What follows belongs to an exercise in optimizing a design on an open flow for small area; a production flow would make more cautious choices. The RTL was checked by simulation tests, not by an equivalence proof against the original design. The series may have gaps, and a smaller design here may also do less where the tests do not look. With no activity given, the tool overestimates toggling in this design, so its power and IR-drop figures are unreliable. No driver is modelled on the clock port, so clocking that relies on it looks cheaper here than on a real chip.

==> flow/design.v <==
module two_port_ram #(
    parameter ADDR_WIDTH = 6,
    parameter DATA_WIDTH = 30,
    parameter RAM_DEPTH  = 1 << ADDR_WIDTH
)(
    input                   clk,
    input                   i_we,
    input  [ADDR_WIDTH-1:0] i_waddr,
    input  [DATA_WIDTH-1:0] i_din,
    input                   i_re,
    input  [ADDR_WIDTH-1:0] i_raddr,
    output [DATA_WIDTH-1:0] o_dout
);
    reg [DATA_WIDTH-1:0] r_mem [0:RAM_DEPTH-1];
    reg [DATA_WIDTH-1:0] r_tmp_data;
    assign o_dout = r_tmp_data;
    always @(posedge clk) begin
        if (i_we)
            r_mem[i_waddr] <= i_din;
    end
    always @(posedge clk) begin
        if (i_re)
            r_tmp_data <= r_mem[i_raddr];
    end
endmodule
module line_buf_ctrl #(
    parameter HTOT = 80,
    parameter HACT = 64
)(
    input             clk,
    input             rstn,
    input             i_vsync,
    input             i_hsync,
    input             i_de,
    input       [9:0] i_r_data,
    input       [9:0] i_g_data,
    input       [9:0] i_b_data,
    output wire       o_vsync,
    output wire       o_hsync,
    output wire       o_de,
    output wire [9:0] o_r_data,
    output wire [9:0] o_g_data,
    output wire [9:0] o_b_data
);
    localparam DELAY_CYCLES = 2 * HTOT;
    localparam CNT_WIDTH    = $clog2(DELAY_CYCLES + 1);
    localparam W            = 33;
    wire [W-1:0] din = {i_vsync, i_hsync, i_de, i_r_data, i_g_data, i_b_data};
    wire [W-1:0] dout;
    genvar b;
    generate
        for (b = 0; b < W; b = b + 1) begin : g_lane
            reg [DELAY_CYCLES-1:0] sr;
            always @(posedge clk)
                sr <= {sr[DELAY_CYCLES-2:0], din[b]};
            assign dout[b] = sr[DELAY_CYCLES-1];
        end
    endgenerate
    reg  [CNT_WIDTH-1:0] cnt;
    wire                 valid = (cnt == DELAY_CYCLES);
    always @(posedge clk or negedge rstn) begin
        if (!rstn)
            cnt <= {CNT_WIDTH{1'b0}};
        else if (!valid)
            cnt <= cnt + 1'b1;
    end
    assign o_vsync  = dout[32] & valid;
    assign o_hsync  = dout[31] & valid;
    assign o_de     = dout[30] & valid;
    assign o_r_data = dout[29:20];
    assign o_g_data = dout[19:10];
    assign o_b_data = dout[9:0];
endmodule
module line_buf_ctrl_top #(
    parameter HTOT = 80,   
    parameter HACT = 64    
)(
    input             clk,
    input             rstn,
    input             i_vsync,
    input             i_hsync,
    input             i_de,
    input       [9:0] i_r_data,
    input       [9:0] i_g_data,
    input       [9:0] i_b_data,
    output wire       o_vsync,
    output wire       o_hsync,
    output wire       o_de,
    output wire [9:0] o_r_data,
    output wire [9:0] o_g_data,
    output wire [9:0] o_b_data
);
    line_buf_ctrl #(
        .HTOT(HTOT),
        .HACT(HACT)
    ) u_line_buf_ctrl (
        .clk     (clk),
        .rstn    (rstn),
        .i_vsync (i_vsync),
        .i_hsync (i_hsync),
        .i_de    (i_de),
        .i_r_data(i_r_data),
        .i_g_data(i_g_data),
        .i_b_data(i_b_data),
        .o_vsync (o_vsync),
        .o_hsync (o_hsync),
        .o_de    (o_de),
        .o_r_data(o_r_data),
        .o_g_data(o_g_data),
        .o_b_data(o_b_data)
    );
endmodule
==> flow/run.sh <==
#!/bin/bash
# synth_recipe.tcl (not shown) runs the flow's synth.tcl, then flattens the netlist and writes it again
# the make line also repeats each setting of config.mk as NAME=value (left out here)
make -C /OpenROAD-flow-scripts/flow DESIGN_CONFIG=/design/flow/config.mk WORK_HOME=/design/flow/orfs CLKGATE_MAP_FILE= SYNTH_SCRIPT=/design/flow/synth_recipe.tcl finish
==> flow/config.mk <==
export PLATFORM = sky130hd
export DESIGN_NAME = line_buf_ctrl_top
export DESIGN_NICKNAME = line_buf_ctrl_top
export VERILOG_FILES = /design/flow/design.v
export SDC_FILE = /design/flow/constraint.sdc
export NUM_CORES = 4
export LEC_CHECK = 0
export CAP_MARGIN = 20
export CORE_MARGIN = 2
export CORE_UTILIZATION = 45
export SLEW_MARGIN = 20
==> flow/constraint.sdc <==
create_clock -name core_clock -period 10.0 [get_ports {clk}]
set_input_delay 2.0000 -clock core_clock [delete_from_list [all_inputs] [get_ports {clk}]]
set_output_delay 2.0000 -clock core_clock [all_outputs]
set_load 0.01 [all_outputs]
==> out/summary.log, run 1 <==
INFO  run_status     outcome=timing/DRC/antenna clean
INFO  synthesis      post_synth_instance_area=0.106mm2
INFO  place          gpl.final_weighted_congestion=0.634
INFO  grt            antenna_violations_before_repair=1
INFO  worst_setup_path crit_path_dat=2.63ns
INFO  synthesis      synth.cells.most_frequent=dfxtp_1, buf_4, dfrtp_1
INFO  floorplan      top_level_i_o_count=68
INFO  synthesis      seq_area_frac_synth=0.996
INFO  job            max-cap-violations=0
INFO  timing         slew_at_the_pin_closest_to_its_max_slew_limit=0.341ns
INFO  timing         timing.final.crit_share=0.463
INFO  cells_and_area layout.area.seq=0.106mm2
INFO  routing        drt_iter0_drc=1213
INFO  timing         slew_viol_final=0
INFO  synthesis      synth.area.top_cells=dfxtp_1, buf_4, dfrtp_1, xnor2_1, nand4bb_4
INFO  routing        avgViaCountPerCell=3.75
INFO  cells_and_area layout.filler_cells=18.6k
INFO  worst_setup_path start_kind=flip-flop
INFO  clock_tree     tritoncts_clock_tree=built
INFO  synthesis      yosys.area.top_type=dfxtp_1
INFO  worst_setup_path cpPeakStageDelay=0.52ns
INFO  routing        num_vias=35.2k
INFO  synthesis      synthesis.yosys.warnings=1
INFO  floorplan      die_x=490um
INFO  clock_tree     post_cts_clock_slew_at_the_launch_and_capture_registers_of_the_worst_setup_and_hold_paths=0.06ns
INFO  floorplan      start_util=0.452
INFO  synthesis      syn-instance-count=5345
INFO  synthesis      ys_seq_elements=5288
INFO  worst_setup_path setup.worst_path.class=flip-flop to primary output
INFO  worst_setup_path timing.critical_path.required=8.00ns
INFO  routing        drt_pass1_iterations=4
INFO  clock_tree     cts_inserted_buffers=477
INFO  clock_tree     cts_root_buffer=clkbuf_16
INFO  timing         finalCriticalPeriod=4.63ns
INFO  timing         final-setup-viol-count=0
INFO  place          place_hpwl=36100um
INFO  floorplan      die_area=0.240mm2
INFO  floorplan      num_rows=178
INFO  synthesis      synth_most_common_cell=dfxtp_1
INFO  clock_tree     clk_latency=0.92ns
INFO  clock_tree     cts_h_tree_lvls=5
INFO  synthesis      synth.net_count=5382
INFO  floorplan      dieHeight=490um
INFO  timing         timing.slew.headroom=0.772
INFO  routing        drc=0
INFO  worst_setup_path cp_max_fo=5
INFO  timing         skew=0.0254ns
INFO  hold_path      min-delay-path-class=flip-flop to flip-flop
INFO  clock_tree     cts.repair_timing.setup_buffer_count=0
INFO  clock_tree     cts_buffer_depth=4
INFO  synthesis      number_of_enable_type_register_cells_in_the_synthesized_netlist=0
INFO  timing         setup_repair_after_global_routing_missed_its_margin=no
INFO  clock_tree     clock_sinks=5288
INFO  synthesis      most_used_flip_flop_cell_after_synthesis=dfxtp_1
INFO  timing         max_clock_freq=216MHz
INFO  grt            first_pass_grt_wire_length=158000um
INFO  grt            grt_pass1_vias=35.7k
INFO  cells_and_area multi_input_comb_area=219um2
INFO  timing         hold_violations=0
INFO  place          portBuffers=67
INFO  synthesis      async_sr_flop_fraction=0.00151
INFO  worst_setup_path critPathSlowestCell=clkdlybuf4s50_1
INFO  routing        totalWireLength=87700um
INFO  synthesis      synth.avg_cell_area=19.9um2
INFO  routing        final_antenna_net_count=0
INFO  grt            pin_count_of_the_biggest_net_entering_global_routing=17
INFO  synthesis      synth.distinct_cells=19
INFO  clock_tree     hold_buffers_post_cts=0
INFO  cells_and_area final_layout_size_suffix_gt1_frac=0.123
INFO  cells_and_area syn_to_final_growth=19.3%
INFO  clock_tree     post_cts_resize_count=0
INFO  worst_setup_path crit_path_cell_trace=inv_1 -> ha_1 -> nand2b_1 -> nor3_4 -> and2_1 -> clkdlybuf4s50_1
INFO  synthesis      yosys.area.top_type_share=0.994
INFO  cells_and_area postLayoutCoreUtil=0.540
INFO  floorplan      design.core.area=0.235mm2
INFO  worst_setup_path crit_path_end_kind=primary output
INFO  timing         totalNegativeSetupSlack=0ns
INFO  grt            final_global_route_overflow_total=0
INFO  cells_and_area layout_net_count=5898
## run 1: state kept, by name, summed over array words and instances, names as in the netlist
signal	flops
u_line_buf_ctrl.cnt	8
u_line_buf_ctrl.g_lane.sr	5280
## run 1: cell type report
cell class | instances | share of cell area
inverter | 2 | 0.0000592
multi-input combinational | 25 | 0.00173
clock buffer | 682 | 0.110
sequential | 5288 | 0.835
clock inverter | 173 | 0.0174
antenna | 1 | 0.0000197
timing repair buffer | 67 | 0.00529
tap | 3150 | 0.0311
## run 1: per-layer routing
metal  track usage  up-vias  part of all wire
met5             0        -                 0
met4        0.0500        0             0.053
met3        0.0276      403             0.060
met2         0.108      593              0.41
met1        0.0933    16624              0.48
li1              -    17541                 -
## run 1: stage by stage
step	worst slack (ns)	std cells	hold slack (ns)	instance area, um2
after CTS	5.24	9387	0.307	127000
final	5.37	9388	0.303	127000
after floorplan	6.91	5345	0.310	106000
after detailed placement	6.30	8532	0.312	111000
after global placement	6.35	8532	0.310	111000
after global routing	5.13	9388	0.308	127000
## run 1: layout by cell type (no fill, tap or decap), types with 3 or more instances in the layout
master / n
bufinv_16: 49
xnor2_1: 4
clkdlybuf4s50_1: 67
clkinvlp_4: 31
clkinv_4: 4
clkinv_2: 86
and2_1: 3
clkbuf_1: 91
clkbuf_16: 486
dfrtp_1: 8
dfxtp_1: 5280
clkbuf_8: 105
nand3_1: 3
## run 1: critical path, delay by kind of cell, from the launching register on
kind	cells	cell delay, ns
buf+inv	2	0.60
simple gates	3	0.52
fa+ha+maj	1	0.16
flops	1	0.42
## run 1: final timing paths
| path | from | to | slack, ns | depth (start not counted) |
|---|---|---|---|---|
| max reg2reg | u_line_buf_ctrl.cnt[0] | u_line_buf_ctrl.cnt[1] | 8.54 | 5 |
| min | u_line_buf_ctrl.g_lane[26].sr[46] | u_line_buf_ctrl.g_lane[26].sr[47] | 0.30 | 0 |
| max in group asynchronous | rstn | u_line_buf_ctrl.cnt[1] | 8.41 | 1 |
| min in group asynchronous | rstn | u_line_buf_ctrl.cnt[5] | 1.34 | 1 |
| max | u_line_buf_ctrl.cnt[0] | o_de | 5.37 | 6 |
| min reg2reg | u_line_buf_ctrl.g_lane[26].sr[46] | u_line_buf_ctrl.g_lane[26].sr[47] | 0.30 | 0 |
## run 1: kinds of logic (layout without fill, tap and decap cells)
kind of cell | after synthesis | count (layout) | share of synthesized area
flip-flops | 5288 | 5288 | 0.996
buffers and inverters | 32 | 924 | 0.00219
AND/OR/NAND/NOR | 14 | 14 | 0.00105
XOR/XNOR | 6 | 6 | 0.000494
adder cells (fa/ha/maj) | 2 | 2 | 0.000235
multiplexers | 2 | 2 | 0.000235
AO/OA/AOI/OAI | 1 | 1 | 0.0000470
other | 0 | 1 | 0
### Wires at chosen ports, followed through buffers, run 1

Drawn at 1 px/um.
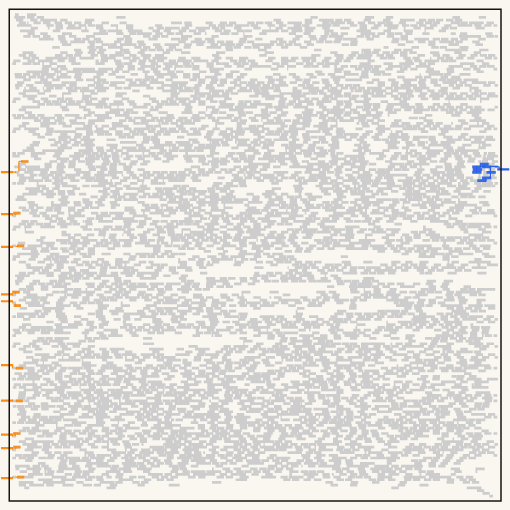
legend:
  rstn:
    colour: blue
    direction: input
    end_cells: 8
    wire: 45.7 um
  i_g_data:
    colour: orange
    direction: input
    end_cells: 10
    wire: 74.2 um

### Routed metal, one colour a layer, run 1

Drawn at 1 px/um. Two of the layers only.
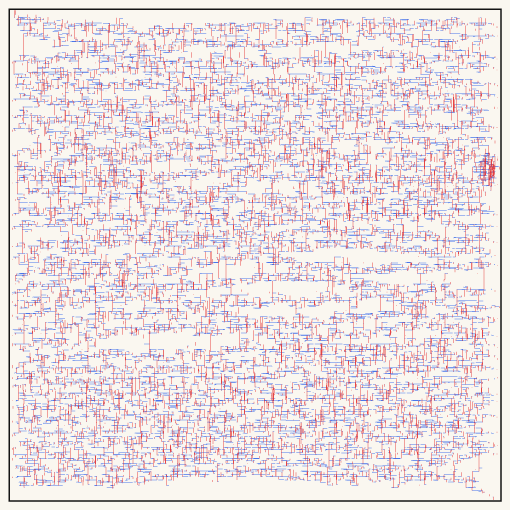
legend:
  met1:
    colour: blue
    wire_length: 42.1 mm
  met2:
    colour: red
    wire_length: 35.8 mm
average wire per cell in the routed design: 9.35 um
total global-route track usage: 0.0748

### IR drop map, run 1

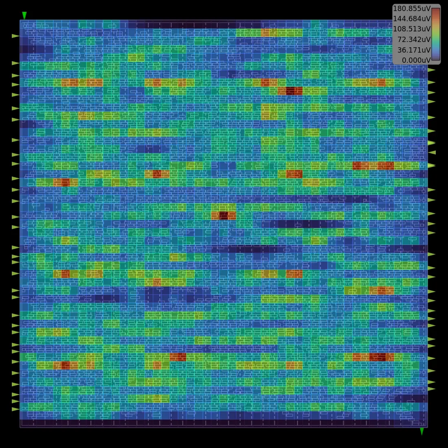

==> inputs of run 2 (changes only) <==
--- a/flow/config.mk
+++ b/flow/config.mk
@@ -7,5 +7,5 @@
 export LEC_CHECK = 0
 export CAP_MARGIN = 20
 export CORE_MARGIN = 2
-export CORE_UTILIZATION = 45
+export CORE_UTILIZATION = 70
 export SLEW_MARGIN = 20
==> run 2 against run 1 <==
Effect of this change:
- cell count decreased by 13%
- largest cell class unchanged
- via count down 1.4%
- register-to-register slack gained 0.02 ns
- count of clock-buffer cells in the layout shrank 40
- clock skew fell by 0.0023 ns
- area after synthesis unchanged
- die area shrank 35%
- sequential share of layout area up 2.0 points
==> out/summary.log, run 2 <==
INFO  clock_tree     post_cts_resize_count=0 [unchanged]
INFO  synthesis      synth_most_common_cell=dfxtp_1
INFO  worst_setup_path cp_max_fo=5 [unchanged]
INFO  clock_tree     clk_latency=0.90ns [-0.02 ns]
INFO  synthesis      seq_area_frac_synth=0.996 [unchanged]
INFO  synthesis      syn-instance-count=5345 [unchanged]
INFO  grt            pin_count_of_the_biggest_net_entering_global_routing=17 [unchanged]
INFO  timing         hold_violations=0 [unchanged]
INFO  clock_tree     tritoncts_clock_tree=built
INFO  place          portBuffers=67 [unchanged]
INFO  place          dpl.cell_count=7412 [-13%]
INFO  cells_and_area registers_with_the_most_flip_flops=u_line_buf_ctrl.g_lane.sr (5280), u_line_buf_ctrl.cnt (8)
INFO  timing         slew_at_the_pin_closest_to_its_max_slew_limit=0.352ns [+0.0111 ns]
INFO  floorplan      die_area=0.155mm2 [-35%]
INFO  cells_and_area regMostFlops=u_line_buf_ctrl.g_lane.sr
INFO  timing         final-setup-viol-count=0 [unchanged]
INFO  worst_setup_path start_kind=flip-flop
INFO  cells_and_area final_layout_size_suffix_gt1_frac=0.112 [-0.0112]
INFO  routing        drt_pass1_iterations=5 [+1]
INFO  routing        avgViaCountPerCell=4.23 [+13%]
INFO  clock_tree     cts_h_tree_lvls=5 [unchanged]
INFO  routing        drt_iter0_drc=1138 [-6.2%]
INFO  timing         slew_viol_final=0 [unchanged]
INFO  timing         skew=0.0232ns [-0.00226 ns]
INFO  cells_and_area layout_net_count=5865 [-0.56%]
INFO  clock_tree     hold_buffers_post_cts=0 [unchanged]
INFO  floorplan      dieHeight=394um [-20%]
INFO  place          gpl.final_weighted_congestion=0.644 [+1.7%]
INFO  cells_and_area layout_common_cells=dfxtp_1, clkbuf_16, clkbuf_8
INFO  worst_setup_path crit_path_dat=2.56ns [-0.07 ns]
INFO  synthesis      yosys.area.top_type=dfxtp_1
INFO  run_status     outcome=timing/DRC/antenna clean
INFO  grt            final_global_route_overflow_total=0 [unchanged]
INFO  timing         finalHoldWorstSlack=0.303ns [+0.000393 ns]
INFO  hold_path      min-delay-path-class=flip-flop to flip-flop
INFO  worst_setup_path setup.worst_path.class=flip-flop to primary output
INFO  floorplan      design.core.area=0.151mm2 [-36%]
run 2: cell types whose count changed in the layout (fill, tap and decap cells not counted), sizes merged:
| cell | previous run | this run |
|---|---|---|
| clkbuf | 682 | 642 |
| clkinvlp | 31 | 8 |
| bufinv | 49 | 34 |
| clkinv | 91 | 89 |
| diode | 1 | 0 |
| inv | 4 | 3 |
run 2: metrics by stage:
step                area, um2  utilization  worst slack, ns
detailed placement     109000        0.722             6.35
CTS                    124000        0.819             5.34
floorplan              106000            -             6.91
global route           124000        0.819             5.26
global placement       109000        0.722             6.40
finish                 124000        0.819             5.44
run 2: logic make-up after synthesis:
group	after synthesis	synth area share
compound gates	1	0.0000470
xor+xnor	6	0.000494
fa+ha+maj	2	0.000235
buf+inv	32	0.00219
flops	5288	0.996
mux	2	0.000235
simple gates	14	0.00105
run 2: critical path, delay by kind of cell, from the launching register on:
family	cells	cell delay, ns
flip-flops	1	0.41
AND/OR/NAND/NOR	3	0.51
adder cells (fa/ha/maj)	1	0.15
buffers and inverters	2	0.61
run 2: layer usage:
layer  track usage  vias to the layer above  share of wire
li1              -                    17395              -
met1         0.183                    16490           0.44
met5             0                        -              0
met2         0.243                      493           0.49
met4        0.0644                        0          0.029
met3        0.0342                      279          0.036
run 2: final timing paths:
path,startpoint,end,slack [ns],cells past startpoint
max in group asynchronous,rstn,u_line_buf_ctrl.cnt[5],8.35,1
min reg2reg,u_line_buf_ctrl.g_lane[27].sr[107],u_line_buf_ctrl.g_lane[27].sr[108],0.30,0
max reg2reg,u_line_buf_ctrl.cnt[0],u_line_buf_ctrl.cnt[1],8.56,5
min in group asynchronous,rstn,u_line_buf_ctrl.cnt[1],1.39,1
min,u_line_buf_ctrl.g_lane[27].sr[107],u_line_buf_ctrl.g_lane[27].sr[108],0.30,0
max,u_line_buf_ctrl.cnt[0],o_hsync,5.44,6
run 2: final cells by class:
type	instances	area, um2
clock buffers	642	13100
repair buffers	67	671
well taps	2030	2540
multi-input cells	25	219
flip-flops and latches	5288	106000
fillers	7250	27400
clock inverters	132	1540
inverters	2	7.51
### Wires at chosen ports, followed through buffers, run 2

Drawn at 1 px/um.
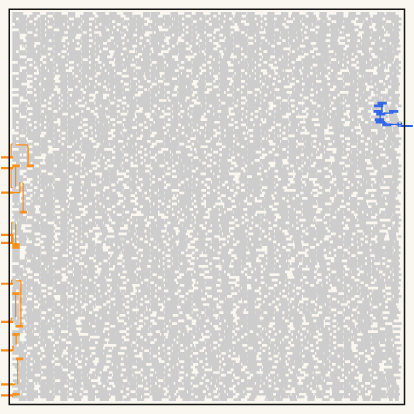
legend:
  i_g_data:
    colour: orange
    direction: input
    end_cells: 10
    wire: 353 um
  rstn:
    colour: blue
    direction: input
    end_cells: 8
    wire: 59.4 um

### M3 wires, run 2

Drawn at 1.5 px/um.
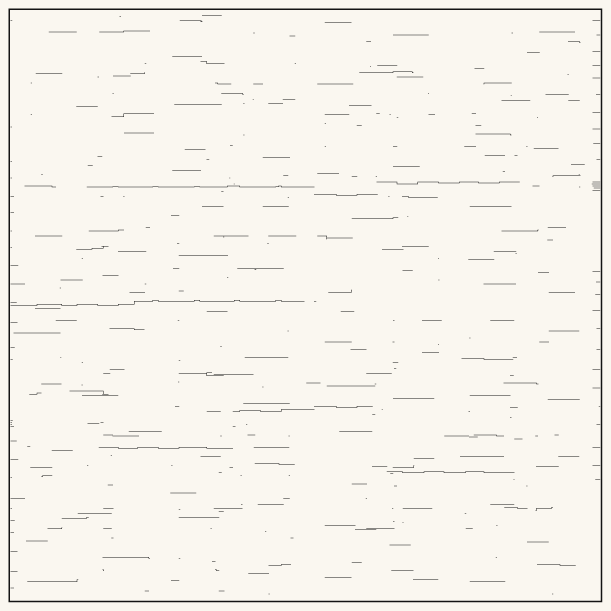
main direction: horizontal
wire length on this layer: 3880 um
longest straight run: 32.9 um
met3 Usage GRT: 0.0342
total detailed-routing wirelength: 109000 um
overall via count from detail_route: 34.7k

### Routed metal, one colour a layer, run 2

Drawn at 1 px/um. Two of the layers only.
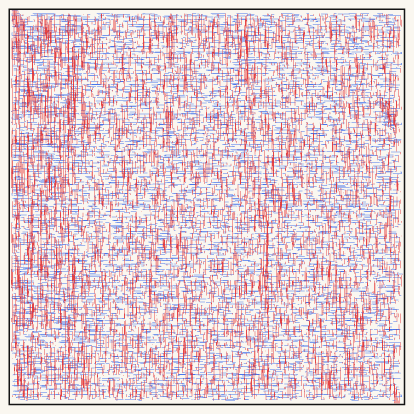
legend:
  met1:
    colour: blue
    wire_length: 48.4 mm
  met2:
    colour: red
    wire_length: 53.7 mm
average wire per cell in the routed design: 13.3 um
total global-route track usage: 0.146

==> inputs of run 3 (changes only) <==
--- a/flow/config.mk
+++ b/flow/config.mk
@@ -7,5 +7,9 @@
 export LEC_CHECK = 0
 export CAP_MARGIN = 20
 export CORE_MARGIN = 2
-export CORE_UTILIZATION = 70
+export CORE_UTILIZATION = 75
+export CTS_BUF_LIST = sky130_fd_sc_hd__clkbuf_16
+export CTS_CLUSTER_DIAMETER = 60
+export CTS_CLUSTER_SIZE = 34
+export PLACE_DENSITY = 0.85
 export SLEW_MARGIN = 20
==> run 3 against run 2 <==
Effect of this change:
- the run now fails in 4_1_cts
- area after synthesis unchanged
- synthesized cell count unchanged
==> out/summary.log, run 3 <==
INFO  floorplan      start_util=0.754
INFO  synthesis      synth.avg_cell_area=19.9um2
INFO  synthesis      yosys.area.top_type=dfxtp_1
INFO  floorplan      dieHeight=381um [-3.4%]
INFO  synthesis      yosys.area.top_type_share=0.994
INFO  run_status     last-stage-reached=4_1_cts
INFO  synthesis      syn-instance-count=5345 [unchanged]
INFO  clock_tree     post_cts_resize_count=0 [unchanged]
INFO  clock_tree     cts_h_tree_lvls=4 [-1]
INFO  synthesis      number_of_enable_type_register_cells_in_the_synthesized_netlist=0
INFO  clock_tree     cts_inserted_buffers=184
INFO  synthesis      async_sr_flop_fraction=0.00151
INFO  synthesis      post_synth_instance_area=0.106mm2
INFO  place          portBuffers=67 [unchanged]
INFO  synthesis      seq_area_frac_synth=0.996 [unchanged]
INFO  synthesis      synth_most_common_cell=dfxtp_1
INFO  clock_tree     clock_sinks=5288
INFO  synthesis      synthesis.yosys.warnings=1
INFO  synthesis      synth.cells.most_frequent=dfxtp_1, buf_4, dfrtp_1
INFO  floorplan      top_level_i_o_count=68
INFO  clock_tree     cts_buffer_depth=3
INFO  synthesis      synth.net_count=5382
INFO  place          place_hpwl=44700um
INFO  clock_tree     cts.repair_timing.setup_buffer_count=0
INFO  floorplan      num_rows=138
INFO  clock_tree     hold_buffers_post_cts=0 [unchanged]
INFO  run_status     outcome=did not finish
INFO  synthesis      synth.area.top_cells=dfxtp_1, buf_4, dfrtp_1, xnor2_1, nand4bb_4
INFO  synthesis      most_used_flip_flop_cell_after_synthesis=dfxtp_1
INFO  synthesis      synth.distinct_cells=19
INFO  place          gpl.final_weighted_congestion=0.647 [+0.47%]
INFO  floorplan      die_x=381um
INFO  run_status     toolErrorMsg=[ERROR DPL-0033] detailed placement checks failed during check placement.
INFO  synthesis      ys_seq_elements=5288
INFO  clock_tree     cts_root_buffer=clkbuf_16
run 3: cell counts after synthesis:
Identical to the previous run, type by type.
run 3: how the worst max path moves through the flow:
stage | from | end | slack (ns) | cells past startpoint
global placement | u_line_buf_ctrl.cnt[0] | o_vsync | 6.40 | 6
detailed placement | u_line_buf_ctrl.cnt[0] | o_hsync | 6.34 | 6
floorplan | u_line_buf_ctrl.cnt[3] | o_de | 6.91 | 3
run 3: metrics by stage:
stage                     setup slack, ns  instance area (um2)  instances   util
after global placement               6.40               109000       7272  0.774
after floorplan                      6.91               106000       5345      -
after detailed placement             6.34               109000       7272  0.774
run 3: cell families after synthesis:
family,count (synthesis),synth area share
flops,5288,0.996
buf+inv,32,0.00219
fa+ha+maj,2,0.000235
xor+xnor,6,0.000494
simple gates,14,0.00105
mux,2,0.000235
compound gates,1,0.0000470
==> inputs of run 4 (changes only) <==
--- a/flow/config.mk
+++ b/flow/config.mk
@@ -8,8 +8,8 @@
 export CAP_MARGIN = 20
 export CORE_MARGIN = 2
 export CORE_UTILIZATION = 75
-export CTS_BUF_LIST = sky130_fd_sc_hd__clkbuf_16
-export CTS_CLUSTER_DIAMETER = 60
-export CTS_CLUSTER_SIZE = 34
+export CTS_BUF_LIST = sky130_fd_sc_hd__clkbuf_4
+export CTS_CLUSTER_DIAMETER = 40
+export CTS_CLUSTER_SIZE = 10
 export PLACE_DENSITY = 0.85
 export SLEW_MARGIN = 20
==> run 4 against run 3 <==
Effect of this change:
- now clean on timing, DRC and antenna
- area after synthesis did not move
- synthesized cell count did not move
==> out/summary.log, run 4 <==
INFO  cells_and_area layout_common_cells=dfxtp_1, clkbuf_4, clkdlybuf4s50_1
INFO  clock_tree     cts_buffer_depth=4 [+1]
INFO  floorplan      die_area=0.145mm2
INFO  grt            antenna_violations_before_repair=2
INFO  floorplan      start_util=0.754 [unchanged]
INFO  worst_setup_path start_kind=flip-flop
INFO  timing         finalHoldWorstSlack=0.293ns
INFO  grt            pin_count_of_the_biggest_net_entering_global_routing=17
INFO  routing        drc=0
INFO  place          portBuffers=67 [unchanged]
INFO  clock_tree     cts_root_buffer=clkbuf_4
INFO  timing         skew=0.0402ns
INFO  synthesis      syn-instance-count=5345 [unchanged]
INFO  synthesis      yosys.area.top_type=dfxtp_1
INFO  routing        avgViaCountPerCell=4.36
INFO  grt            final_global_route_overflow_total=0
INFO  timing         totalNegativeSetupSlack=0ns
INFO  cells_and_area layout_net_count=6032
INFO  clock_tree     post_cts_clock_slew_at_the_launch_and_capture_registers_of_the_worst_setup_and_hold_paths=0.10ns
INFO  synthesis      synth.avg_cell_area=19.9um2 [unchanged]
INFO  clock_tree     cts_inserted_buffers=611 [+230%]
INFO  grt            first_pass_grt_wire_length=164000um
INFO  hold_path      min-delay-path-class=flip-flop to flip-flop
INFO  cells_and_area syn_to_final_growth=7.18%
INFO  worst_setup_path cpPeakStageDelay=0.53ns
INFO  timing         setup_repair_after_global_routing_missed_its_margin=no
INFO  cells_and_area regMostFlops=u_line_buf_ctrl.g_lane.sr
INFO  timing         timing.slew.headroom=0.604
INFO  cells_and_area final_layout_size_suffix_gt1_frac=0.107
INFO  timing         max_clock_freq=204MHz
INFO  cells_and_area layout.cells.most_common=dfxtp_1
INFO  clock_tree     tritoncts_clock_tree=built
INFO  clock_tree     cts.repair_timing.setup_buffer_count=0 [unchanged]
INFO  floorplan      design.core.area=0.141mm2
INFO  synthesis      number_of_enable_type_register_cells_in_the_synthesized_netlist=0 [unchanged]
INFO  synthesis      seq_area_frac_synth=0.996 [unchanged]
INFO  cells_and_area max_reg_flops=5280
INFO  timing         hold_violations=0
INFO  timing         finalCriticalPeriod=4.91ns
INFO  worst_setup_path cp_max_fo=5
INFO  synthesis      synth_most_common_cell=dfxtp_1
INFO  routing        final_antenna_net_count=0
INFO  floorplan      num_rows=138 [unchanged]
INFO  timing         final-setup-viol-count=0
INFO  floorplan      top_level_i_o_count=68 [unchanged]
INFO  timing         slew_at_the_pin_closest_to_its_max_slew_limit=0.595ns
INFO  place          place_hpwl=44700um [unchanged]
INFO  worst_setup_path critPathSlowestCell=clkdlybuf4s50_1
INFO  synthesis      synth.distinct_cells=19 [unchanged]
INFO  routing        drt_iter0_drc=1131
INFO  worst_setup_path crit_path_cell_trace=inv_1 -> ha_1 -> nand2b_1 -> nor3_4 -> and2_1 -> clkdlybuf4s50_1
INFO  synthesis      synth.area.top_cells=dfxtp_1, buf_4, dfrtp_1, xnor2_1, nand4bb_4
INFO  clock_tree     cts_h_tree_lvls=6 [+2]
INFO  worst_setup_path crit_path_end_kind=primary output
INFO  worst_setup_path crit_path_dat=2.91ns
INFO  floorplan      dieHeight=381um [unchanged]
INFO  cells_and_area registers_with_the_most_flip_flops=u_line_buf_ctrl.g_lane.sr (5280), u_line_buf_ctrl.cnt (8)
INFO  routing        drt_pass1_iterations=4
INFO  synthesis      synth.cells.most_frequent=dfxtp_1, buf_4, dfrtp_1
INFO  routing        routedWlPerCell=12.1um
INFO  floorplan      die_x=381um [unchanged]
INFO  synthesis      most_used_flip_flop_cell_after_synthesis=dfxtp_1
INFO  synthesis      async_sr_flop_fraction=0.00151 [unchanged]
INFO  run_status     outcome=timing/DRC/antenna clean
INFO  synthesis      ys_seq_elements=5288 [unchanged]
INFO  clock_tree     clock_sinks=5288 [unchanged]
INFO  synthesis      synthesis.yosys.warnings=1 [unchanged]
INFO  place          gpl.final_weighted_congestion=0.647 [unchanged]
INFO  grt            grtUsageTotal=0.135
INFO  job            max-cap-violations=0
INFO  grt            grt_pass1_vias=36.8k
INFO  synthesis      yosys.area.top_type_share=0.994 [unchanged]
INFO  clock_tree     post_cts_resize_count=0 [unchanged]
INFO  clock_tree     clk_latency=1.25ns
INFO  synthesis      synth.net_count=5382 [unchanged]
INFO  worst_setup_path timing.critical_path.required=8.00ns
INFO  clock_tree     hold_buffers_post_cts=0 [unchanged]
INFO  worst_setup_path setup.worst_path.class=flip-flop to primary output
INFO  synthesis      post_synth_instance_area=0.106mm2 [unchanged]
INFO  timing         slew_viol_final=0
INFO  timing         timing.final.crit_share=0.491
-- run 4: cell counts after synthesis --
Identical to the previous run, type by type.
-- run 4: layout make-up --
type / instances / area [um2]
multi-input cells: 25 / 219
repair buffers: 67 / 671
fillers: 7037 / 27100
flip-flops and latches: 5288 / 106000
inverters: 2 / 7.51
clock inverters: 7 / 27.5
diodes: 10 / 25.0
clock buffers: 636 / 4770
well taps: 1890 / 2360
-- run 4: cells by family (layout without fill, tap and decap cells) --
family | count (synthesis) | in the layout | share of synthesized area
xor+xnor | 6 | 6 | 0.000494
other cells | 0 | 10 | 0
simple gates | 14 | 14 | 0.00105
mux | 2 | 2 | 0.000235
flops | 5288 | 5288 | 0.996
fa+ha+maj | 2 | 2 | 0.000235
compound gates | 1 | 1 | 0.0000470
buf+inv | 32 | 712 | 0.00219
-- run 4: metal layers --
| metal | GRT usage | vias up | part of all wire |
|---|---|---|---|
| li1 | - | 17636 | - |
| met2 | 0.204 | 545 | 0.46 |
| met4 | 0.0677 | 0 | 0.022 |
| met3 | 0.0463 | 206 | 0.045 |
| met1 | 0.176 | 16128 | 0.47 |
| met5 | 0 | - | 0 |
-- run 4: stage by stage --
step,setup slack (ns),std cells,utilization,area (um2)
global placement,6.40,7272,0.774,109000
floorplan,6.91,5345,-,106000
CTS,4.85,7915,0.808,114000
finish,5.09,7925,0.808,114000
detailed placement,6.34,7272,0.774,109000
global route,4.74,7925,0.808,114000
-- run 4: worst max-delay path: cells and delay by family, from the launching register on --
family / cells / cell delay (ns)
fa+ha+maj: 1 / 0.16
buf+inv: 2 / 0.61
simple gates: 3 / 0.48
flops: 1 / 0.44
-- run 4: worst paths after layout --
path / cells after the start / to / startpoint / slack [ns]
max in group asynchronous: 1 / u_line_buf_ctrl.cnt[0] / rstn / 8.71
worst max register to register: 5 / u_line_buf_ctrl.cnt[1] / u_line_buf_ctrl.cnt[0] / 8.57
worst min-delay path: 0 / u_line_buf_ctrl.g_lane[8].sr[4] / u_line_buf_ctrl.g_lane[8].sr[3] / 0.29
worst max-delay path: 6 / o_hsync / u_line_buf_ctrl.cnt[0] / 5.09
worst min register to register: 0 / u_line_buf_ctrl.g_lane[8].sr[4] / u_line_buf_ctrl.g_lane[8].sr[3] / 0.29
min in group asynchronous: 1 / u_line_buf_ctrl.cnt[7] / rstn / 1.02
### IR drop map, run 4

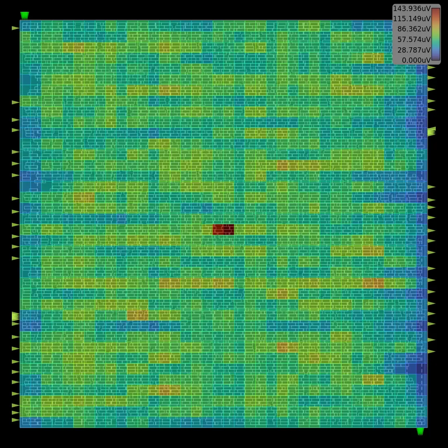

### M3 wires, run 4

Drawn at 2 px/um.
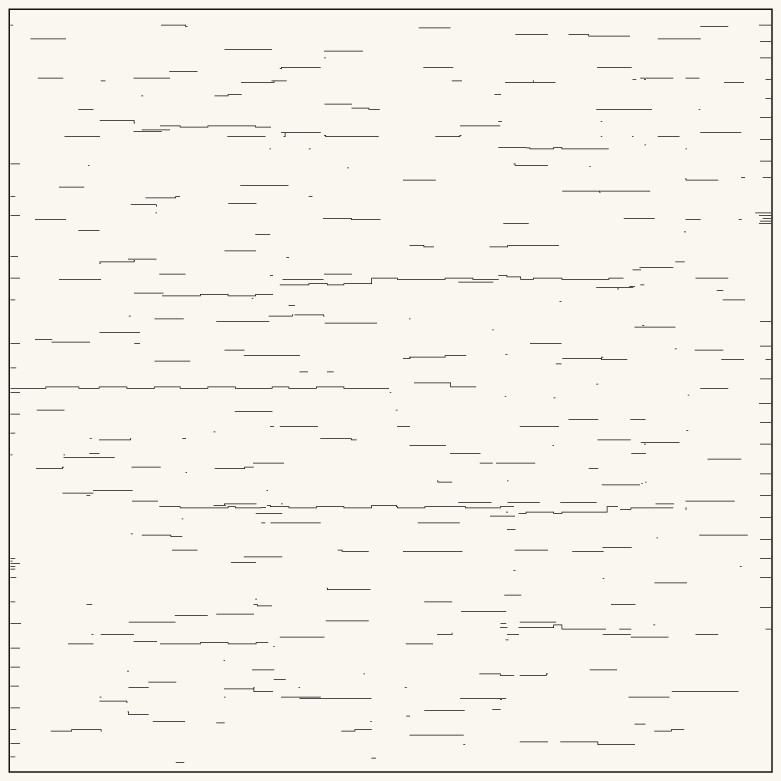
nets with wire on the layer: 140
share of all routed wire: 4.5%
longest straight run: 43.7 um
total detailed-routing wirelength: 96200 um
met3 Usage GRT: 0.0463
overall via count from detail_route: 34.5k

### Placed cells, one colour a class, run 4

Drawn at 1.5 px/um.
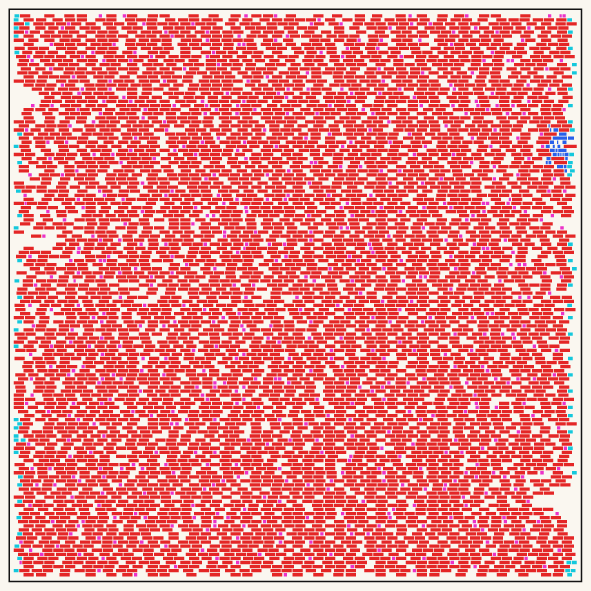
legend:
  flip-flops:
    colour: red
    cells: 5288
    share_of_their_area: 95%
  all other logic:
    colour: blue
    cells: 27
    share_of_their_area: 0.20%
  clock drivers and dummy loads:
    colour: magenta
    cells: 643
    share_of_their_area: 4.3%
  other buffers and delay cells:
    colour: cyan
    cells: 67
    share_of_their_area: 0.60%

==> inputs of run 5 (changes only) <==
--- a/flow/config.mk
+++ b/flow/config.mk
@@ -8,8 +8,8 @@
 export CAP_MARGIN = 20
 export CORE_MARGIN = 2
 export CORE_UTILIZATION = 75
-export CTS_BUF_LIST = sky130_fd_sc_hd__clkbuf_4
-export CTS_CLUSTER_DIAMETER = 40
-export CTS_CLUSTER_SIZE = 10
+export CTS_BUF_LIST = sky130_fd_sc_hd__clkbuf_8
+export CTS_CLUSTER_DIAMETER = 45
+export CTS_CLUSTER_SIZE = 21
 export PLACE_DENSITY = 0.85
 export SLEW_MARGIN = 20
==> run 5 against run 4 <==
Effect of this change:
- worst setup slack gained 0.25 ns
- maximum frequency grew 5.5%
- cell count fell by 3.7%
- area after synthesis unchanged
- highest routed layer unchanged
==> out/summary.log, run 5 <==
INFO  synthesis      synth.distinct_cells=19 [unchanged]
INFO  worst_setup_path ff2ff_path_depth=5 [unchanged]
INFO  timing         setup_repair_after_global_routing_missed_its_margin=no
INFO  synthesis      yosys.area.top_type=dfxtp_1
INFO  hold_path      worstHoldPathCells=0 [unchanged]
INFO  cells_and_area max_reg_flops=5280 [unchanged]
INFO  routing        final_antenna_net_count=0 [unchanged]
INFO  routing        drc=0 [unchanged]
INFO  timing         slew_viol_final=0 [unchanged]
INFO  routing        avgViaCountPerCell=4.31 [-0.97%]
INFO  grt            pin_count_of_the_biggest_net_entering_global_routing=23 [+6]
INFO  job            max-cap-violations=0 [unchanged]
INFO  hold_path      min-delay-path-class=flip-flop to flip-flop
INFO  synthesis      syn-instance-count=5345 [unchanged]
INFO  synthesis      ys_seq_elements=5288 [unchanged]
INFO  timing         timing.final.crit_share=0.465 [-0.0254]
INFO  place          gpl.final_weighted_congestion=0.647 [unchanged]
INFO  cells_and_area layout_net_count=5730 [-5.0%]
INFO  floorplan      start_util=0.754 [unchanged]
INFO  place          place_hpwl=44700um [unchanged]
INFO  cells_and_area multi_input_comb_area=219um2 [unchanged]
INFO  cells_and_area regMostFlops=u_line_buf_ctrl.g_lane.sr
INFO  clock_tree     cts_inserted_buffers=309 [-49%]
INFO  cells_and_area syn_to_final_growth=7.19% [about the same]
INFO  clock_tree     post_cts_resize_count=0 [unchanged]
INFO  synthesis      synth.avg_cell_area=19.9um2 [unchanged]
INFO  worst_setup_path cp_max_fo=5 [unchanged]
INFO  timing         final-setup-viol-count=0 [unchanged]
INFO  cells_and_area layout.area.seq=0.106mm2 [unchanged]
INFO  clock_tree     tritoncts_clock_tree=built
INFO  grt            final_global_route_overflow_total=0 [unchanged]
INFO  routing        drt_pass1_iterations=4 [unchanged]
INFO  floorplan      design.core.area=0.141mm2 [unchanged]
INFO  grt            grt_pass1_vias=35.3k [-4.0%]
INFO  worst_setup_path crit_path_dat=2.65ns [-0.26 ns]
INFO  routing        drt_iter0_drc=1263 [+12%]
INFO  synthesis      async_sr_flop_fraction=0.00151 [unchanged]
INFO  worst_setup_path cpPeakStageDelay=0.53ns [about the same]
INFO  run_status     outcome=timing/DRC/antenna clean
INFO  synthesis      synthesis.yosys.warnings=1 [unchanged]
INFO  worst_setup_path critPathSlowestCell=clkdlybuf4s50_1
INFO  timing         slew_at_the_pin_closest_to_its_max_slew_limit=0.372ns [-0.222 ns]
INFO  clock_tree     clock_sinks=5288 [unchanged]
INFO  timing         max_clock_freq=215MHz [+5.5%]
INFO  synthesis      number_of_enable_type_register_cells_in_the_synthesized_netlist=0 [unchanged]
INFO  worst_setup_path timing.critical_path.required=8.00ns [about the same]
run 5: cell count changes in the layout (fill, tap and decap cells not counted), sizes merged:
cell | previous run | this run
clkbuf | 636 | 324
inv | 5 | 22
diode | 10 | 1
clkinvlp | 0 | 6
bufinv | 0 | 5
clkinv | 4 | 6
run 5: worst max-delay path, delay by kind of cell (launching register included):
kind,cells,cell delay (ns)
buf+inv,2,0.61
simple gates,3,0.48
flops,1,0.44
fa+ha+maj,1,0.16
run 5: kinds of logic after synthesis:
logic type | Yosys count | synth area share
buf+inv | 32 | 0.00219
flops | 5288 | 0.996
xor+xnor | 6 | 0.000494
compound gates | 1 | 0.0000470
simple gates | 14 | 0.00105
mux | 2 | 0.000235
fa+ha+maj | 2 | 0.000235
run 5: layout make-up:
type,count,area share
timing repair buffer,67,0.00588
clock buffer,324,0.0391
inverter,2,0.0000659
antenna,1,0.0000220
clock inverter,37,0.00327
multi-input combinational,25,0.00192
tap,1890,0.0207
sequential,5288,0.929
run 5: stage by stage:
stage | instance area (um2) | hold WS [ns] | setup WS (ns) | instances
final | 114000 | 0.305 | 5.35 | 7634
after global placement | 109000 | 0.310 | 6.40 | 7272
after CTS | 114000 | 0.304 | 5.20 | 7633
after floorplan | 106000 | 0.310 | 6.91 | 5345
after global routing | 114000 | 0.309 | 5.13 | 7634
after detailed placement | 109000 | 0.312 | 6.34 | 7272
run 5: routing by layer:
metal,wire length [um],track usage
met5,0,0
met4,3320,0.0621
met3,3730,0.0326
met2,48200,0.238
met1,47000,0.189
run 5: path summary, 6_finish.rpt:
kind / end / startpoint / slack (ns)
worst max register to register: u_line_buf_ctrl.cnt[1] / u_line_buf_ctrl.cnt[0] / 8.57
worst min register to register: u_line_buf_ctrl.g_lane[9].sr[64] / u_line_buf_ctrl.g_lane[9].sr[63] / 0.31
worst max-delay path: o_hsync / u_line_buf_ctrl.cnt[0] / 5.35
min in group asynchronous: u_line_buf_ctrl.cnt[1] / rstn / 1.29
max in group asynchronous: u_line_buf_ctrl.cnt[6] / rstn / 8.45
worst min-delay path: u_line_buf_ctrl.g_lane[9].sr[64] / u_line_buf_ctrl.g_lane[9].sr[63] / 0.31
### Routed metal, one colour a layer, run 5

Drawn at 1 px/um. Two of the layers only.
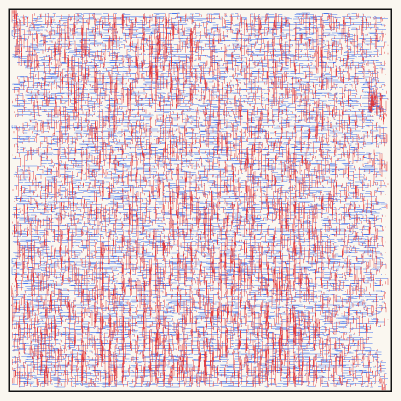
legend:
  met2:
    colour: red
    wire_length: 48.2 mm
  met1:
    colour: blue
    wire_length: 47.0 mm
total detailed-routing wirelength: 102000 um
total global-route track usage: 0.145

### Wires at chosen ports, followed through buffers, run 5

Drawn at 1 px/um.
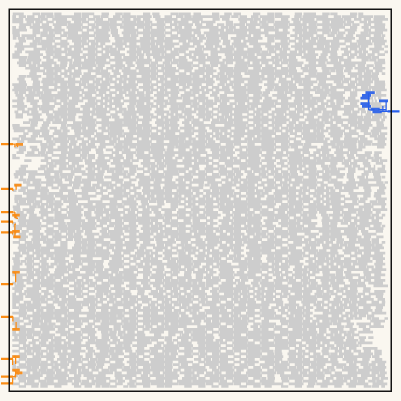
legend:
  i_g_data:
    colour: orange
    direction: input
    end_cells: 10
    wire: 136 um
  rstn:
    colour: blue
    direction: input
    end_cells: 8
    wire: 62.0 um
# port buffers: 67
top-level I/O count: 68

### M3 wires, run 5

Drawn at 2 px/um.
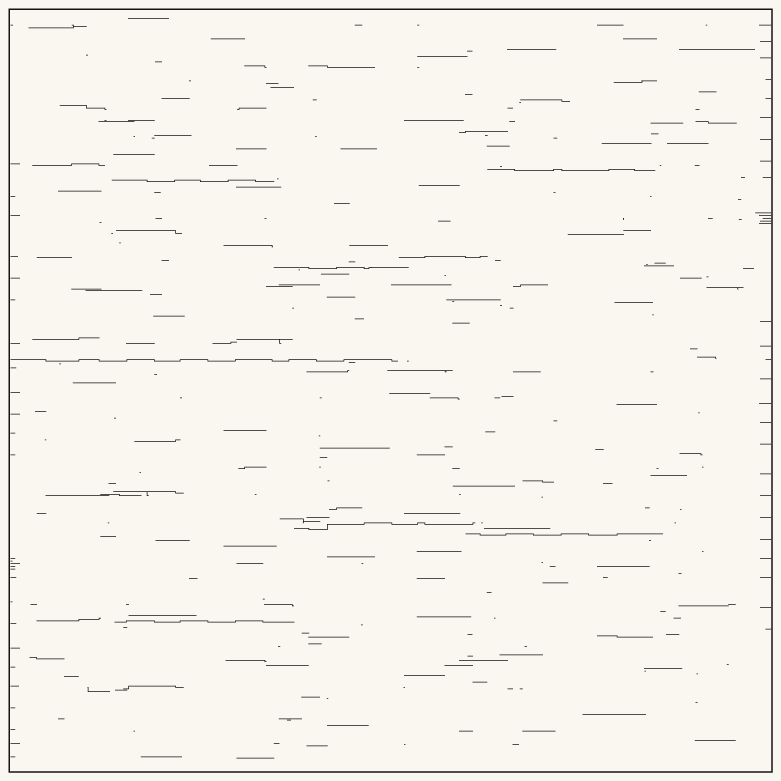
main direction: horizontal
wire length on this layer: 3730 um
share of all routed wire: 3.7%
nets with wire on the layer: 110
longest straight run: 37.7 um
overall via count from detail_route: 32.9k
met3 Usage GRT: 0.0326

==> inputs of run 6 (changes only) <==
--- a/flow/config.mk
+++ b/flow/config.mk
@@ -9,7 +9,7 @@
 export CORE_MARGIN = 2
 export CORE_UTILIZATION = 75
 export CTS_BUF_LIST = sky130_fd_sc_hd__clkbuf_8
-export CTS_CLUSTER_DIAMETER = 45
-export CTS_CLUSTER_SIZE = 21
+export CTS_CLUSTER_DIAMETER = 50
+export CTS_CLUSTER_SIZE = 20
 export PLACE_DENSITY = 0.85
 export SLEW_MARGIN = 20
==> run 6 against run 5 <==
Effect of this change:
- cell count shrank 0.25%
- worst setup slack lost 0.0017 ns
- non-clock buffer count is the same
- still clean on timing, DRC and antenna
- area after synthesis is the same
==> out/summary.log, run 6 <==
INFO  hold_path      min-delay-path-class=flip-flop to flip-flop
INFO  floorplan      die_x=381um
INFO  timing         slew_at_the_pin_closest_to_its_max_slew_limit=0.376ns [+0.00359 ns]
INFO  hold_path      hold_end=u_line_buf_ctrl.g_lane[0].sr[119]
INFO  hold_path      worstHoldPathCells=0 [unchanged]
INFO  timing         timing.final.crit_share=0.465 [about the same]
INFO  routing        drc=0 [unchanged]
INFO  timing         final-setup-viol-count=0 [unchanged]
INFO  timing         slew_viol_final=0 [unchanged]
INFO  clock_tree     post_cts_resize_count=0 [unchanged]
INFO  grt            pin_count_of_the_biggest_net_entering_global_routing=22 [-4.3%]
INFO  routing        drt_pass1_iterations=6 [+2]
INFO  timing         max_clock_freq=215MHz [about the same]
INFO  routing        drt_iter0_drc=1308 [+3.6%]
INFO  synthesis      synthesis.yosys.warnings=1 [unchanged]
INFO  synthesis      compound_gate_fraction_of_synth_area=0.0000471 [unchanged]
INFO  synthesis      synth.area.mux_share=0.000235 [unchanged]
INFO  place          portBuffers=67 [unchanged]
INFO  clock_tree     tritoncts_clock_tree=built
INFO  floorplan      top_level_i_o_count=68 [unchanged]
INFO  cells_and_area layout_common_cells=dfxtp_1, clkbuf_8, clkdlybuf4s50_1
INFO  clock_tree     cts_inserted_buffers=315 [+1.9%]
INFO  timing         setup_repair_after_global_routing_missed_its_margin=no
INFO  synthesis      number_of_enable_type_register_cells_in_the_synthesized_netlist=0 [unchanged]
INFO  floorplan      dieHeight=381um
INFO  hold_path      hold_path_startpoint=u_line_buf_ctrl.g_lane[0].sr[118]
INFO  place          place_hpwl=44700um [unchanged]
INFO  grt            final_global_route_overflow_total=0 [unchanged]
INFO  worst_setup_path crit_path_dat=2.65ns [about the same]
INFO  timing         finalCriticalPeriod=4.65ns
INFO  routing        final_antenna_net_count=0 [unchanged]
INFO  synthesis      synth_simple_gate_area_share=0.00105 [unchanged]
INFO  synthesis      ys_seq_elements=5288 [unchanged]
INFO  timing         setup_ws=5.35ns [-0.00173 ns]
INFO  run_status     outcome=timing/DRC/antenna clean
INFO  worst_setup_path worstReg2RegStart=u_line_buf_ctrl.cnt[0]
INFO  worst_setup_path reg2reg_to=u_line_buf_ctrl.cnt[1]
INFO  cells_and_area layout.cells.most_common=dfxtp_1
INFO  synthesis      synth.avg_cell_area=19.9um2 [unchanged]
INFO  cells_and_area regMostFlops=u_line_buf_ctrl.g_lane.sr
INFO  worst_setup_path timing.reg2reg.setup_slack=8.57ns [about the same]
INFO  grt            grt_pass1_vias=34.6k [-1.7%]
INFO  floorplan      start_util=0.754 [unchanged]
INFO  routing        avgViaCountPerCell=4.32 [+0.12%]
INFO  cells_and_area layout_net_count=5736 [+0.10%]
INFO  worst_setup_path ff2ff_path_depth=5 [unchanged]
INFO  synthesis      synth_top_family_by_area=buffers and inverters
INFO  timing         totalNegativeSetupSlack=0ns
INFO  floorplan      design.core.area=0.141mm2 [unchanged]
INFO  synthesis      yosys.area.top_type=dfxtp_1
INFO  cells_and_area final_layout_size_suffix_gt1_frac=0.0594
INFO  job            max-cap-violations=0 [unchanged]
INFO  synthesis      async_sr_flop_fraction=0.00151 [unchanged]
INFO  synthesis      synth.cells.most_frequent=dfxtp_1, buf_4, dfrtp_1
INFO  worst_setup_path cp_max_fo=5 [unchanged]
INFO  synthesis      synth.area.top_cells=dfxtp_1, buf_4, dfrtp_1, xnor2_1, nand4bb_4
INFO  synthesis      syn-instance-count=5345 [unchanged]
INFO  synthesis      synthAdderAreaFrac=0.000235 [unchanged]
INFO  synthesis      yosys.area_share.xor_xnor=0.000494 [unchanged]
INFO  synthesis      synth.distinct_cells=19 [unchanged]
INFO  worst_setup_path timing.critical_path.required=8.00ns [about the same]
INFO  cells_and_area syn_to_final_growth=6.98%
INFO  place          gpl.final_weighted_congestion=0.647 [unchanged]
INFO  cells_and_area registers_with_the_most_flip_flops=u_line_buf_ctrl.g_lane.sr (5280), u_line_buf_ctrl.cnt (8)
INFO  clock_tree     clock_sinks=5288 [unchanged]
==> run 6: stage by stage <==
| stage | utilization | instance area [um2] | instances | hold WS [ns] |
|---|---|---|---|---|
| floorplan | - | 106000 | 5345 | 0.310 |
| global placement | 0.774 | 109000 | 7272 | 0.310 |
| detailed placement | 0.774 | 109000 | 7272 | 0.312 |
| CTS | 0.806 | 114000 | 7611 | 0.306 |
| global route | 0.807 | 114000 | 7615 | 0.317 |
| finish | 0.807 | 114000 | 7615 | 0.307 |
==> run 6: worst max path at each step <==
stage | start | to | slack, ns
finish | u_line_buf_ctrl.cnt[0] | o_hsync | 5.35
global placement | u_line_buf_ctrl.cnt[0] | o_vsync | 6.40
global route | u_line_buf_ctrl.cnt[0] | o_hsync | 5.11
detailed placement | u_line_buf_ctrl.cnt[0] | o_hsync | 6.34
floorplan | u_line_buf_ctrl.cnt[3] | o_de | 6.91
CTS | u_line_buf_ctrl.cnt[0] | o_hsync | 5.19
==> run 6: cell families (layout without fill, tap and decap cells) <==
logic type / after synthesis / in the layout
XOR/XNOR: 6 / 6
AO/OA/AOI/OAI: 1 / 1
other: 0 / 4
multiplexers: 2 / 2
buffers and inverters: 32 / 408
flip-flops: 5288 / 5288
AND/OR/NAND/NOR: 14 / 14
adder cells (fa/ha/maj): 2 / 2
==> run 6: routing by layer <==
layer  global-route usage  share of wire
met2                0.221           0.46
met4               0.0516          0.023
met1                0.184           0.47
met3               0.0389          0.046
met5                    0              0
==> run 6: area by class of cell <==
cell class	count	area [um2]
diodes	4	10.0
clock buffers	328	4510
clock inverters	11	88.8
fillers	6674	27300
inverters	2	7.51
multi-input cells	25	219
flip-flops and latches	5288	106000
well taps	1890	2360
repair buffers	67	671
==> run 6: critical path, stage by stage (launching register included) <==
cell	delay, ns
dfrtp_1	0.44
inv_1	0.08
ha_1	0.15
nand2b_1	0.10
nor3_4	0.22
and2_1	0.16
clkdlybuf4s50_1	0.53
### IR drop map, run 6

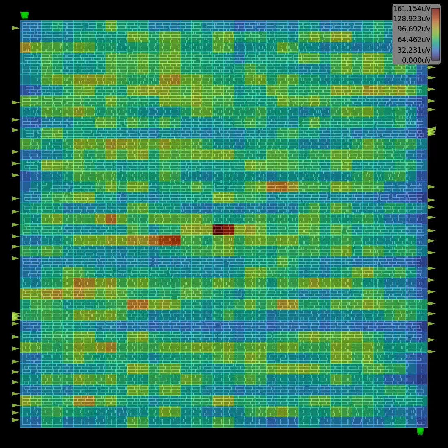

### M3 wires, run 6

Drawn at 2 px/um.
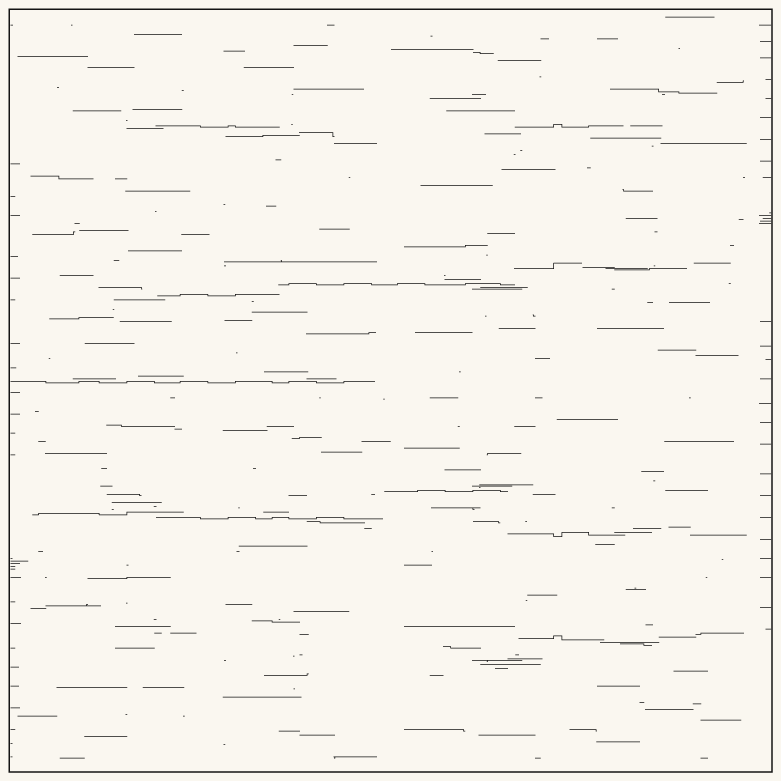
wire length on this layer: 4440 um
longest straight run: 76.1 um
main direction: horizontal
nets with wire on the layer: 107
share of all routed wire: 4.6%
overall via count from detail_route: 32.9k
total detailed-routing wirelength: 97300 um
met3 Usage GRT: 0.0389

### Routed metal, one colour a layer, run 6

Drawn at 1 px/um. Two of the layers only.
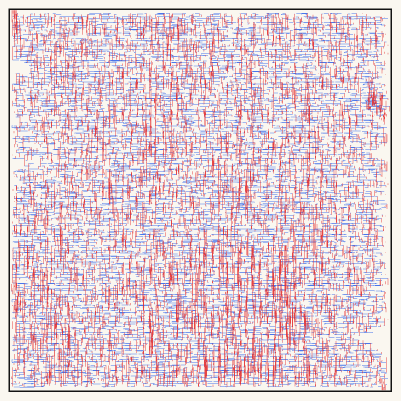
legend:
  met2:
    colour: red
    wire_length: 44.5 mm
  met1:
    colour: blue
    wire_length: 46.2 mm
average wire per cell in the routed design: 12.8 um
total global-route track usage: 0.139

==> inputs of run 7 (changes only) <==
==> flow/config.mk (replaced) <==
export PLATFORM = sky130hd
export DESIGN_NAME = line_buf_ctrl_top
export DESIGN_NICKNAME = line_buf_ctrl_top
export VERILOG_FILES = /design/flow/design.v
export SDC_FILE = /design/flow/constraint.sdc
export NUM_CORES = 4
export LEC_CHECK = 0
export CAP_MARGIN = 20
export CORE_MARGIN = 2
export CORE_UTILIZATION = 70
export CTS_BUF_LIST = sky130_fd_sc_hd__clkbuf_16
export CTS_CLUSTER_DIAMETER = 60
export CTS_CLUSTER_SIZE = 32
export PLACE_DENSITY = 0.8
export SLEW_MARGIN = 20
==> run 7 against run 6 <==
Effect of this change:
- global-route usage shrank 2.0 points
- area after synthesis is the same
- highest routed layer unchanged
- clock skew shrank 0.021 ns
- sequential cell count is the same
- worst setup slack gained 0.14 ns
- die area grew 7.1%
- register-to-register slack is essentially flat
- still clean on timing, DRC and antenna
==> out/summary.log, run 7 <==
INFO  timing         final-setup-viol-count=0 [unchanged]
INFO  place          gpl.final_weighted_congestion=0.648 [about the same]
INFO  clock_tree     cts_h_tree_lvls=4
INFO  cells_and_area final_layout_size_suffix_gt1_frac=0.0453 [-0.0141]
INFO  timing         timing.final.crit_share=0.451 [-0.0142]
INFO  cells_and_area layout.cells.most_common=dfxtp_1
INFO  place          portBuffers=67 [unchanged]
INFO  grt            final_global_route_overflow_total=0 [unchanged]
INFO  synthesis      synth.area.mux_share=0.000235 [unchanged]
INFO  clock_tree     post_cts_resize_count=0 [unchanged]
INFO  hold_path      min-delay-path-class=flip-flop to flip-flop
INFO  floorplan      dieHeight=394um [+3.5%]
INFO  synthesis      ys_seq_elements=5288 [unchanged]
INFO  worst_setup_path cp_max_fo=5 [unchanged]
INFO  synthesis      synth.area.top_cells=dfxtp_1, buf_4, dfrtp_1, xnor2_1, nand4bb_4
INFO  timing         slew_at_the_pin_closest_to_its_max_slew_limit=0.346ns [-0.0303 ns]
INFO  run_status     outcome=timing/DRC/antenna clean
INFO  synthesis      number_of_enable_type_register_cells_in_the_synthesized_netlist=0 [unchanged]
INFO  grt            grtUsageTotal=0.119 [-0.0201]
INFO  synthesis      syn-instance-count=5345 [unchanged]
INFO  worst_setup_path cpPeakStageDelay=0.53ns [about the same]
INFO  worst_setup_path timing.critical_path.required=8.00ns [about the same]
INFO  synthesis      synth_simple_gate_area_share=0.00105 [unchanged]
INFO  worst_setup_path crit_path_dat=2.51ns [-0.14 ns]
INFO  routing        routedWlPerCell=11.6um [-9.2%]
INFO  synthesis      compound_gate_fraction_of_synth_area=0.0000471 [unchanged]
INFO  synthesis      synth_top_family_by_area=buffers and inverters
INFO  timing         setup_repair_after_global_routing_missed_its_margin=no
INFO  worst_setup_path crit_path_cell_trace=inv_1 -> ha_1 -> nand2b_1 -> nor3_4 -> and2_1 -> clkdlybuf4s50_1
INFO  cells_and_area regMostFlops=u_line_buf_ctrl.g_lane.sr
INFO  cells_and_area layout_common_cells=dfxtp_1, clkbuf_16, clkdlybuf4s50_1
INFO  synthesis      synth.distinct_cells=19 [unchanged]
INFO  routing        avgViaCountPerCell=4.21 [-2.5%]
INFO  grt            grt_pass1_vias=33.1k [-4.5%]
INFO  clock_tree     tritoncts_clock_tree=built
INFO  routing        totalWireLength=89100um [-8.4%]
INFO  routing        drc=0 [unchanged]
INFO  timing         totalNegativeSetupSlack=0ns [unchanged]
INFO  cells_and_area syn_to_final_growth=8.09%
INFO  cells_and_area final_cells=7679 [+0.84%]
INFO  floorplan      die_x=394um [+3.5%]
INFO  timing         finalCriticalPeriod=4.51ns [-0.142 ns]
INFO  synthesis      yosys.area.top_type=dfxtp_1
INFO  timing         slew_viol_final=0 [unchanged]
INFO  floorplan      start_util=0.703 [-0.0513]
INFO  synthesis      async_sr_flop_fraction=0.00151 [unchanged]
INFO  synthesis      yosys.area_share.xor_xnor=0.000494 [unchanged]
INFO  synthesis      synth.avg_cell_area=19.9um2 [unchanged]
INFO  job            max-cap-violations=0 [unchanged]
INFO  floorplan      top_level_i_o_count=68 [unchanged]
INFO  clock_tree     cts_inserted_buffers=192 [-39%]
INFO  cells_and_area antenna_cells_inserted=0 [-4]
INFO  worst_setup_path critPathSlowestCell=clkdlybuf4s50_1
INFO  routing        num_vias=32.3k [-1.7%]
INFO  place          dpl.cell_count=7412 [+1.9%]
INFO  synthesis      synthAdderAreaFrac=0.000235 [unchanged]
INFO  cells_and_area registers_with_the_most_flip_flops=u_line_buf_ctrl.g_lane.sr (5280), u_line_buf_ctrl.cnt (8)
INFO  place          place_hpwl=41100um [-8.0%]
INFO  synthesis      synth.cells.most_frequent=dfxtp_1, buf_4, dfrtp_1
-- run 7: layer usage --
metal | routed length [um] | GRT usage
met4 | 2470 | 0.0438
met2 | 38700 | 0.184
met1 | 44600 | 0.166
met5 | 0 | 0
met3 | 3360 | 0.0277
-- run 7: kinds of logic after synthesis --
kind of cell	Yosys count
muxes	2
DFF	5288
AOI/OAI and AO/OA	1
and+or+nand+nor	14
adders and majority gates	2
buffers and inverters	32
xor gates and xnor gates	6
-- run 7: cell type report --
class	count	area [um2]
flip-flops and latches	5288	106000
fillers	8701	36400
clock buffers	192	4800
well taps	2030	2540
clock inverters	75	815
repair buffers	67	671
multi-input cells	25	219
inverters	2	7.51
-- run 7: per-stage QoR --
step	util	area [um2]	setup slack [ns]
after CTS	0.759	115000	5.38
after global placement	0.722	109000	6.40
after global routing	0.759	115000	5.34
after detailed placement	0.722	109000	6.34
final	0.759	115000	5.49
after floorplan	-	106000	6.91
-- run 7: final timing paths --
path / startpoint / endpoint / slack [ns] / cells after the start
worst max register to register: u_line_buf_ctrl.cnt[0] / u_line_buf_ctrl.cnt[1] / 8.56 / 5
worst min-delay path: u_line_buf_ctrl.g_lane[8].sr[122] / u_line_buf_ctrl.g_lane[8].sr[123] / 0.31 / 0
worst min register to register: u_line_buf_ctrl.g_lane[8].sr[122] / u_line_buf_ctrl.g_lane[8].sr[123] / 0.31 / 0
worst max-delay path: u_line_buf_ctrl.cnt[0] / o_hsync / 5.49 / 6
min in group asynchronous: rstn / u_line_buf_ctrl.cnt[5] / 1.44 / 1
max in group asynchronous: rstn / u_line_buf_ctrl.cnt[7] / 8.30 / 1
-- run 7: worst max-delay path: cells and delay by family, from the launching register on --
| family | cells | cell delay, ns |
|---|---|---|
| simple gates | 3 | 0.50 |
| buf+inv | 2 | 0.62 |
| fa+ha+maj | 1 | 0.14 |
| flops | 1 | 0.44 |
### IR drop map, run 7

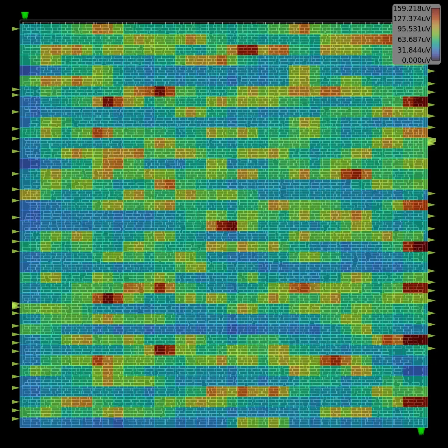

### Routed metal, one colour a layer, run 7

Drawn at 1 px/um. Two of the layers only.
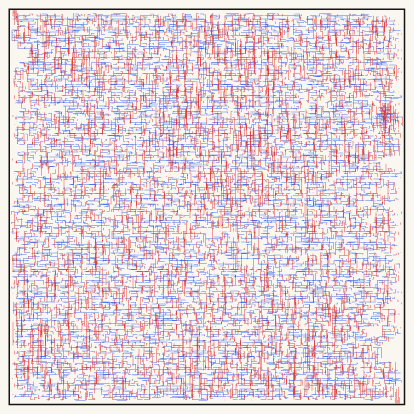
legend:
  met2:
    colour: red
    wire_length: 38.7 mm
  met1:
    colour: blue
    wire_length: 44.6 mm

### Placed cells, one colour a class, run 7

Drawn at 1.5 px/um.
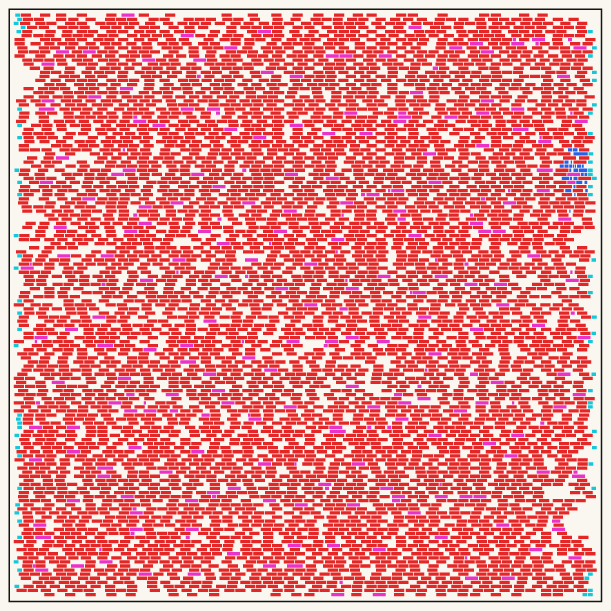
legend:
  clock drivers and dummy loads:
    colour: magenta
    cells: 267
    share_of_their_area: 5.0%
  flip-flops:
    colour: red
    cells: 5288
    share_of_their_area: 94%
  all other logic:
    colour: blue
    cells: 27
    share_of_their_area: 0.20%
  other buffers and delay cells:
    colour: cyan
    cells: 67
    share_of_their_area: 0.60%
placeable core region: 0.151 mm2
Design Area, Final: 0.115 mm2

==> inputs of run 8 (changes only) <==
==> flow/flow/run.sh (new file) <==
#!/bin/bash
# The standard layout (standard.sh: unchanged synthesis, floorplan, power grid,
# placement, CTS and routing) with two changes:
#  - the port buffers are the smallest buffer cell instead of the resizer's default pick;
#  - CTS inserts no dummy loads (the same CTS arguments as config.mk's settings otherwise).
# Make's full output goes to flow_make.log; each ORFS step keeps its own log under orfs/logs/.
set -euo pipefail
bash standard.sh finish \
  "BUFFER_PORTS_ARGS=-buffer_cell sky130_fd_sc_hd__buf_1" \
  "CTS_ARGS=-sink_clustering_enable -repair_clock_nets -dont_use_dummy_load -sink_clustering_size 38 -sink_clustering_max_diameter 60 -buf_list sky130_fd_sc_hd__clkbuf_16" \
  > flow_make.log 2>&1
==> flow/standard.sh (new file) <==
#!/bin/bash
# synth_recipe.tcl (not shown) runs the flow's synth.tcl, then flattens the netlist and writes it again
# the make line also repeats each setting of config.mk as NAME=value (left out here)
make -C /OpenROAD-flow-scripts/flow DESIGN_CONFIG=/design/flow/config.mk WORK_HOME=/design/flow/orfs CLKGATE_MAP_FILE= SYNTH_SCRIPT=/design/flow/synth_recipe.tcl "${@:-finish}"
--- a/flow/config.mk
+++ b/flow/config.mk
@@ -7,9 +7,9 @@
 export LEC_CHECK = 0
 export CAP_MARGIN = 20
 export CORE_MARGIN = 2
-export CORE_UTILIZATION = 70
+export CORE_UTILIZATION = 65
 export CTS_BUF_LIST = sky130_fd_sc_hd__clkbuf_16
 export CTS_CLUSTER_DIAMETER = 60
-export CTS_CLUSTER_SIZE = 32
-export PLACE_DENSITY = 0.8
+export CTS_CLUSTER_SIZE = 38
+export PLACE_DENSITY = 0.75
 export SLEW_MARGIN = 20
removed: flow/run.sh
==> run 8 against run 7 <==
Effect of this change:
- still clean
- global-route usage is 1.8 points lower
- worst setup slack gained 0.43 ns
- highest routed layer unchanged
- largest cell class unchanged
- maximum frequency rose by 11%
==> out/summary.log, run 8 <==
INFO  worst_setup_path cpPeakStageDelay=0.44ns [-0.09 ns]
INFO  routing        final_antenna_net_count=0
INFO  grt            antenna_violations_before_repair=0
INFO  place          place_hpwl=39200um [-4.8%]
INFO  synthesis      synthesis.yosys.warnings=1
INFO  cells_and_area antenna_cells_inserted=0 [unchanged]
INFO  timing         timing.slew.headroom=0.728
INFO  timing         skew=0.0476ns
INFO  place          dp_worst_setup_slack=6.69ns [+0.348 ns]
INFO  timing         hold_violations=0
INFO  place          gpl.final_weighted_congestion=0.640 [-1.2%]
INFO  grt            first_pass_grt_wire_length=145000um
INFO  synthesis      post_synth_instance_area=0.106mm2
INFO  grt            final_global_route_overflow_total=0 [unchanged]
INFO  worst_setup_path critPathSlowestCell=dfrtp_1
INFO  cells_and_area layout_common_cells=dfxtp_1, clkbuf_16, buf_1
INFO  worst_setup_path crit_path_end_kind=primary output
INFO  synthesis      synth_most_common_cell=dfxtp_1
INFO  job            max-cap-violations=0 [unchanged]
INFO  routing        avgViaCountPerCell=4.13 [-1.9%]
INFO  synthesis      most_used_flip_flop_cell_after_synthesis=dfxtp_1
INFO  floorplan      die_x=409um [+3.7%]
INFO  cells_and_area layout.cells.most_common=dfxtp_1
INFO  clock_tree     cts_root_buffer=clkbuf_16
INFO  clock_tree     cts_buffer_depth=3
INFO  synthesis      ys_seq_elements=5288 [unchanged]
INFO  grt            pin_count_of_the_biggest_net_entering_global_routing=39
INFO  timing         final-setup-viol-count=0 [unchanged]
INFO  cells_and_area multi_input_comb_area=219um2 [unchanged]
INFO  routing        drc=0 [unchanged]
INFO  floorplan      start_util=0.654 [-0.0485]
INFO  timing         setup_ws=5.92ns [+0.431 ns]
INFO  cells_and_area max_reg_flops=5280
INFO  floorplan      top_level_i_o_count=68 [unchanged]
INFO  clock_tree     post_cts_resize_count=0 [unchanged]
INFO  place          portBuffers=67 [unchanged]
INFO  clock_tree     post_cts_clock_slew_at_the_launch_and_capture_registers_of_the_worst_setup_and_hold_paths=0.12ns
INFO  worst_setup_path crit_path_cell_trace=nand4bb_4 -> nor3_4 -> and2_1 -> buf_1
INFO  cells_and_area layout_net_count=5606
INFO  synthesis      yosys.area.top_type_share=0.994
INFO  cells_and_area registers_with_the_most_flip_flops=u_line_buf_ctrl.g_lane.sr (5280), u_line_buf_ctrl.cnt (8)
INFO  clock_tree     clk_latency=0.78ns
INFO  clock_tree     cts_inserted_buffers=185 [-3.6%]
INFO  synthesis      synth.distinct_cells=19 [unchanged]
INFO  synthesis      seq_area_frac_synth=0.996
INFO  cells_and_area layout.filler_cells=10.5k [+20%]
INFO  worst_setup_path cp_max_fo=5 [unchanged]
INFO  timing         finalCriticalPeriod=4.08ns [-0.431 ns]
INFO  routing        routedWlPerCell=10.8um [-7.2%]
INFO  timing         slew_viol_final=0 [unchanged]
INFO  timing         totalNegativeSetupSlack=0ns [unchanged]
INFO  synthesis      yosys.area.top_type=dfxtp_1
INFO  cells_and_area layout.area.seq=0.106mm2 [unchanged]
INFO  worst_setup_path start_kind=flip-flop
INFO  run_status     outcome=timing/DRC/antenna clean
INFO  grt            grt_pass1_vias=31.7k [-4.3%]
INFO  clock_tree     hold_buffers_post_cts=0
INFO  timing         slew_at_the_pin_closest_to_its_max_slew_limit=0.408ns [+0.0629 ns]
INFO  synthesis      synth.avg_cell_area=19.9um2 [unchanged]
INFO  synthesis      async_sr_flop_fraction=0.00151 [unchanged]
INFO  cells_and_area regMostFlops=u_line_buf_ctrl.g_lane.sr
INFO  clock_tree     tritoncts_clock_tree=built
INFO  floorplan      dieHeight=409um [+3.7%]
INFO  synthesis      synth.net_count=5382
INFO  timing         max_clock_freq=245MHz
INFO  hold_path      min-delay-path-class=flip-flop to flip-flop
INFO  synthesis      synth.area.top_cells=dfxtp_1, buf_4, dfrtp_1, xnor2_1, nand4bb_4
INFO  routing        drt_pass1_iterations=4
INFO  clock_tree     clock_sinks=5288
INFO  grt            grtUsageTotal=0.101 [-0.0180]
INFO  synthesis      synth.cells.most_frequent=dfxtp_1, buf_4, dfrtp_1
INFO  timing         timing.final.crit_share=0.408 [-0.0431]
INFO  clock_tree     cts.repair_timing.setup_buffer_count=0
INFO  cells_and_area final_layout_size_suffix_gt1_frac=0.0340 [-0.0114]
INFO  synthesis      number_of_enable_type_register_cells_in_the_synthesized_netlist=0 [unchanged]
INFO  worst_setup_path setup.worst_path.class=flip-flop to primary output
INFO  clock_tree     cts_h_tree_lvls=4 [unchanged]
INFO  floorplan      die_area=0.167mm2
INFO  cells_and_area syn_to_final_growth=6.94%
INFO  timing         setup_repair_after_global_routing_missed_its_margin=no
INFO  synthesis      syn-instance-count=5345 [unchanged]
INFO  worst_setup_path crit_path_dat=2.08ns [-0.43 ns]
INFO  routing        drt_iter0_drc=1439
INFO  worst_setup_path timing.critical_path.required=8.00ns [about the same]
INFO  routing        num_vias=32.0k [-1.1%]
run 8: changes by cell type in the layout (fill, tap and decap cells not counted), moves of 8 or more:
cell and change:
clkdlybuf4s50_1 -67, clkinv_4 -10, bufinv_16 -8, inv_6 -14, buf_1 +67, clkinv_2 -10, clkinv_1 -8, clkinv_8 -9
run 8: per-stage QoR:
stage	hold slack (ns)	util	instances	instance area (um2)
after global routing	0.285	0.700	7742	114000
after global placement	0.310	0.671	7557	109000
after CTS	0.286	0.700	7742	114000
after floorplan	0.310	-	5345	106000
after detailed placement	0.312	0.671	7557	109000
final	0.287	0.700	7742	114000
run 8: cell type report:
class | count | share of cell area
clock buffers | 185 | 0.0407
inverters | 2 | 0.0000660
multi-input cells | 25 | 0.00193
flip-flops and latches | 5288 | 0.931
well taps | 2175 | 0.0239
repair buffers | 67 | 0.00221
run 8: worst max-delay path: cells and delay by family, from the launching register on:
family / cells / cell delay, ns
AND/OR/NAND/NOR: 3 / 0.70
flip-flops: 1 / 0.44
buffers and inverters: 1 / 0.15
run 8: cells by family after synthesis:
kind of cell,Yosys count,share of synthesized area
AO/OA/AOI/OAI,1,0.0000470
XOR/XNOR,6,0.000494
adder cells (fa/ha/maj),2,0.000235
buffers and inverters,32,0.00219
flip-flops,5288,0.996
multiplexers,2,0.000235
AND/OR/NAND/NOR,14,0.00105
run 8: routing by layer:
metal	vias to the layer above	global-route usage	share of wire	routed length, um
met2	268	0.148	0.40	33600
li1	16547	-	-	-
met4	0	0.0393	0.032	2690
met3	197	0.0261	0.039	3240
met5	-	0	0	0
met1	14951	0.145	0.53	43800
run 8: path summary, 6_finish.rpt:
kind,from,to,slack (ns),cells past startpoint
max,u_line_buf_ctrl.cnt[3],o_vsync,5.92,4
min,u_line_buf_ctrl.g_lane[26].sr[141],u_line_buf_ctrl.g_lane[26].sr[142],0.29,0
max reg2reg,u_line_buf_ctrl.cnt[3],u_line_buf_ctrl.cnt[1],8.52,3
min reg2reg,u_line_buf_ctrl.g_lane[26].sr[141],u_line_buf_ctrl.g_lane[26].sr[142],0.29,0
max in group asynchronous,rstn,u_line_buf_ctrl.cnt[1],8.56,1
min in group asynchronous,rstn,u_line_buf_ctrl.cnt[4],1.10,1
### Placed cells, one colour a class, run 8

Drawn at 1.5 px/um.
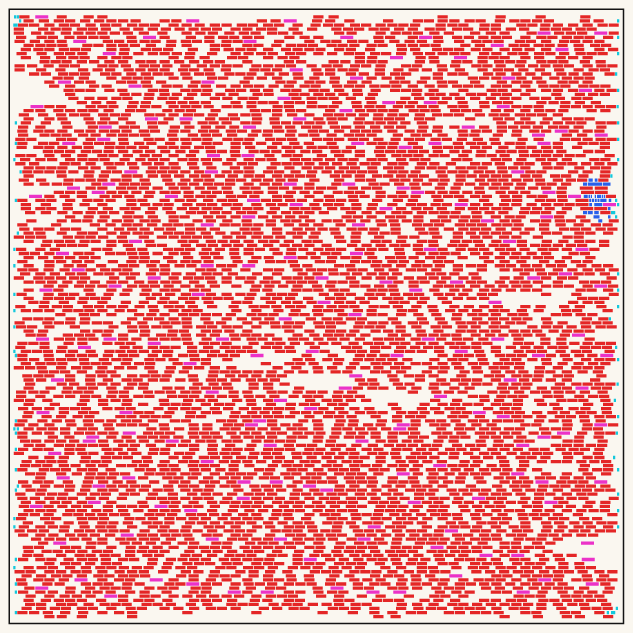
legend:
  all other logic:
    colour: blue
    cells: 27
    share_of_their_area: 0.20%
  other buffers and delay cells:
    colour: cyan
    cells: 67
    share_of_their_area: 0.23%
  cells driving clock nets:
    colour: magenta
    cells: 185
    share_of_their_area: 4.2%
  flip-flops:
    colour: red
    cells: 5288
    share_of_their_area: 95%
final core utilization: 0.700
number of core rows: 148
placeable core region: 0.163 mm2
Design Area, Final: 0.114 mm2
register fraction of the total cell area: 0.931

### M3 wires, run 8

Drawn at 1.5 px/um.
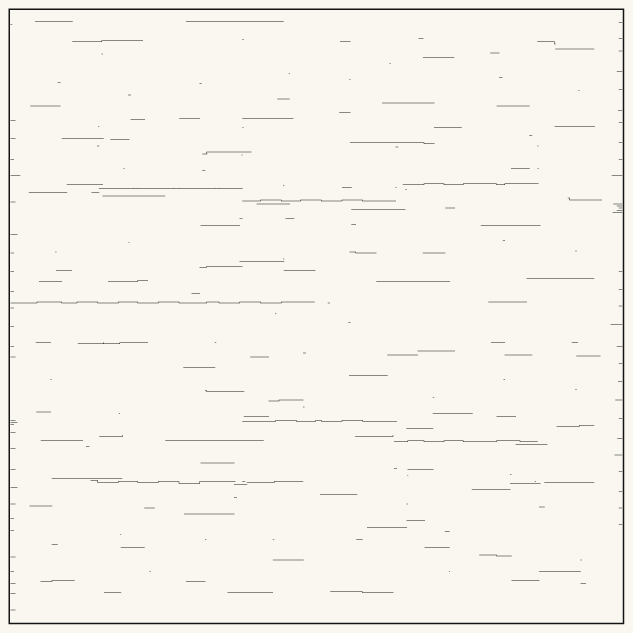
main direction: horizontal
wire length on this layer: 3240 um
total detailed-routing wirelength: 83400 um
met3 Usage GRT: 0.0261

### Wires at chosen ports, followed through buffers, run 8

Drawn at 1 px/um.
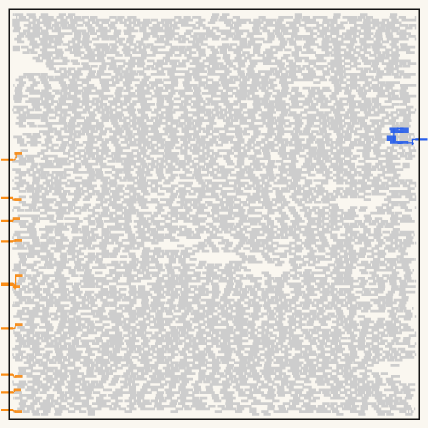
legend:
  i_g_data:
    colour: orange
    direction: input
    end_cells: 10
    wire: 82.5 um
  rstn:
    colour: blue
    direction: input
    end_cells: 8
    wire: 52.7 um

==> inputs of run 9 (changes only) <==
--- a/flow/flow/run.sh
+++ b/flow/flow/run.sh
@@ -7,5 +7,5 @@
 set -euo pipefail
 bash standard.sh finish \
   "BUFFER_PORTS_ARGS=-buffer_cell sky130_fd_sc_hd__buf_1" \
-  "CTS_ARGS=-sink_clustering_enable -repair_clock_nets -dont_use_dummy_load -sink_clustering_size 38 -sink_clustering_max_diameter 60 -buf_list sky130_fd_sc_hd__clkbuf_16" \
+  "CTS_ARGS=-sink_clustering_enable -repair_clock_nets -dont_use_dummy_load -sink_clustering_size 11 -sink_clustering_max_diameter 40 -buf_list sky130_fd_sc_hd__clkbuf_4" \
   > flow_make.log 2>&1
--- a/flow/config.mk
+++ b/flow/config.mk
@@ -8,8 +8,8 @@
 export CAP_MARGIN = 20
 export CORE_MARGIN = 2
 export CORE_UTILIZATION = 65
-export CTS_BUF_LIST = sky130_fd_sc_hd__clkbuf_16
-export CTS_CLUSTER_DIAMETER = 60
-export CTS_CLUSTER_SIZE = 38
+export CTS_BUF_LIST = sky130_fd_sc_hd__clkbuf_4
+export CTS_CLUSTER_DIAMETER = 40
+export CTS_CLUSTER_SIZE = 11
 export PLACE_DENSITY = 0.75
 export SLEW_MARGIN = 20
==> run 9 against run 8 <==
Effect of this change:
- non-clock buffer count unchanged
- sequential share of layout area is 0.28 points higher
- clock skew up 0.0096 ns
- via count up 7.6%
- worst setup slack got worse by 0.45 ns
- first-iteration DRC count is 10% lower
- maximum frequency down 10%
- sequential cell count unchanged
- cell count increased by 5.1%
- critical endpoint unchanged
- largest cell class unchanged
- highest routed layer unchanged
==> out/summary.log, run 9 <==
INFO  run_status     outcome=timing/DRC/antenna clean
INFO  worst_setup_path ff2ff_path_depth=5 [+2]
INFO  floorplan      start_util=0.654 [unchanged]
INFO  synthesis      seq_area_frac_synth=0.996 [unchanged]
INFO  cells_and_area layout.cells.most_common=dfxtp_1
INFO  place          dp_worst_setup_slack=6.69ns [unchanged]
INFO  timing         max_clock_freq=221MHz [-10%]
INFO  floorplan      dieHeight=409um [unchanged]
INFO  synthesis      ys_seq_elements=5288 [unchanged]
INFO  synthesis      synth.area.top_cells=dfxtp_1, buf_4, dfrtp_1, xnor2_1, nand4bb_4
INFO  routing        drt_iter0_drc=1295 [-10%]
INFO  timing         skew=0.0572ns [+0.00963 ns]
INFO  cells_and_area max_reg_flops=5280 [unchanged]
INFO  clock_tree     post_cts_clock_slew_at_the_launch_and_capture_registers_of_the_worst_setup_and_hold_paths=0.10ns [-0.02 ns]
INFO  clock_tree     post_cts_resize_count=0 [unchanged]
INFO  cells_and_area layout_common_cells=dfxtp_1, clkbuf_4, buf_1
INFO  grt            final_global_route_overflow_total=0 [unchanged]
INFO  clock_tree     cts_inserted_buffers=568 [+210%]
INFO  synthesis      synthAdderAreaFrac=0.000235 [unchanged]
INFO  floorplan      top_level_i_o_count=68 [unchanged]
INFO  worst_setup_path timing.critical_path.required=8.00ns [about the same]
INFO  grt            antenna_violations_before_repair=2 [+2]
INFO  grt            first_pass_grt_wire_length=156000um [+7.7%]
INFO  worst_setup_path start_kind=flip-flop
INFO  place          portBuffers=67 [unchanged]
INFO  hold_path      min-delay-path-class=flip-flop to flip-flop
INFO  routing        drt_pass1_iterations=4 [unchanged]
INFO  synthesis      synthesis.yosys.warnings=1 [unchanged]
INFO  synthesis      async_sr_flop_fraction=0.00151 [unchanged]
INFO  hold_path      worstHoldPathCells=0 [unchanged]
INFO  routing        drc=0 [unchanged]
INFO  routing        avgViaCountPerCell=4.23 [+2.4%]
INFO  cells_and_area registers_with_the_most_flip_flops=u_line_buf_ctrl.g_lane.sr (5280), u_line_buf_ctrl.cnt (8)
INFO  synthesis      synth_top_family_by_area=buffers and inverters
INFO  clock_tree     cts_buffer_depth=4 [+1]
INFO  floorplan      num_rows=148 [unchanged]
INFO  timing         final-setup-viol-count=0 [unchanged]
INFO  synthesis      synth.cells.most_frequent=dfxtp_1, buf_4, dfrtp_1
INFO  place          place_hpwl=39200um [unchanged]
INFO  place          gpl.final_weighted_congestion=0.640 [unchanged]
INFO  worst_setup_path reg2reg_to=u_line_buf_ctrl.cnt[1]
INFO  timing         setup_repair_after_global_routing_missed_its_margin=no
INFO  timing         finalCriticalPeriod=4.53ns [+0.454 ns]
INFO  synthesis      synth.avg_cell_area=19.9um2 [unchanged]
INFO  worst_setup_path crit_path_dat=2.53ns [+0.45 ns]
INFO  clock_tree     cts.repair_timing.setup_buffer_count=0 [unchanged]
INFO  worst_setup_path crit_path_end_kind=primary output
INFO  cells_and_area regMostFlops=u_line_buf_ctrl.g_lane.sr
INFO  timing         timing.slew.headroom=0.609 [-0.118]
INFO  synthesis      synth.net_count=5382 [unchanged]
INFO  cells_and_area syn_to_final_growth=6.61%
INFO  synthesis      synth.area.mux_share=0.000235 [unchanged]
INFO  grt            pin_count_of_the_biggest_net_entering_global_routing=17 [-56%]
INFO  hold_path      hold_end=u_line_buf_ctrl.g_lane[12].sr[4]
INFO  synthesis      synth_simple_gate_area_share=0.00105 [unchanged]
INFO  job            max-cap-violations=0 [unchanged]
INFO  place          placed_area=0.109mm2 [unchanged]
INFO  timing         slew_at_the_pin_closest_to_its_max_slew_limit=0.586ns [+0.178 ns]
INFO  worst_setup_path timing.reg2reg.setup_slack=8.56ns [+0.04 ns]
INFO  timing         timing.final.crit_share=0.453 [+0.0454]
INFO  synthesis      compound_gate_fraction_of_synth_area=0.0000471 [unchanged]
INFO  routing        final_antenna_net_count=0 [unchanged]
INFO  clock_tree     cts_h_tree_lvls=6 [+2]
INFO  worst_setup_path cp_max_fo=5 [unchanged]
INFO  cells_and_area postLayoutCellArea=0.113mm2 [-0.30%]
INFO  timing         totalNegativeSetupSlack=0ns [unchanged]
INFO  floorplan      die_x=409um [unchanged]
INFO  clock_tree     clock_sinks=5288 [unchanged]
INFO  cells_and_area final_cells=8134 [+5.1%]
INFO  timing         hold_violations=0 [unchanged]
INFO  cells_and_area multi_input_comb_area=219um2 [unchanged]
INFO  grt            grt_pass1_vias=35.7k [+13%]
INFO  timing         slew_viol_final=0 [unchanged]
INFO  synthesis      synth.distinct_cells=19 [unchanged]
INFO  floorplan      die_area=0.167mm2 [unchanged]
INFO  cells_and_area layout_net_count=5989 [+6.8%]
INFO  synthesis      post_synth_instance_area=0.106mm2 [unchanged]
INFO  synthesis      number_of_enable_type_register_cells_in_the_synthesized_netlist=0 [unchanged]
INFO  synthesis      syn-instance-count=5345 [unchanged]
INFO  clock_tree     hold_buffers_post_cts=0 [unchanged]
INFO  synthesis      yosys.area.top_type=dfxtp_1
INFO  timing         setup_ws=5.47ns [-0.454 ns]
INFO  cells_and_area layout.filler_cells=10.7k [+2.3%]
INFO  cells_and_area final_layout_size_suffix_gt1_frac=0.0961 [+0.0622]
INFO  worst_setup_path worstReg2RegStart=u_line_buf_ctrl.cnt[0]
INFO  clock_tree     cts_root_buffer=clkbuf_4
INFO  place          dpl.cell_count=7557 [unchanged]
INFO  worst_setup_path setup.worst_path.class=flip-flop to primary output
INFO  clock_tree     clk_latency=1.28ns [+0.50 ns]
INFO  cells_and_area layout.area.seq=0.106mm2 [unchanged]
INFO  synthesis      yosys.area_share.xor_xnor=0.000494 [unchanged]
INFO  synthesis      most_used_flip_flop_cell_after_synthesis=dfxtp_1
INFO  clock_tree     tritoncts_clock_tree=built
INFO  hold_path      hold_path_startpoint=u_line_buf_ctrl.g_lane[12].sr[3]
INFO  synthesis      yosys.area.top_type_share=0.994 [unchanged]
INFO  synthesis      synth_most_common_cell=dfxtp_1
INFO  floorplan      design.core.area=0.163mm2 [unchanged]
-- run 9: how the worst max path moves through the flow --
stage	endpoint	startpoint	slack (ns)
5_1_grt	o_vsync	u_line_buf_ctrl.cnt[0]	5.14
4_1_cts	o_vsync	u_line_buf_ctrl.cnt[0]	5.19
3_3_place_gp	o_hsync	u_line_buf_ctrl.cnt[0]	6.78
6_report	o_vsync	u_line_buf_ctrl.cnt[0]	5.47
2_1_floorplan	o_de	u_line_buf_ctrl.cnt[3]	6.91
3_5_place_dp	o_vsync	u_line_buf_ctrl.cnt[0]	6.69
-- run 9: worst max-delay path: stages, from the launching register on --
cell	delay, ns
dfrtp_1	0.43
inv_1	0.07
ha_1	0.15
nand2b_1	0.11
nor3_4	0.23
and2_1	0.16
buf_1	0.15
-- run 9: routing by layer --
| metal | up-vias | part of all wire | track usage | routed length [um] |
|---|---|---|---|---|
| met2 | 611 | 0.41 | 0.152 | 35800 |
| met1 | 15935 | 0.49 | 0.144 | 42600 |
| met3 | 306 | 0.057 | 0.0390 | 4940 |
| met4 | 0 | 0.043 | 0.0719 | 3770 |
| li1 | 17527 | - | - | - |
| met5 | - | 0 | 0 | 0 |
-- run 9: layout make-up --
type / instances / share of cell area
well taps: 2175 / 0.0240
multi-input cells: 25 / 0.00193
diodes: 9 / 0.000199
clock buffers: 568 / 0.0376
inverters: 2 / 0.0000662
repair buffers: 67 / 0.00222
flip-flops and latches: 5288 / 0.934
-- run 9: logic make-up (layout without fill, tap and decap cells) --
family / after synthesis / in the layout
flops: 5288 / 5288
simple gates: 14 / 14
buf+inv: 32 / 637
other cells: 0 / 9
fa+ha+maj: 2 / 2
mux: 2 / 2
xor+xnor: 6 / 6
compound gates: 1 / 1
-- run 9: per-stage QoR --
stage | hold WS, ns | utilization
6_report | 0.267 | 0.697
5_1_grt | 0.279 | 0.697
3_3_place_gp | 0.310 | 0.671
3_5_place_dp | 0.312 | 0.671
2_1_floorplan | 0.310 | -
4_1_cts | 0.268 | 0.697
### Routed metal, one colour a layer, run 9

Drawn at 1 px/um. Two of the layers only.
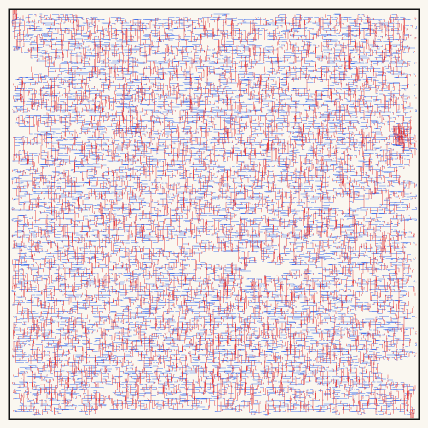
overall via count from detail_route: 34.4k
total global-route track usage: 0.109
average wire per cell in the routed design: 10.7 um
total detailed-routing wirelength: 87200 um

### M3 wires, run 9

Drawn at 1.5 px/um.
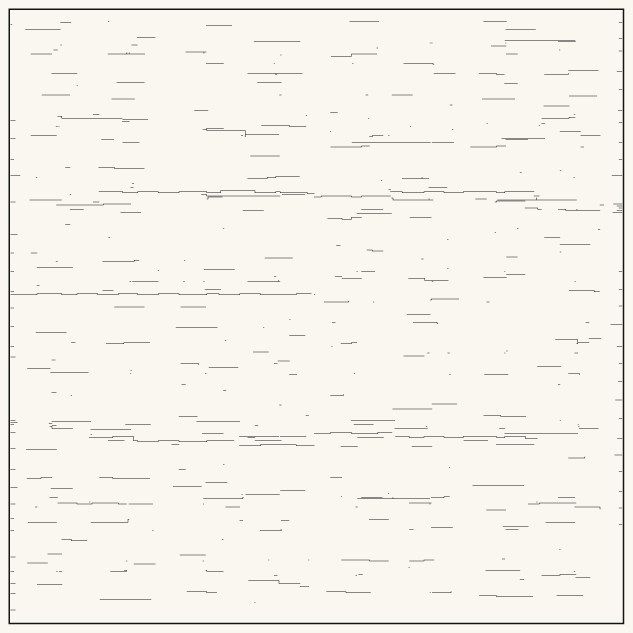
wire length on this layer: 4940 um
share of all routed wire: 5.7%
longest straight run: 52.7 um
met3 Usage GRT: 0.0390

### IR drop map, run 9

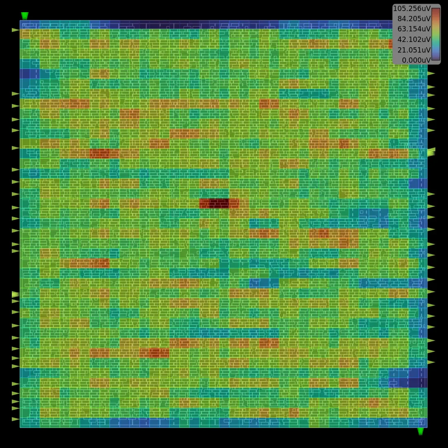

==> inputs of run 10 (changes only) <==
--- a/flow/flow/run.sh
+++ b/flow/flow/run.sh
@@ -7,5 +7,5 @@
 set -euo pipefail
 bash standard.sh finish \
   "BUFFER_PORTS_ARGS=-buffer_cell sky130_fd_sc_hd__buf_1" \
-  "CTS_ARGS=-sink_clustering_enable -repair_clock_nets -dont_use_dummy_load -sink_clustering_size 11 -sink_clustering_max_diameter 40 -buf_list sky130_fd_sc_hd__clkbuf_4" \
+  "CTS_ARGS=-sink_clustering_enable -repair_clock_nets -dont_use_dummy_load -sink_clustering_size 13 -sink_clustering_max_diameter 45 -buf_list sky130_fd_sc_hd__clkbuf_4" \
   > flow_make.log 2>&1
--- a/flow/config.mk
+++ b/flow/config.mk
@@ -9,7 +9,7 @@
 export CORE_MARGIN = 2
 export CORE_UTILIZATION = 65
 export CTS_BUF_LIST = sky130_fd_sc_hd__clkbuf_4
-export CTS_CLUSTER_DIAMETER = 40
-export CTS_CLUSTER_SIZE = 11
+export CTS_CLUSTER_DIAMETER = 45
+export CTS_CLUSTER_SIZE = 13
 export PLACE_DENSITY = 0.75
 export SLEW_MARGIN = 20
==> run 10 against run 9 <==
Effect of this change:
- still clean on timing, DRC and antenna
- clock skew rose by 0.010 ns
- global-route usage fell by 0.25 points
- area after synthesis did not move
- critical path depth down 2
- non-clock buffer count is the same
- sequential cell count is the same
- register-to-register slack barely moved
- hold slack got worse by 0.022 ns
- synthesized cell count is the same
- critical path type unchanged
==> out/summary.log, run 10 <==
INFO  timing         slew_viol_final=0 [unchanged]
INFO  worst_setup_path ff2ff_path_depth=3 [-2]
INFO  grt            pin_count_of_the_biggest_net_entering_global_routing=17 [unchanged]
INFO  grt            grt_pass1_vias=34.6k [-3.2%]
INFO  synthesis      synth.distinct_cells=19 [unchanged]
INFO  grt            first_pass_grt_wire_length=153000um [-2.1%]
INFO  timing         final-setup-viol-count=0 [unchanged]
INFO  timing         timing.slew.headroom=0.619 [+0.00989]
INFO  timing         finalCriticalPeriod=4.57ns [+0.0338 ns]
INFO  synthesis      synth.area.top_cells=dfxtp_1, buf_4, dfrtp_1, xnor2_1, nand4bb_4
INFO  synthesis      yosys.area.top_type=dfxtp_1
INFO  grt            antenna_violations_before_repair=2 [unchanged]
INFO  hold_path      worstHoldPathCells=0 [unchanged]
INFO  cells_and_area layout_common_cells=dfxtp_1, clkbuf_4, buf_1
INFO  place          place_hpwl=39200um [unchanged]
INFO  worst_setup_path worstReg2RegStart=u_line_buf_ctrl.cnt[3]
INFO  place          portBuffers=67 [unchanged]
INFO  clock_tree     cts_buffer_depth=4 [unchanged]
INFO  timing         finalHoldWorstSlack=0.245ns [-0.0224 ns]
INFO  clock_tree     post_cts_resize_count=0 [unchanged]
INFO  cells_and_area postLayoutCellArea=0.113mm2 [-0.72%]
INFO  synthesis      yosys.area.top_type_share=0.994 [unchanged]
INFO  routing        drt_pass1_iterations=4 [unchanged]
INFO  worst_setup_path reg2reg_to=u_line_buf_ctrl.cnt[1]
INFO  worst_setup_path cp_max_fo=5 [unchanged]
INFO  routing        drt_iter0_drc=1375 [+6.2%]
INFO  synthesis      post_synth_instance_area=0.106mm2 [unchanged]
INFO  cells_and_area syn_to_final_growth=5.85%
INFO  synthesis      synth.avg_cell_area=19.9um2 [unchanged]
INFO  floorplan      dieHeight=409um [unchanged]
INFO  synthesis      syn-instance-count=5345 [unchanged]
INFO  cells_and_area layout_net_count=5881 [-1.8%]
INFO  timing         hold_violations=0 [unchanged]
INFO  floorplan      top_level_i_o_count=68 [unchanged]
INFO  synthesis      ys_seq_elements=5288 [unchanged]
INFO  floorplan      die_x=409um [unchanged]
INFO  clock_tree     cts_h_tree_lvls=5 [-1]
INFO  clock_tree     clock_sinks=5288 [unchanged]
INFO  clock_tree     cts_inserted_buffers=460 [-19%]
INFO  floorplan      num_rows=148 [unchanged]
INFO  cells_and_area registers_with_the_most_flip_flops=u_line_buf_ctrl.g_lane.sr (5280), u_line_buf_ctrl.cnt (8)
INFO  floorplan      design.core.area=0.163mm2 [unchanged]
INFO  clock_tree     cts_root_buffer=clkbuf_4
INFO  timing         max_clock_freq=219MHz [-0.74%]
INFO  floorplan      start_util=0.654 [unchanged]
INFO  synthesis      number_of_enable_type_register_cells_in_the_synthesized_netlist=0 [unchanged]
INFO  worst_setup_path start_kind=flip-flop
INFO  timing         skew=0.0674ns [+0.0102 ns]
INFO  cells_and_area regMostFlops=u_line_buf_ctrl.g_lane.sr
INFO  synthesis      synthesis.yosys.warnings=1 [unchanged]
INFO  worst_setup_path setup.worst_path.class=flip-flop to primary output
INFO  clock_tree     cts.repair_timing.setup_buffer_count=0 [unchanged]
INFO  hold_path      min-delay-path-class=flip-flop to flip-flop
INFO  worst_setup_path crit_path_dat=2.57ns [+0.04 ns]
INFO  worst_setup_path timing.critical_path.required=8.00ns [about the same]
INFO  run_status     outcome=timing/DRC/antenna clean
INFO  job            max-cap-violations=0 [unchanged]
INFO  clock_tree     post_cts_clock_slew_at_the_launch_and_capture_registers_of_the_worst_setup_and_hold_paths=0.12ns [+0.02 ns]
INFO  synthesis      synth.net_count=5382 [unchanged]
INFO  clock_tree     tritoncts_clock_tree=built
INFO  clock_tree     hold_buffers_post_cts=0 [unchanged]
INFO  worst_setup_path crit_path_end_kind=primary output
INFO  synthesis      synth.cells.most_frequent=dfxtp_1, buf_4, dfrtp_1
INFO  timing         setup_repair_after_global_routing_missed_its_margin=no
INFO  routing        drc=0 [unchanged]
INFO  synthesis      async_sr_flop_fraction=0.00151 [unchanged]
INFO  place          placed_area=0.109mm2 [unchanged]
INFO  timing         slew_at_the_pin_closest_to_its_max_slew_limit=0.571ns [-0.0148 ns]
INFO  cells_and_area max_reg_flops=5280 [unchanged]
INFO  grt            final_global_route_overflow_total=0 [unchanged]
INFO  worst_setup_path timing.reg2reg.setup_slack=8.56ns [about the same]
INFO  timing         totalNegativeSetupSlack=0ns [unchanged]
INFO  hold_path      hold_end=u_line_buf_ctrl.g_lane[6].sr[3]
INFO  place          gpl.final_weighted_congestion=0.640 [unchanged]
INFO  cells_and_area layout.cells.most_common=dfxtp_1
INFO  cells_and_area final_layout_size_suffix_gt1_frac=0.0794 [-0.0167]
INFO  routing        final_antenna_net_count=0 [unchanged]
INFO  synthesis      most_used_flip_flop_cell_after_synthesis=dfxtp_1
INFO  synthesis      synth_most_common_cell=dfxtp_1
INFO  floorplan      die_area=0.167mm2 [unchanged]
INFO  clock_tree     clk_latency=1.28ns [about the same]
INFO  synthesis      seq_area_frac_synth=0.996 [unchanged]
INFO  timing         timing.final.crit_share=0.457 [+0.00338]
INFO  routing        avgViaCountPerCell=4.21 [-0.32%]
INFO  hold_path      hold_path_startpoint=u_line_buf_ctrl.g_lane[6].sr[2]
run 10: critical path, stage by stage (launching register included):
cell	delay [ns]
dfrtp_1	0.45
nand4bb_4	0.27
nor3_4	0.28
and2_1	0.17
buf_1	0.14
run 10: per-stage QoR:
| stage | setup WS (ns) | instances | util |
|---|---|---|---|
| floorplan | 6.91 | 5345 | - |
| global placement | 6.78 | 7557 | 0.671 |
| detailed placement | 6.69 | 7557 | 0.671 |
| CTS | 5.14 | 8017 | 0.692 |
| global route | 5.10 | 8022 | 0.692 |
| finish | 5.43 | 8024 | 0.692 |
run 10: cell families (layout without fill, tap and decap cells):
group,Yosys count,count (layout),synth area share
flops,5288,5288,0.996
buf+inv,32,529,0.00219
simple gates,14,14,0.00105
xor+xnor,6,6,0.000494
fa+ha+maj,2,2,0.000235
mux,2,2,0.000235
compound gates,1,1,0.0000470
other cells,0,7,0
run 10: routing by layer:
metal,routed length (um),up-vias,GRT usage
met1,42600,15703,0.144
met5,0,-,0
met3,4190,343,0.0324
li1,-,17246,-
met2,35200,515,0.151
met4,3650,0,0.0667
run 10: area by class of cell:
cell class	instances	area, um2
diodes	7	17.5
clock buffers	460	3450
fillers	10733	50000
inverters	2	7.51
multi-input cells	25	219
flip-flops and latches	5288	106000
well taps	2175	2720
repair buffers	67	251
run 10: how the worst max path moves through the flow:
stage	slack, ns	to	cells after the start	start
floorplan	6.91	o_de	3	u_line_buf_ctrl.cnt[3]
global placement	6.78	o_hsync	6	u_line_buf_ctrl.cnt[0]
detailed placement	6.69	o_vsync	6	u_line_buf_ctrl.cnt[0]
CTS	5.14	o_vsync	6	u_line_buf_ctrl.cnt[0]
global route	5.10	o_vsync	6	u_line_buf_ctrl.cnt[0]
finish	5.43	o_de	4	u_line_buf_ctrl.cnt[3]
### Wires at chosen ports, followed through buffers, run 10

Drawn at 1 px/um.
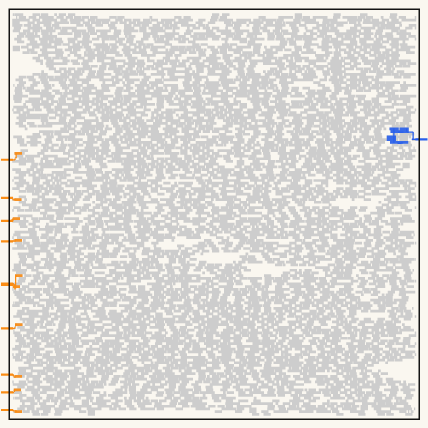

### M3 wires, run 10

Drawn at 1.5 px/um.
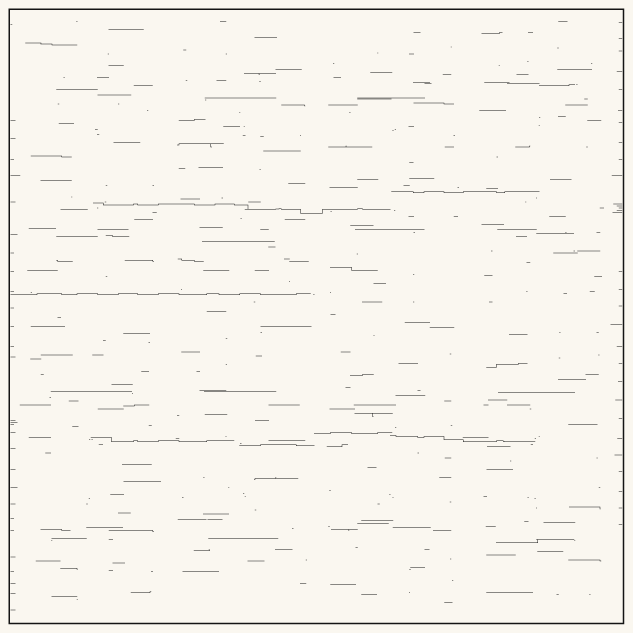
total detailed-routing wirelength: 85600 um
met3 Usage GRT: 0.0324
overall via count from detail_route: 33.8k

### Routed metal, one colour a layer, run 10

Drawn at 1 px/um. Two of the layers only.
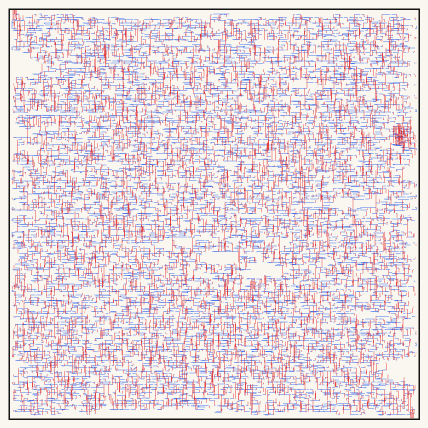
legend:
  met1:
    colour: blue
    wire_length: 42.6 mm
  met2:
    colour: red
    wire_length: 35.2 mm
average wire per cell in the routed design: 10.7 um
total global-route track usage: 0.106

==> inputs of run 11 (changes only) <==
--- a/flow/flow/run.sh
+++ b/flow/flow/run.sh
@@ -7,5 +7,5 @@
 set -euo pipefail
 bash standard.sh finish \
   "BUFFER_PORTS_ARGS=-buffer_cell sky130_fd_sc_hd__buf_1" \
-  "CTS_ARGS=-sink_clustering_enable -repair_clock_nets -dont_use_dummy_load -sink_clustering_size 13 -sink_clustering_max_diameter 45 -buf_list sky130_fd_sc_hd__clkbuf_4" \
+  "CTS_ARGS=-sink_clustering_enable -repair_clock_nets -dont_use_dummy_load -sink_clustering_size 20 -sink_clustering_max_diameter 50 -buf_list sky130_fd_sc_hd__clkbuf_8" \
   > flow_make.log 2>&1
--- a/flow/config.mk
+++ b/flow/config.mk
@@ -8,8 +8,8 @@
 export CAP_MARGIN = 20
 export CORE_MARGIN = 2
 export CORE_UTILIZATION = 65
-export CTS_BUF_LIST = sky130_fd_sc_hd__clkbuf_4
-export CTS_CLUSTER_DIAMETER = 45
-export CTS_CLUSTER_SIZE = 13
+export CTS_BUF_LIST = sky130_fd_sc_hd__clkbuf_8
+export CTS_CLUSTER_DIAMETER = 50
+export CTS_CLUSTER_SIZE = 20
 export PLACE_DENSITY = 0.75
 export SLEW_MARGIN = 20
==> run 11 against run 10 <==
Effect of this change:
- still clean
- first-iteration DRC count grew 4.6%
- utilization is 0.55 points higher
- critical path depth unchanged
- sequential share of layout area is 0.74 points lower
- worst setup slack improved by 0.31 ns
- non-clock buffer count stayed put
- wire length is 0.80% lower
- via count shrank 2.6%
- area after synthesis unchanged
- critical path type unchanged
==> out/summary.log, run 11 <==
INFO  timing         skew=0.0523ns [-0.0151 ns]
INFO  hold_path      min-delay-path-class=flip-flop to flip-flop
INFO  floorplan      design.core.area=0.163mm2 [unchanged]
INFO  synthesis      synth.net_count=5382 [unchanged]
INFO  worst_setup_path start_kind=flip-flop
INFO  clock_tree     cts_root_buffer=clkbuf_8
INFO  timing         timing.slew.headroom=0.735 [+0.116]
INFO  synthesis      synth.distinct_cells=19 [unchanged]
INFO  grt            pin_count_of_the_biggest_net_entering_global_routing=21 [+4]
INFO  place          dpl.cell_count=7557 [unchanged]
INFO  timing         finalCriticalPeriod=4.26ns [-0.310 ns]
INFO  grt            grt_pass1_vias=33.0k [-4.5%]
INFO  cells_and_area max_reg_flops=5280 [unchanged]
INFO  routing        avgViaCountPerCell=4.18 [-0.80%]
INFO  synthesis      synth.area.top_cells=dfxtp_1, buf_4, dfrtp_1, xnor2_1, nand4bb_4
INFO  routing        num_vias=32.9k [-2.6%]
INFO  worst_setup_path cp_max_fo=5 [unchanged]
INFO  synthesis      yosys.area.top_type=dfxtp_1
INFO  routing        totalWireLength=84900um [-0.80%]
INFO  routing        final_antenna_net_count=0 [unchanged]
INFO  place          gpl.final_weighted_congestion=0.640 [unchanged]
INFO  clock_tree     cts_inserted_buffers=316 [-31%]
INFO  floorplan      num_rows=148 [unchanged]
INFO  floorplan      dieHeight=409um [unchanged]
INFO  clock_tree     hold_buffers_post_cts=0 [unchanged]
INFO  worst_setup_path crit_path_dat=2.26ns [-0.31 ns]
INFO  cells_and_area layout.area.seq=0.106mm2 [unchanged]
INFO  cells_and_area final_layout_size_suffix_gt1_frac=0.0562 [-0.0233]
INFO  timing         finalHoldWorstSlack=0.289ns [+0.0441 ns]
INFO  grt            antenna_violations_before_repair=2 [unchanged]
INFO  worst_setup_path setup.worst_path.class=flip-flop to primary output
INFO  timing         slew_at_the_pin_closest_to_its_max_slew_limit=0.398ns [-0.173 ns]
INFO  cells_and_area regMostFlops=u_line_buf_ctrl.g_lane.sr
INFO  place          place_hpwl=39200um [unchanged]
INFO  synthesis      syn-instance-count=5345 [unchanged]
INFO  synthesis      ys_seq_elements=5288 [unchanged]
INFO  synthesis      synth.cells.most_frequent=dfxtp_1, buf_4, dfrtp_1
INFO  synthesis      number_of_enable_type_register_cells_in_the_synthesized_netlist=0 [unchanged]
INFO  clock_tree     cts_h_tree_lvls=5 [unchanged]
INFO  synthesis      seq_area_frac_synth=0.996 [unchanged]
INFO  floorplan      die_x=409um [unchanged]
INFO  grt            final_global_route_overflow_total=0 [unchanged]
INFO  worst_setup_path timing.critical_path.required=8.00ns [about the same]
INFO  floorplan      top_level_i_o_count=68 [unchanged]
INFO  clock_tree     cts_buffer_depth=4 [unchanged]
INFO  cells_and_area layout_common_cells=dfxtp_1, clkbuf_8, buf_1
INFO  run_status     outcome=timing/DRC/antenna clean
INFO  clock_tree     clock_sinks=5288 [unchanged]
INFO  synthesis      synthesis.yosys.warnings=1 [unchanged]
INFO  routing        drt_pass1_iterations=4 [unchanged]
INFO  cells_and_area layout.cells.most_common=dfxtp_1
INFO  synthesis      synth.avg_cell_area=19.9um2 [unchanged]
INFO  routing        drt_iter0_drc=1438 [+4.6%]
INFO  synthesis      most_used_flip_flop_cell_after_synthesis=dfxtp_1
INFO  timing         hold_violations=0 [unchanged]
INFO  synthesis      post_synth_instance_area=0.106mm2 [unchanged]
INFO  cells_and_area layout_net_count=5737 [-2.4%]
==> run 11: cell counts after synthesis <==
Identical to the previous run, type by type.
==> run 11: layout make-up <==
type	instances	area share
multi-input cells	25	0.00193
well taps	2175	0.0240
diodes	4	0.0000882
clock buffers	316	0.0383
flip-flops and latches	5288	0.933
repair buffers	67	0.00222
inverters	2	0.0000662
==> run 11: path summary, 6_finish.rpt <==
check | from | endpoint | slack (ns) | cells past startpoint
max | u_line_buf_ctrl.cnt[3] | o_vsync | 5.74 | 4
min | u_line_buf_ctrl.g_lane[12].sr[5] | u_line_buf_ctrl.g_lane[12].sr[6] | 0.29 | 0
max reg2reg | u_line_buf_ctrl.cnt[3] | u_line_buf_ctrl.cnt[1] | 8.55 | 3
min reg2reg | u_line_buf_ctrl.g_lane[12].sr[5] | u_line_buf_ctrl.g_lane[12].sr[6] | 0.29 | 0
max in group asynchronous | rstn | u_line_buf_ctrl.cnt[1] | 8.77 | 1
min in group asynchronous | rstn | u_line_buf_ctrl.cnt[4] | 0.92 | 1
==> run 11: logic make-up (layout without fill, tap and decap cells) <==
| group | Yosys count | count (layout) | share of synthesized area |
|---|---|---|---|
| xor+xnor | 6 | 6 | 0.000494 |
| fa+ha+maj | 2 | 2 | 0.000235 |
| compound gates | 1 | 1 | 0.0000470 |
| buf+inv | 32 | 385 | 0.00219 |
| simple gates | 14 | 14 | 0.00105 |
| other cells | 0 | 4 | 0 |
| mux | 2 | 2 | 0.000235 |
| flops | 5288 | 5288 | 0.996 |
==> run 11: metrics by stage <==
stage / util / instance area [um2]
global route: 0.698 / 113000
CTS: 0.698 / 113000
detailed placement: 0.671 / 109000
finish: 0.698 / 113000
floorplan: - / 106000
global placement: 0.671 / 109000
==> run 11: worst max-delay path, stage by stage (launching register included) <==
cell       delay [ns]
dfrtp_1          0.44
nand4bb_4        0.26
nor3_4           0.28
and2_1           0.16
buf_1            0.15
==> run 11: layer usage <==
layer | share of wire | vias up | GRT usage
li1 | - | 16767 | -
met4 | 0.042 | 0 | 0.0557
met5 | 0 | - | 0
met3 | 0.049 | 309 | 0.0309
met2 | 0.40 | 427 | 0.147
met1 | 0.51 | 15419 | 0.145
### Placed cells, one colour a class, run 11

Drawn at 1.5 px/um.
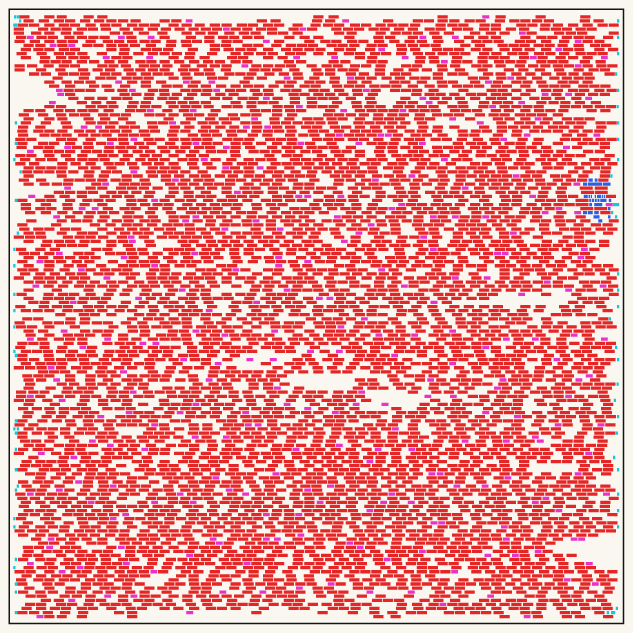
legend:
  cells driving clock nets:
    colour: magenta
    cells: 316
    share_of_their_area: 3.9%
  all other logic:
    colour: blue
    cells: 27
    share_of_their_area: 0.20%
  other buffers and delay cells:
    colour: cyan
    cells: 67
    share_of_their_area: 0.23%
  flip-flops:
    colour: red
    cells: 5288
    share_of_their_area: 96%

### Routed metal, one colour a layer, run 11

Drawn at 1 px/um. Two of the layers only.
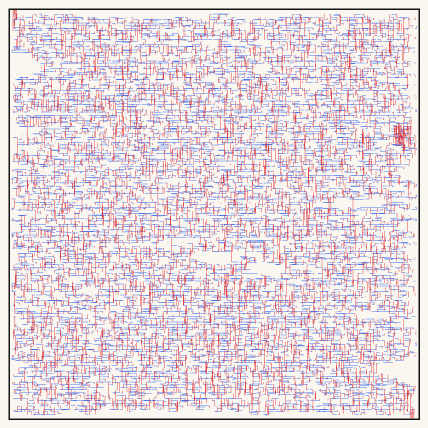
legend:
  met1:
    colour: blue
    wire_length: 43.2 mm
  met2:
    colour: red
    wire_length: 34.0 mm
average wire per cell in the routed design: 10.8 um
total global-route track usage: 0.104

### Wires at chosen ports, followed through buffers, run 11

Drawn at 1 px/um.
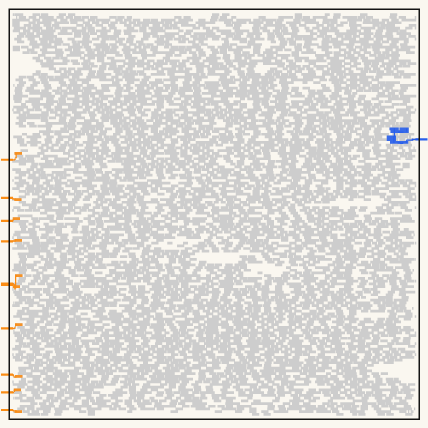

==> inputs of run 12 (changes only) <==
--- a/flow/flow/run.sh
+++ b/flow/flow/run.sh
@@ -7,5 +7,5 @@
 set -euo pipefail
 bash standard.sh finish \
   "BUFFER_PORTS_ARGS=-buffer_cell sky130_fd_sc_hd__buf_1" \
-  "CTS_ARGS=-sink_clustering_enable -repair_clock_nets -dont_use_dummy_load -sink_clustering_size 20 -sink_clustering_max_diameter 50 -buf_list sky130_fd_sc_hd__clkbuf_8" \
+  "CTS_ARGS=-sink_clustering_enable -repair_clock_nets -dont_use_dummy_load -sink_clustering_size 22 -sink_clustering_max_diameter 50 -buf_list sky130_fd_sc_hd__clkbuf_8" \
   > flow_make.log 2>&1
--- a/flow/config.mk
+++ b/flow/config.mk
@@ -10,6 +10,6 @@
 export CORE_UTILIZATION = 65
 export CTS_BUF_LIST = sky130_fd_sc_hd__clkbuf_8
 export CTS_CLUSTER_DIAMETER = 50
-export CTS_CLUSTER_SIZE = 20
+export CTS_CLUSTER_SIZE = 22
 export PLACE_DENSITY = 0.75
 export SLEW_MARGIN = 20
==> run 12 against run 11 <==
Effect of this change:
- still clean
- sequential share of layout area grew 0.25 points
- non-clock buffer count unchanged
- sequential cell count is the same
- global-route usage about the same
- critical path type unchanged
- highest routed layer unchanged
==> out/summary.log, run 12 <==
INFO  synthesis      most_used_flip_flop_cell_after_synthesis=dfxtp_1
INFO  hold_path      hold_end=u_line_buf_ctrl.g_lane[12].sr[3]
INFO  clock_tree     hold_buffers_post_cts=0 [unchanged]
INFO  worst_setup_path timing.critical_path.required=8.00ns [about the same]
INFO  routing        drt_iter0_drc=1484 [+3.2%]
INFO  worst_setup_path crit_path_cell_trace=nand4bb_4 -> nor3_4 -> and2_1 -> buf_1
INFO  cells_and_area registers_with_the_most_flip_flops=u_line_buf_ctrl.g_lane.sr (5280), u_line_buf_ctrl.cnt (8)
INFO  routing        drt_pass1_iterations=4 [unchanged]
INFO  synthesis      number_of_enable_type_register_cells_in_the_synthesized_netlist=0 [unchanged]
INFO  synthesis      seq_area_frac_synth=0.996 [unchanged]
INFO  routing        avgViaCountPerCell=4.15 [-0.63%]
INFO  synthesis      post_synth_instance_area=0.106mm2 [unchanged]
INFO  place          placed_area=0.109mm2 [unchanged]
INFO  synthesis      synth.cells.most_frequent=dfxtp_1, buf_4, dfrtp_1
INFO  timing         skew=0.0682ns [+0.0158 ns]
INFO  floorplan      dieHeight=409um [unchanged]
INFO  grt            globalRouteMet2Util=0.146 [-0.00178]
INFO  grt            grt_pass1_vias=32.6k [-1.2%]
INFO  floorplan      design.core.area=0.163mm2 [unchanged]
INFO  worst_setup_path start_kind=flip-flop
INFO  hold_path      min-delay-path-class=flip-flop to flip-flop
INFO  worst_setup_path critPathSlowestCell=dfrtp_1
INFO  worst_setup_path timing.reg2reg.setup_slack=8.56ns [about the same]
INFO  cells_and_area max_reg_flops=5280 [unchanged]
INFO  synthesis      synth.distinct_cells=19 [unchanged]
INFO  grt            busiest_layer=met2
INFO  hold_path      hold_path_startpoint=u_line_buf_ctrl.g_lane[12].sr[2]
INFO  worst_setup_path crit_start=u_line_buf_ctrl.cnt[3]
INFO  routing        num_vias=32.6k [-0.92%]
INFO  clock_tree     clock_sinks=5288 [unchanged]
INFO  timing         slew_at_the_pin_closest_to_its_max_slew_limit=0.400ns [+0.00254 ns]
INFO  place          gpl.final_weighted_congestion=0.640 [unchanged]
INFO  timing         hold_violations=0 [unchanged]
INFO  grt            pin_count_of_the_biggest_net_entering_global_routing=23 [+9.5%]
INFO  cells_and_area postLayoutCellArea=0.113mm2 [-0.27%]
INFO  floorplan      die_x=409um [unchanged]
INFO  clock_tree     cts_inserted_buffers=294 [-7.0%]
INFO  worst_setup_path cpPeakStageDelay=0.44ns [about the same]
INFO  timing         timing.slew.headroom=0.733 [-0.00169]
INFO  clock_tree     cts_root_buffer=clkbuf_8
INFO  worst_setup_path crit_cells=4 [unchanged]
INFO  worst_setup_path cp_max_fo=5 [unchanged]
INFO  timing         finalHoldWorstSlack=0.242ns [-0.0466 ns]
INFO  synthesis      yosys.area.top_type=dfxtp_1
INFO  synthesis      syn-instance-count=5345 [unchanged]
INFO  clock_tree     cts_h_tree_lvls=5 [unchanged]
INFO  worst_setup_path ff2ff_path_depth=3 [unchanged]
INFO  run_status     outcome=timing/DRC/antenna clean
INFO  floorplan      top_level_i_o_count=68 [unchanged]
INFO  worst_setup_path crit_buf_inv=1 [unchanged]
INFO  worst_setup_path reg2reg_to=u_line_buf_ctrl.cnt[1]
INFO  synthesis      synthesis.yosys.warnings=1 [unchanged]
INFO  floorplan      num_rows=148 [unchanged]
INFO  cells_and_area final_layout_size_suffix_gt1_frac=0.0525 [-0.00366]
INFO  cells_and_area layout.area.seq=0.106mm2 [unchanged]
INFO  grt            final_global_route_overflow_total=0 [unchanged]
INFO  worst_setup_path worstReg2RegStart=u_line_buf_ctrl.cnt[3]
INFO  grt            groute.layer.met1.usage=0.145 [+0.000539]
INFO  cells_and_area layout_common_cells=dfxtp_1, clkbuf_8, buf_1
INFO  cells_and_area regMostFlops=u_line_buf_ctrl.g_lane.sr
INFO  synthesis      ys_seq_elements=5288 [unchanged]
INFO  synthesis      synth.area.top_cells=dfxtp_1, buf_4, dfrtp_1, xnor2_1, nand4bb_4
INFO  grt            antenna_violations_before_repair=1 [-1]
INFO  worst_setup_path setup.worst_path.class=flip-flop to primary output
INFO  worst_setup_path path_delay_family=simple AND/OR/NAND/NOR gates
[run 12: changes by cell type in the layout (fill, tap and decap cells not counted)]
| cell | delta |
|---|---|
| diode_2 | -1 |
| clkbuf_8 | -22 |
[run 12: routing by layer]
metal	wire length, um	up-vias	share of wire
met2	33400	411	0.39
met3	4090	311	0.048
met4	3680	0	0.043
met5	0	-	0
li1	-	16723	-
met1	43600	15174	0.51
[run 12: stage by stage]
stage	util	worst slack, ns	std cells
finish	0.696	5.73	7854
global route	0.696	5.50	7852
CTS	0.696	5.54	7851
detailed placement	0.671	6.69	7557
global placement	0.671	6.78	7557
floorplan	-	6.91	5345
[run 12: worst reg2reg max path: cells and delay by family (launching register included)]
kind             cells  cell delay, ns
AND/OR/NAND/NOR      2            0.55
multiplexers         1            0.33
flip-flops           1            0.44
[run 12: layout make-up]
class	count	area share
Tap cell	2175	0.0240
Clock buffer	294	0.0358
Multi-Input combinational cell	25	0.00194
Sequential cell	5288	0.936
Inverter	2	0.0000663
Antenna cell	3	0.0000663
Timing Repair Buffer	67	0.00222
[run 12: how the worst max path moves through the flow]
stage,to,slack (ns)
2_1_floorplan,o_de,6.91
3_3_place_gp,o_hsync,6.78
3_5_place_dp,o_vsync,6.69
4_1_cts,o_vsync,5.54
5_1_grt,o_vsync,5.50
6_report,o_vsync,5.73
[run 12: cell families after synthesis]
group | after synthesis | share of synthesized area
buffers and inverters | 32 | 0.00219
AO/OA/AOI/OAI | 1 | 0.0000470
XOR/XNOR | 6 | 0.000494
adder cells (fa/ha/maj) | 2 | 0.000235
flip-flops | 5288 | 0.996
multiplexers | 2 | 0.000235
AND/OR/NAND/NOR | 14 | 0.00105
### Routed metal, one colour a layer, run 12

Drawn at 1 px/um. Two of the layers only.
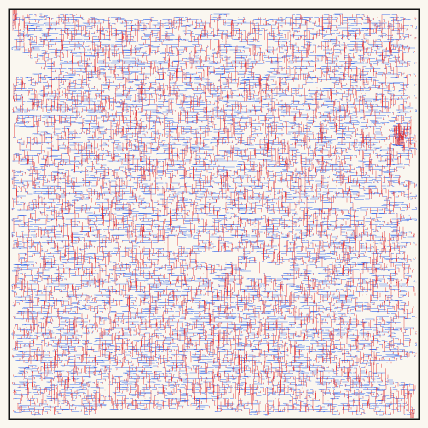
legend:
  met2:
    colour: red
    wire_length: 33.4 mm
  met1:
    colour: blue
    wire_length: 43.6 mm
average wire per cell in the routed design: 10.8 um
total global-route track usage: 0.103

### Wires at chosen ports, followed through buffers, run 12

Drawn at 1 px/um.
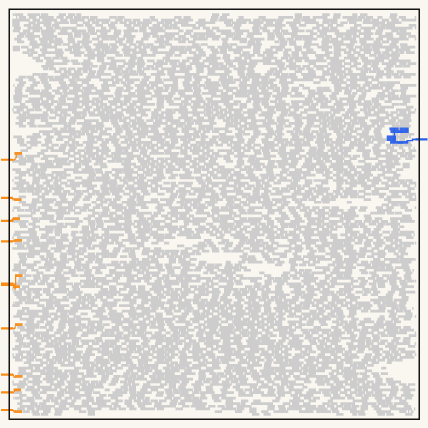
legend:
  i_g_data:
    colour: orange
    direction: input
    end_cells: 10
    wire: 84.8 um
  rstn:
    colour: blue
    direction: input
    end_cells: 8
    wire: 44.0 um

### IR drop map, run 12

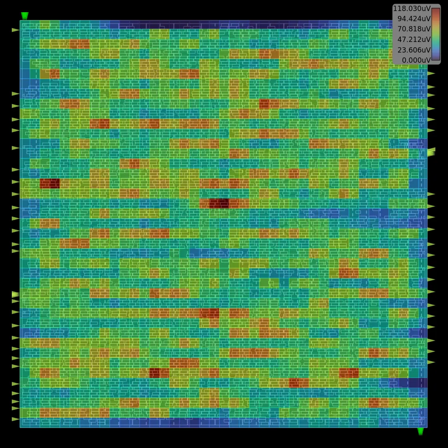

==> afterwards: timing with drivers on the ports <==
Ports are ideal in the flow. The routed layouts listed here were re-timed in OpenROAD. Step 1 (the two cells are an assumption about what drives the block):
set clk [get_ports {clk}]
set_driving_cell -lib_cell sky130_fd_sc_hd__clkbuf_16 $clk
set_driving_cell -lib_cell sky130_fd_sc_hd__buf_2 [delete_from_list [all_inputs] $clk]
Step 2, shift: input delay + t, output delay - t, t = (earliest + latest rising clock arrival at the registers) / 2. This alone moves slack from input paths to output paths. Slacks: no drivers / after step 1 / after step 2; pairs: no drivers / after step 1.
run | t (ns) | setup WS [ns] | clock arrival spread, ns | worst data-port slew with drivers (ns) | pins driven straight from the clock port
run 1 | 0.998 | 5.372 / 5.286 / 6.283 | 0.036 / 0.037 | 0.03 | 1
run 2 | 0.968 | 5.443 / 5.367 / 6.334 | 0.045 / 0.045 | 0.05 | 1
run 4 | 1.296 | 5.093 / 5.027 / 6.323 | 0.060 / 0.060 | 0.04 | 1
run 5 | 1.043 | 5.347 / 5.280 / 6.323 | 0.058 / 0.058 | 0.04 | 1
run 6 | 1.046 | 5.346 / 5.274 / 6.320 | 0.049 / 0.049 | 0.04 | 1
run 7 | 0.883 | 5.488 / 5.416 / 6.300 | 0.031 / 0.031 | 0.04 | 1
run 8 | 0.846 | 5.919 / 5.848 / 6.694 | 0.079 / 0.080 | 0.03 | 1
run 9 | 1.312 | 5.465 / 5.398 / 6.710 | 0.072 / 0.071 | 0.03 | 1
run 10 | 1.334 | 5.431 / 5.364 / 6.698 | 0.098 / 0.098 | 0.03 | 1
run 11 | 1.034 | 5.741 / 5.674 / 6.707 | 0.067 / 0.067 | 0.03 | 1
run 12 | 1.029 | 5.734 / 5.666 / 6.695 | 0.076 / 0.076 | 0.03 | 1
After both steps every run listed still meets setup and hold.
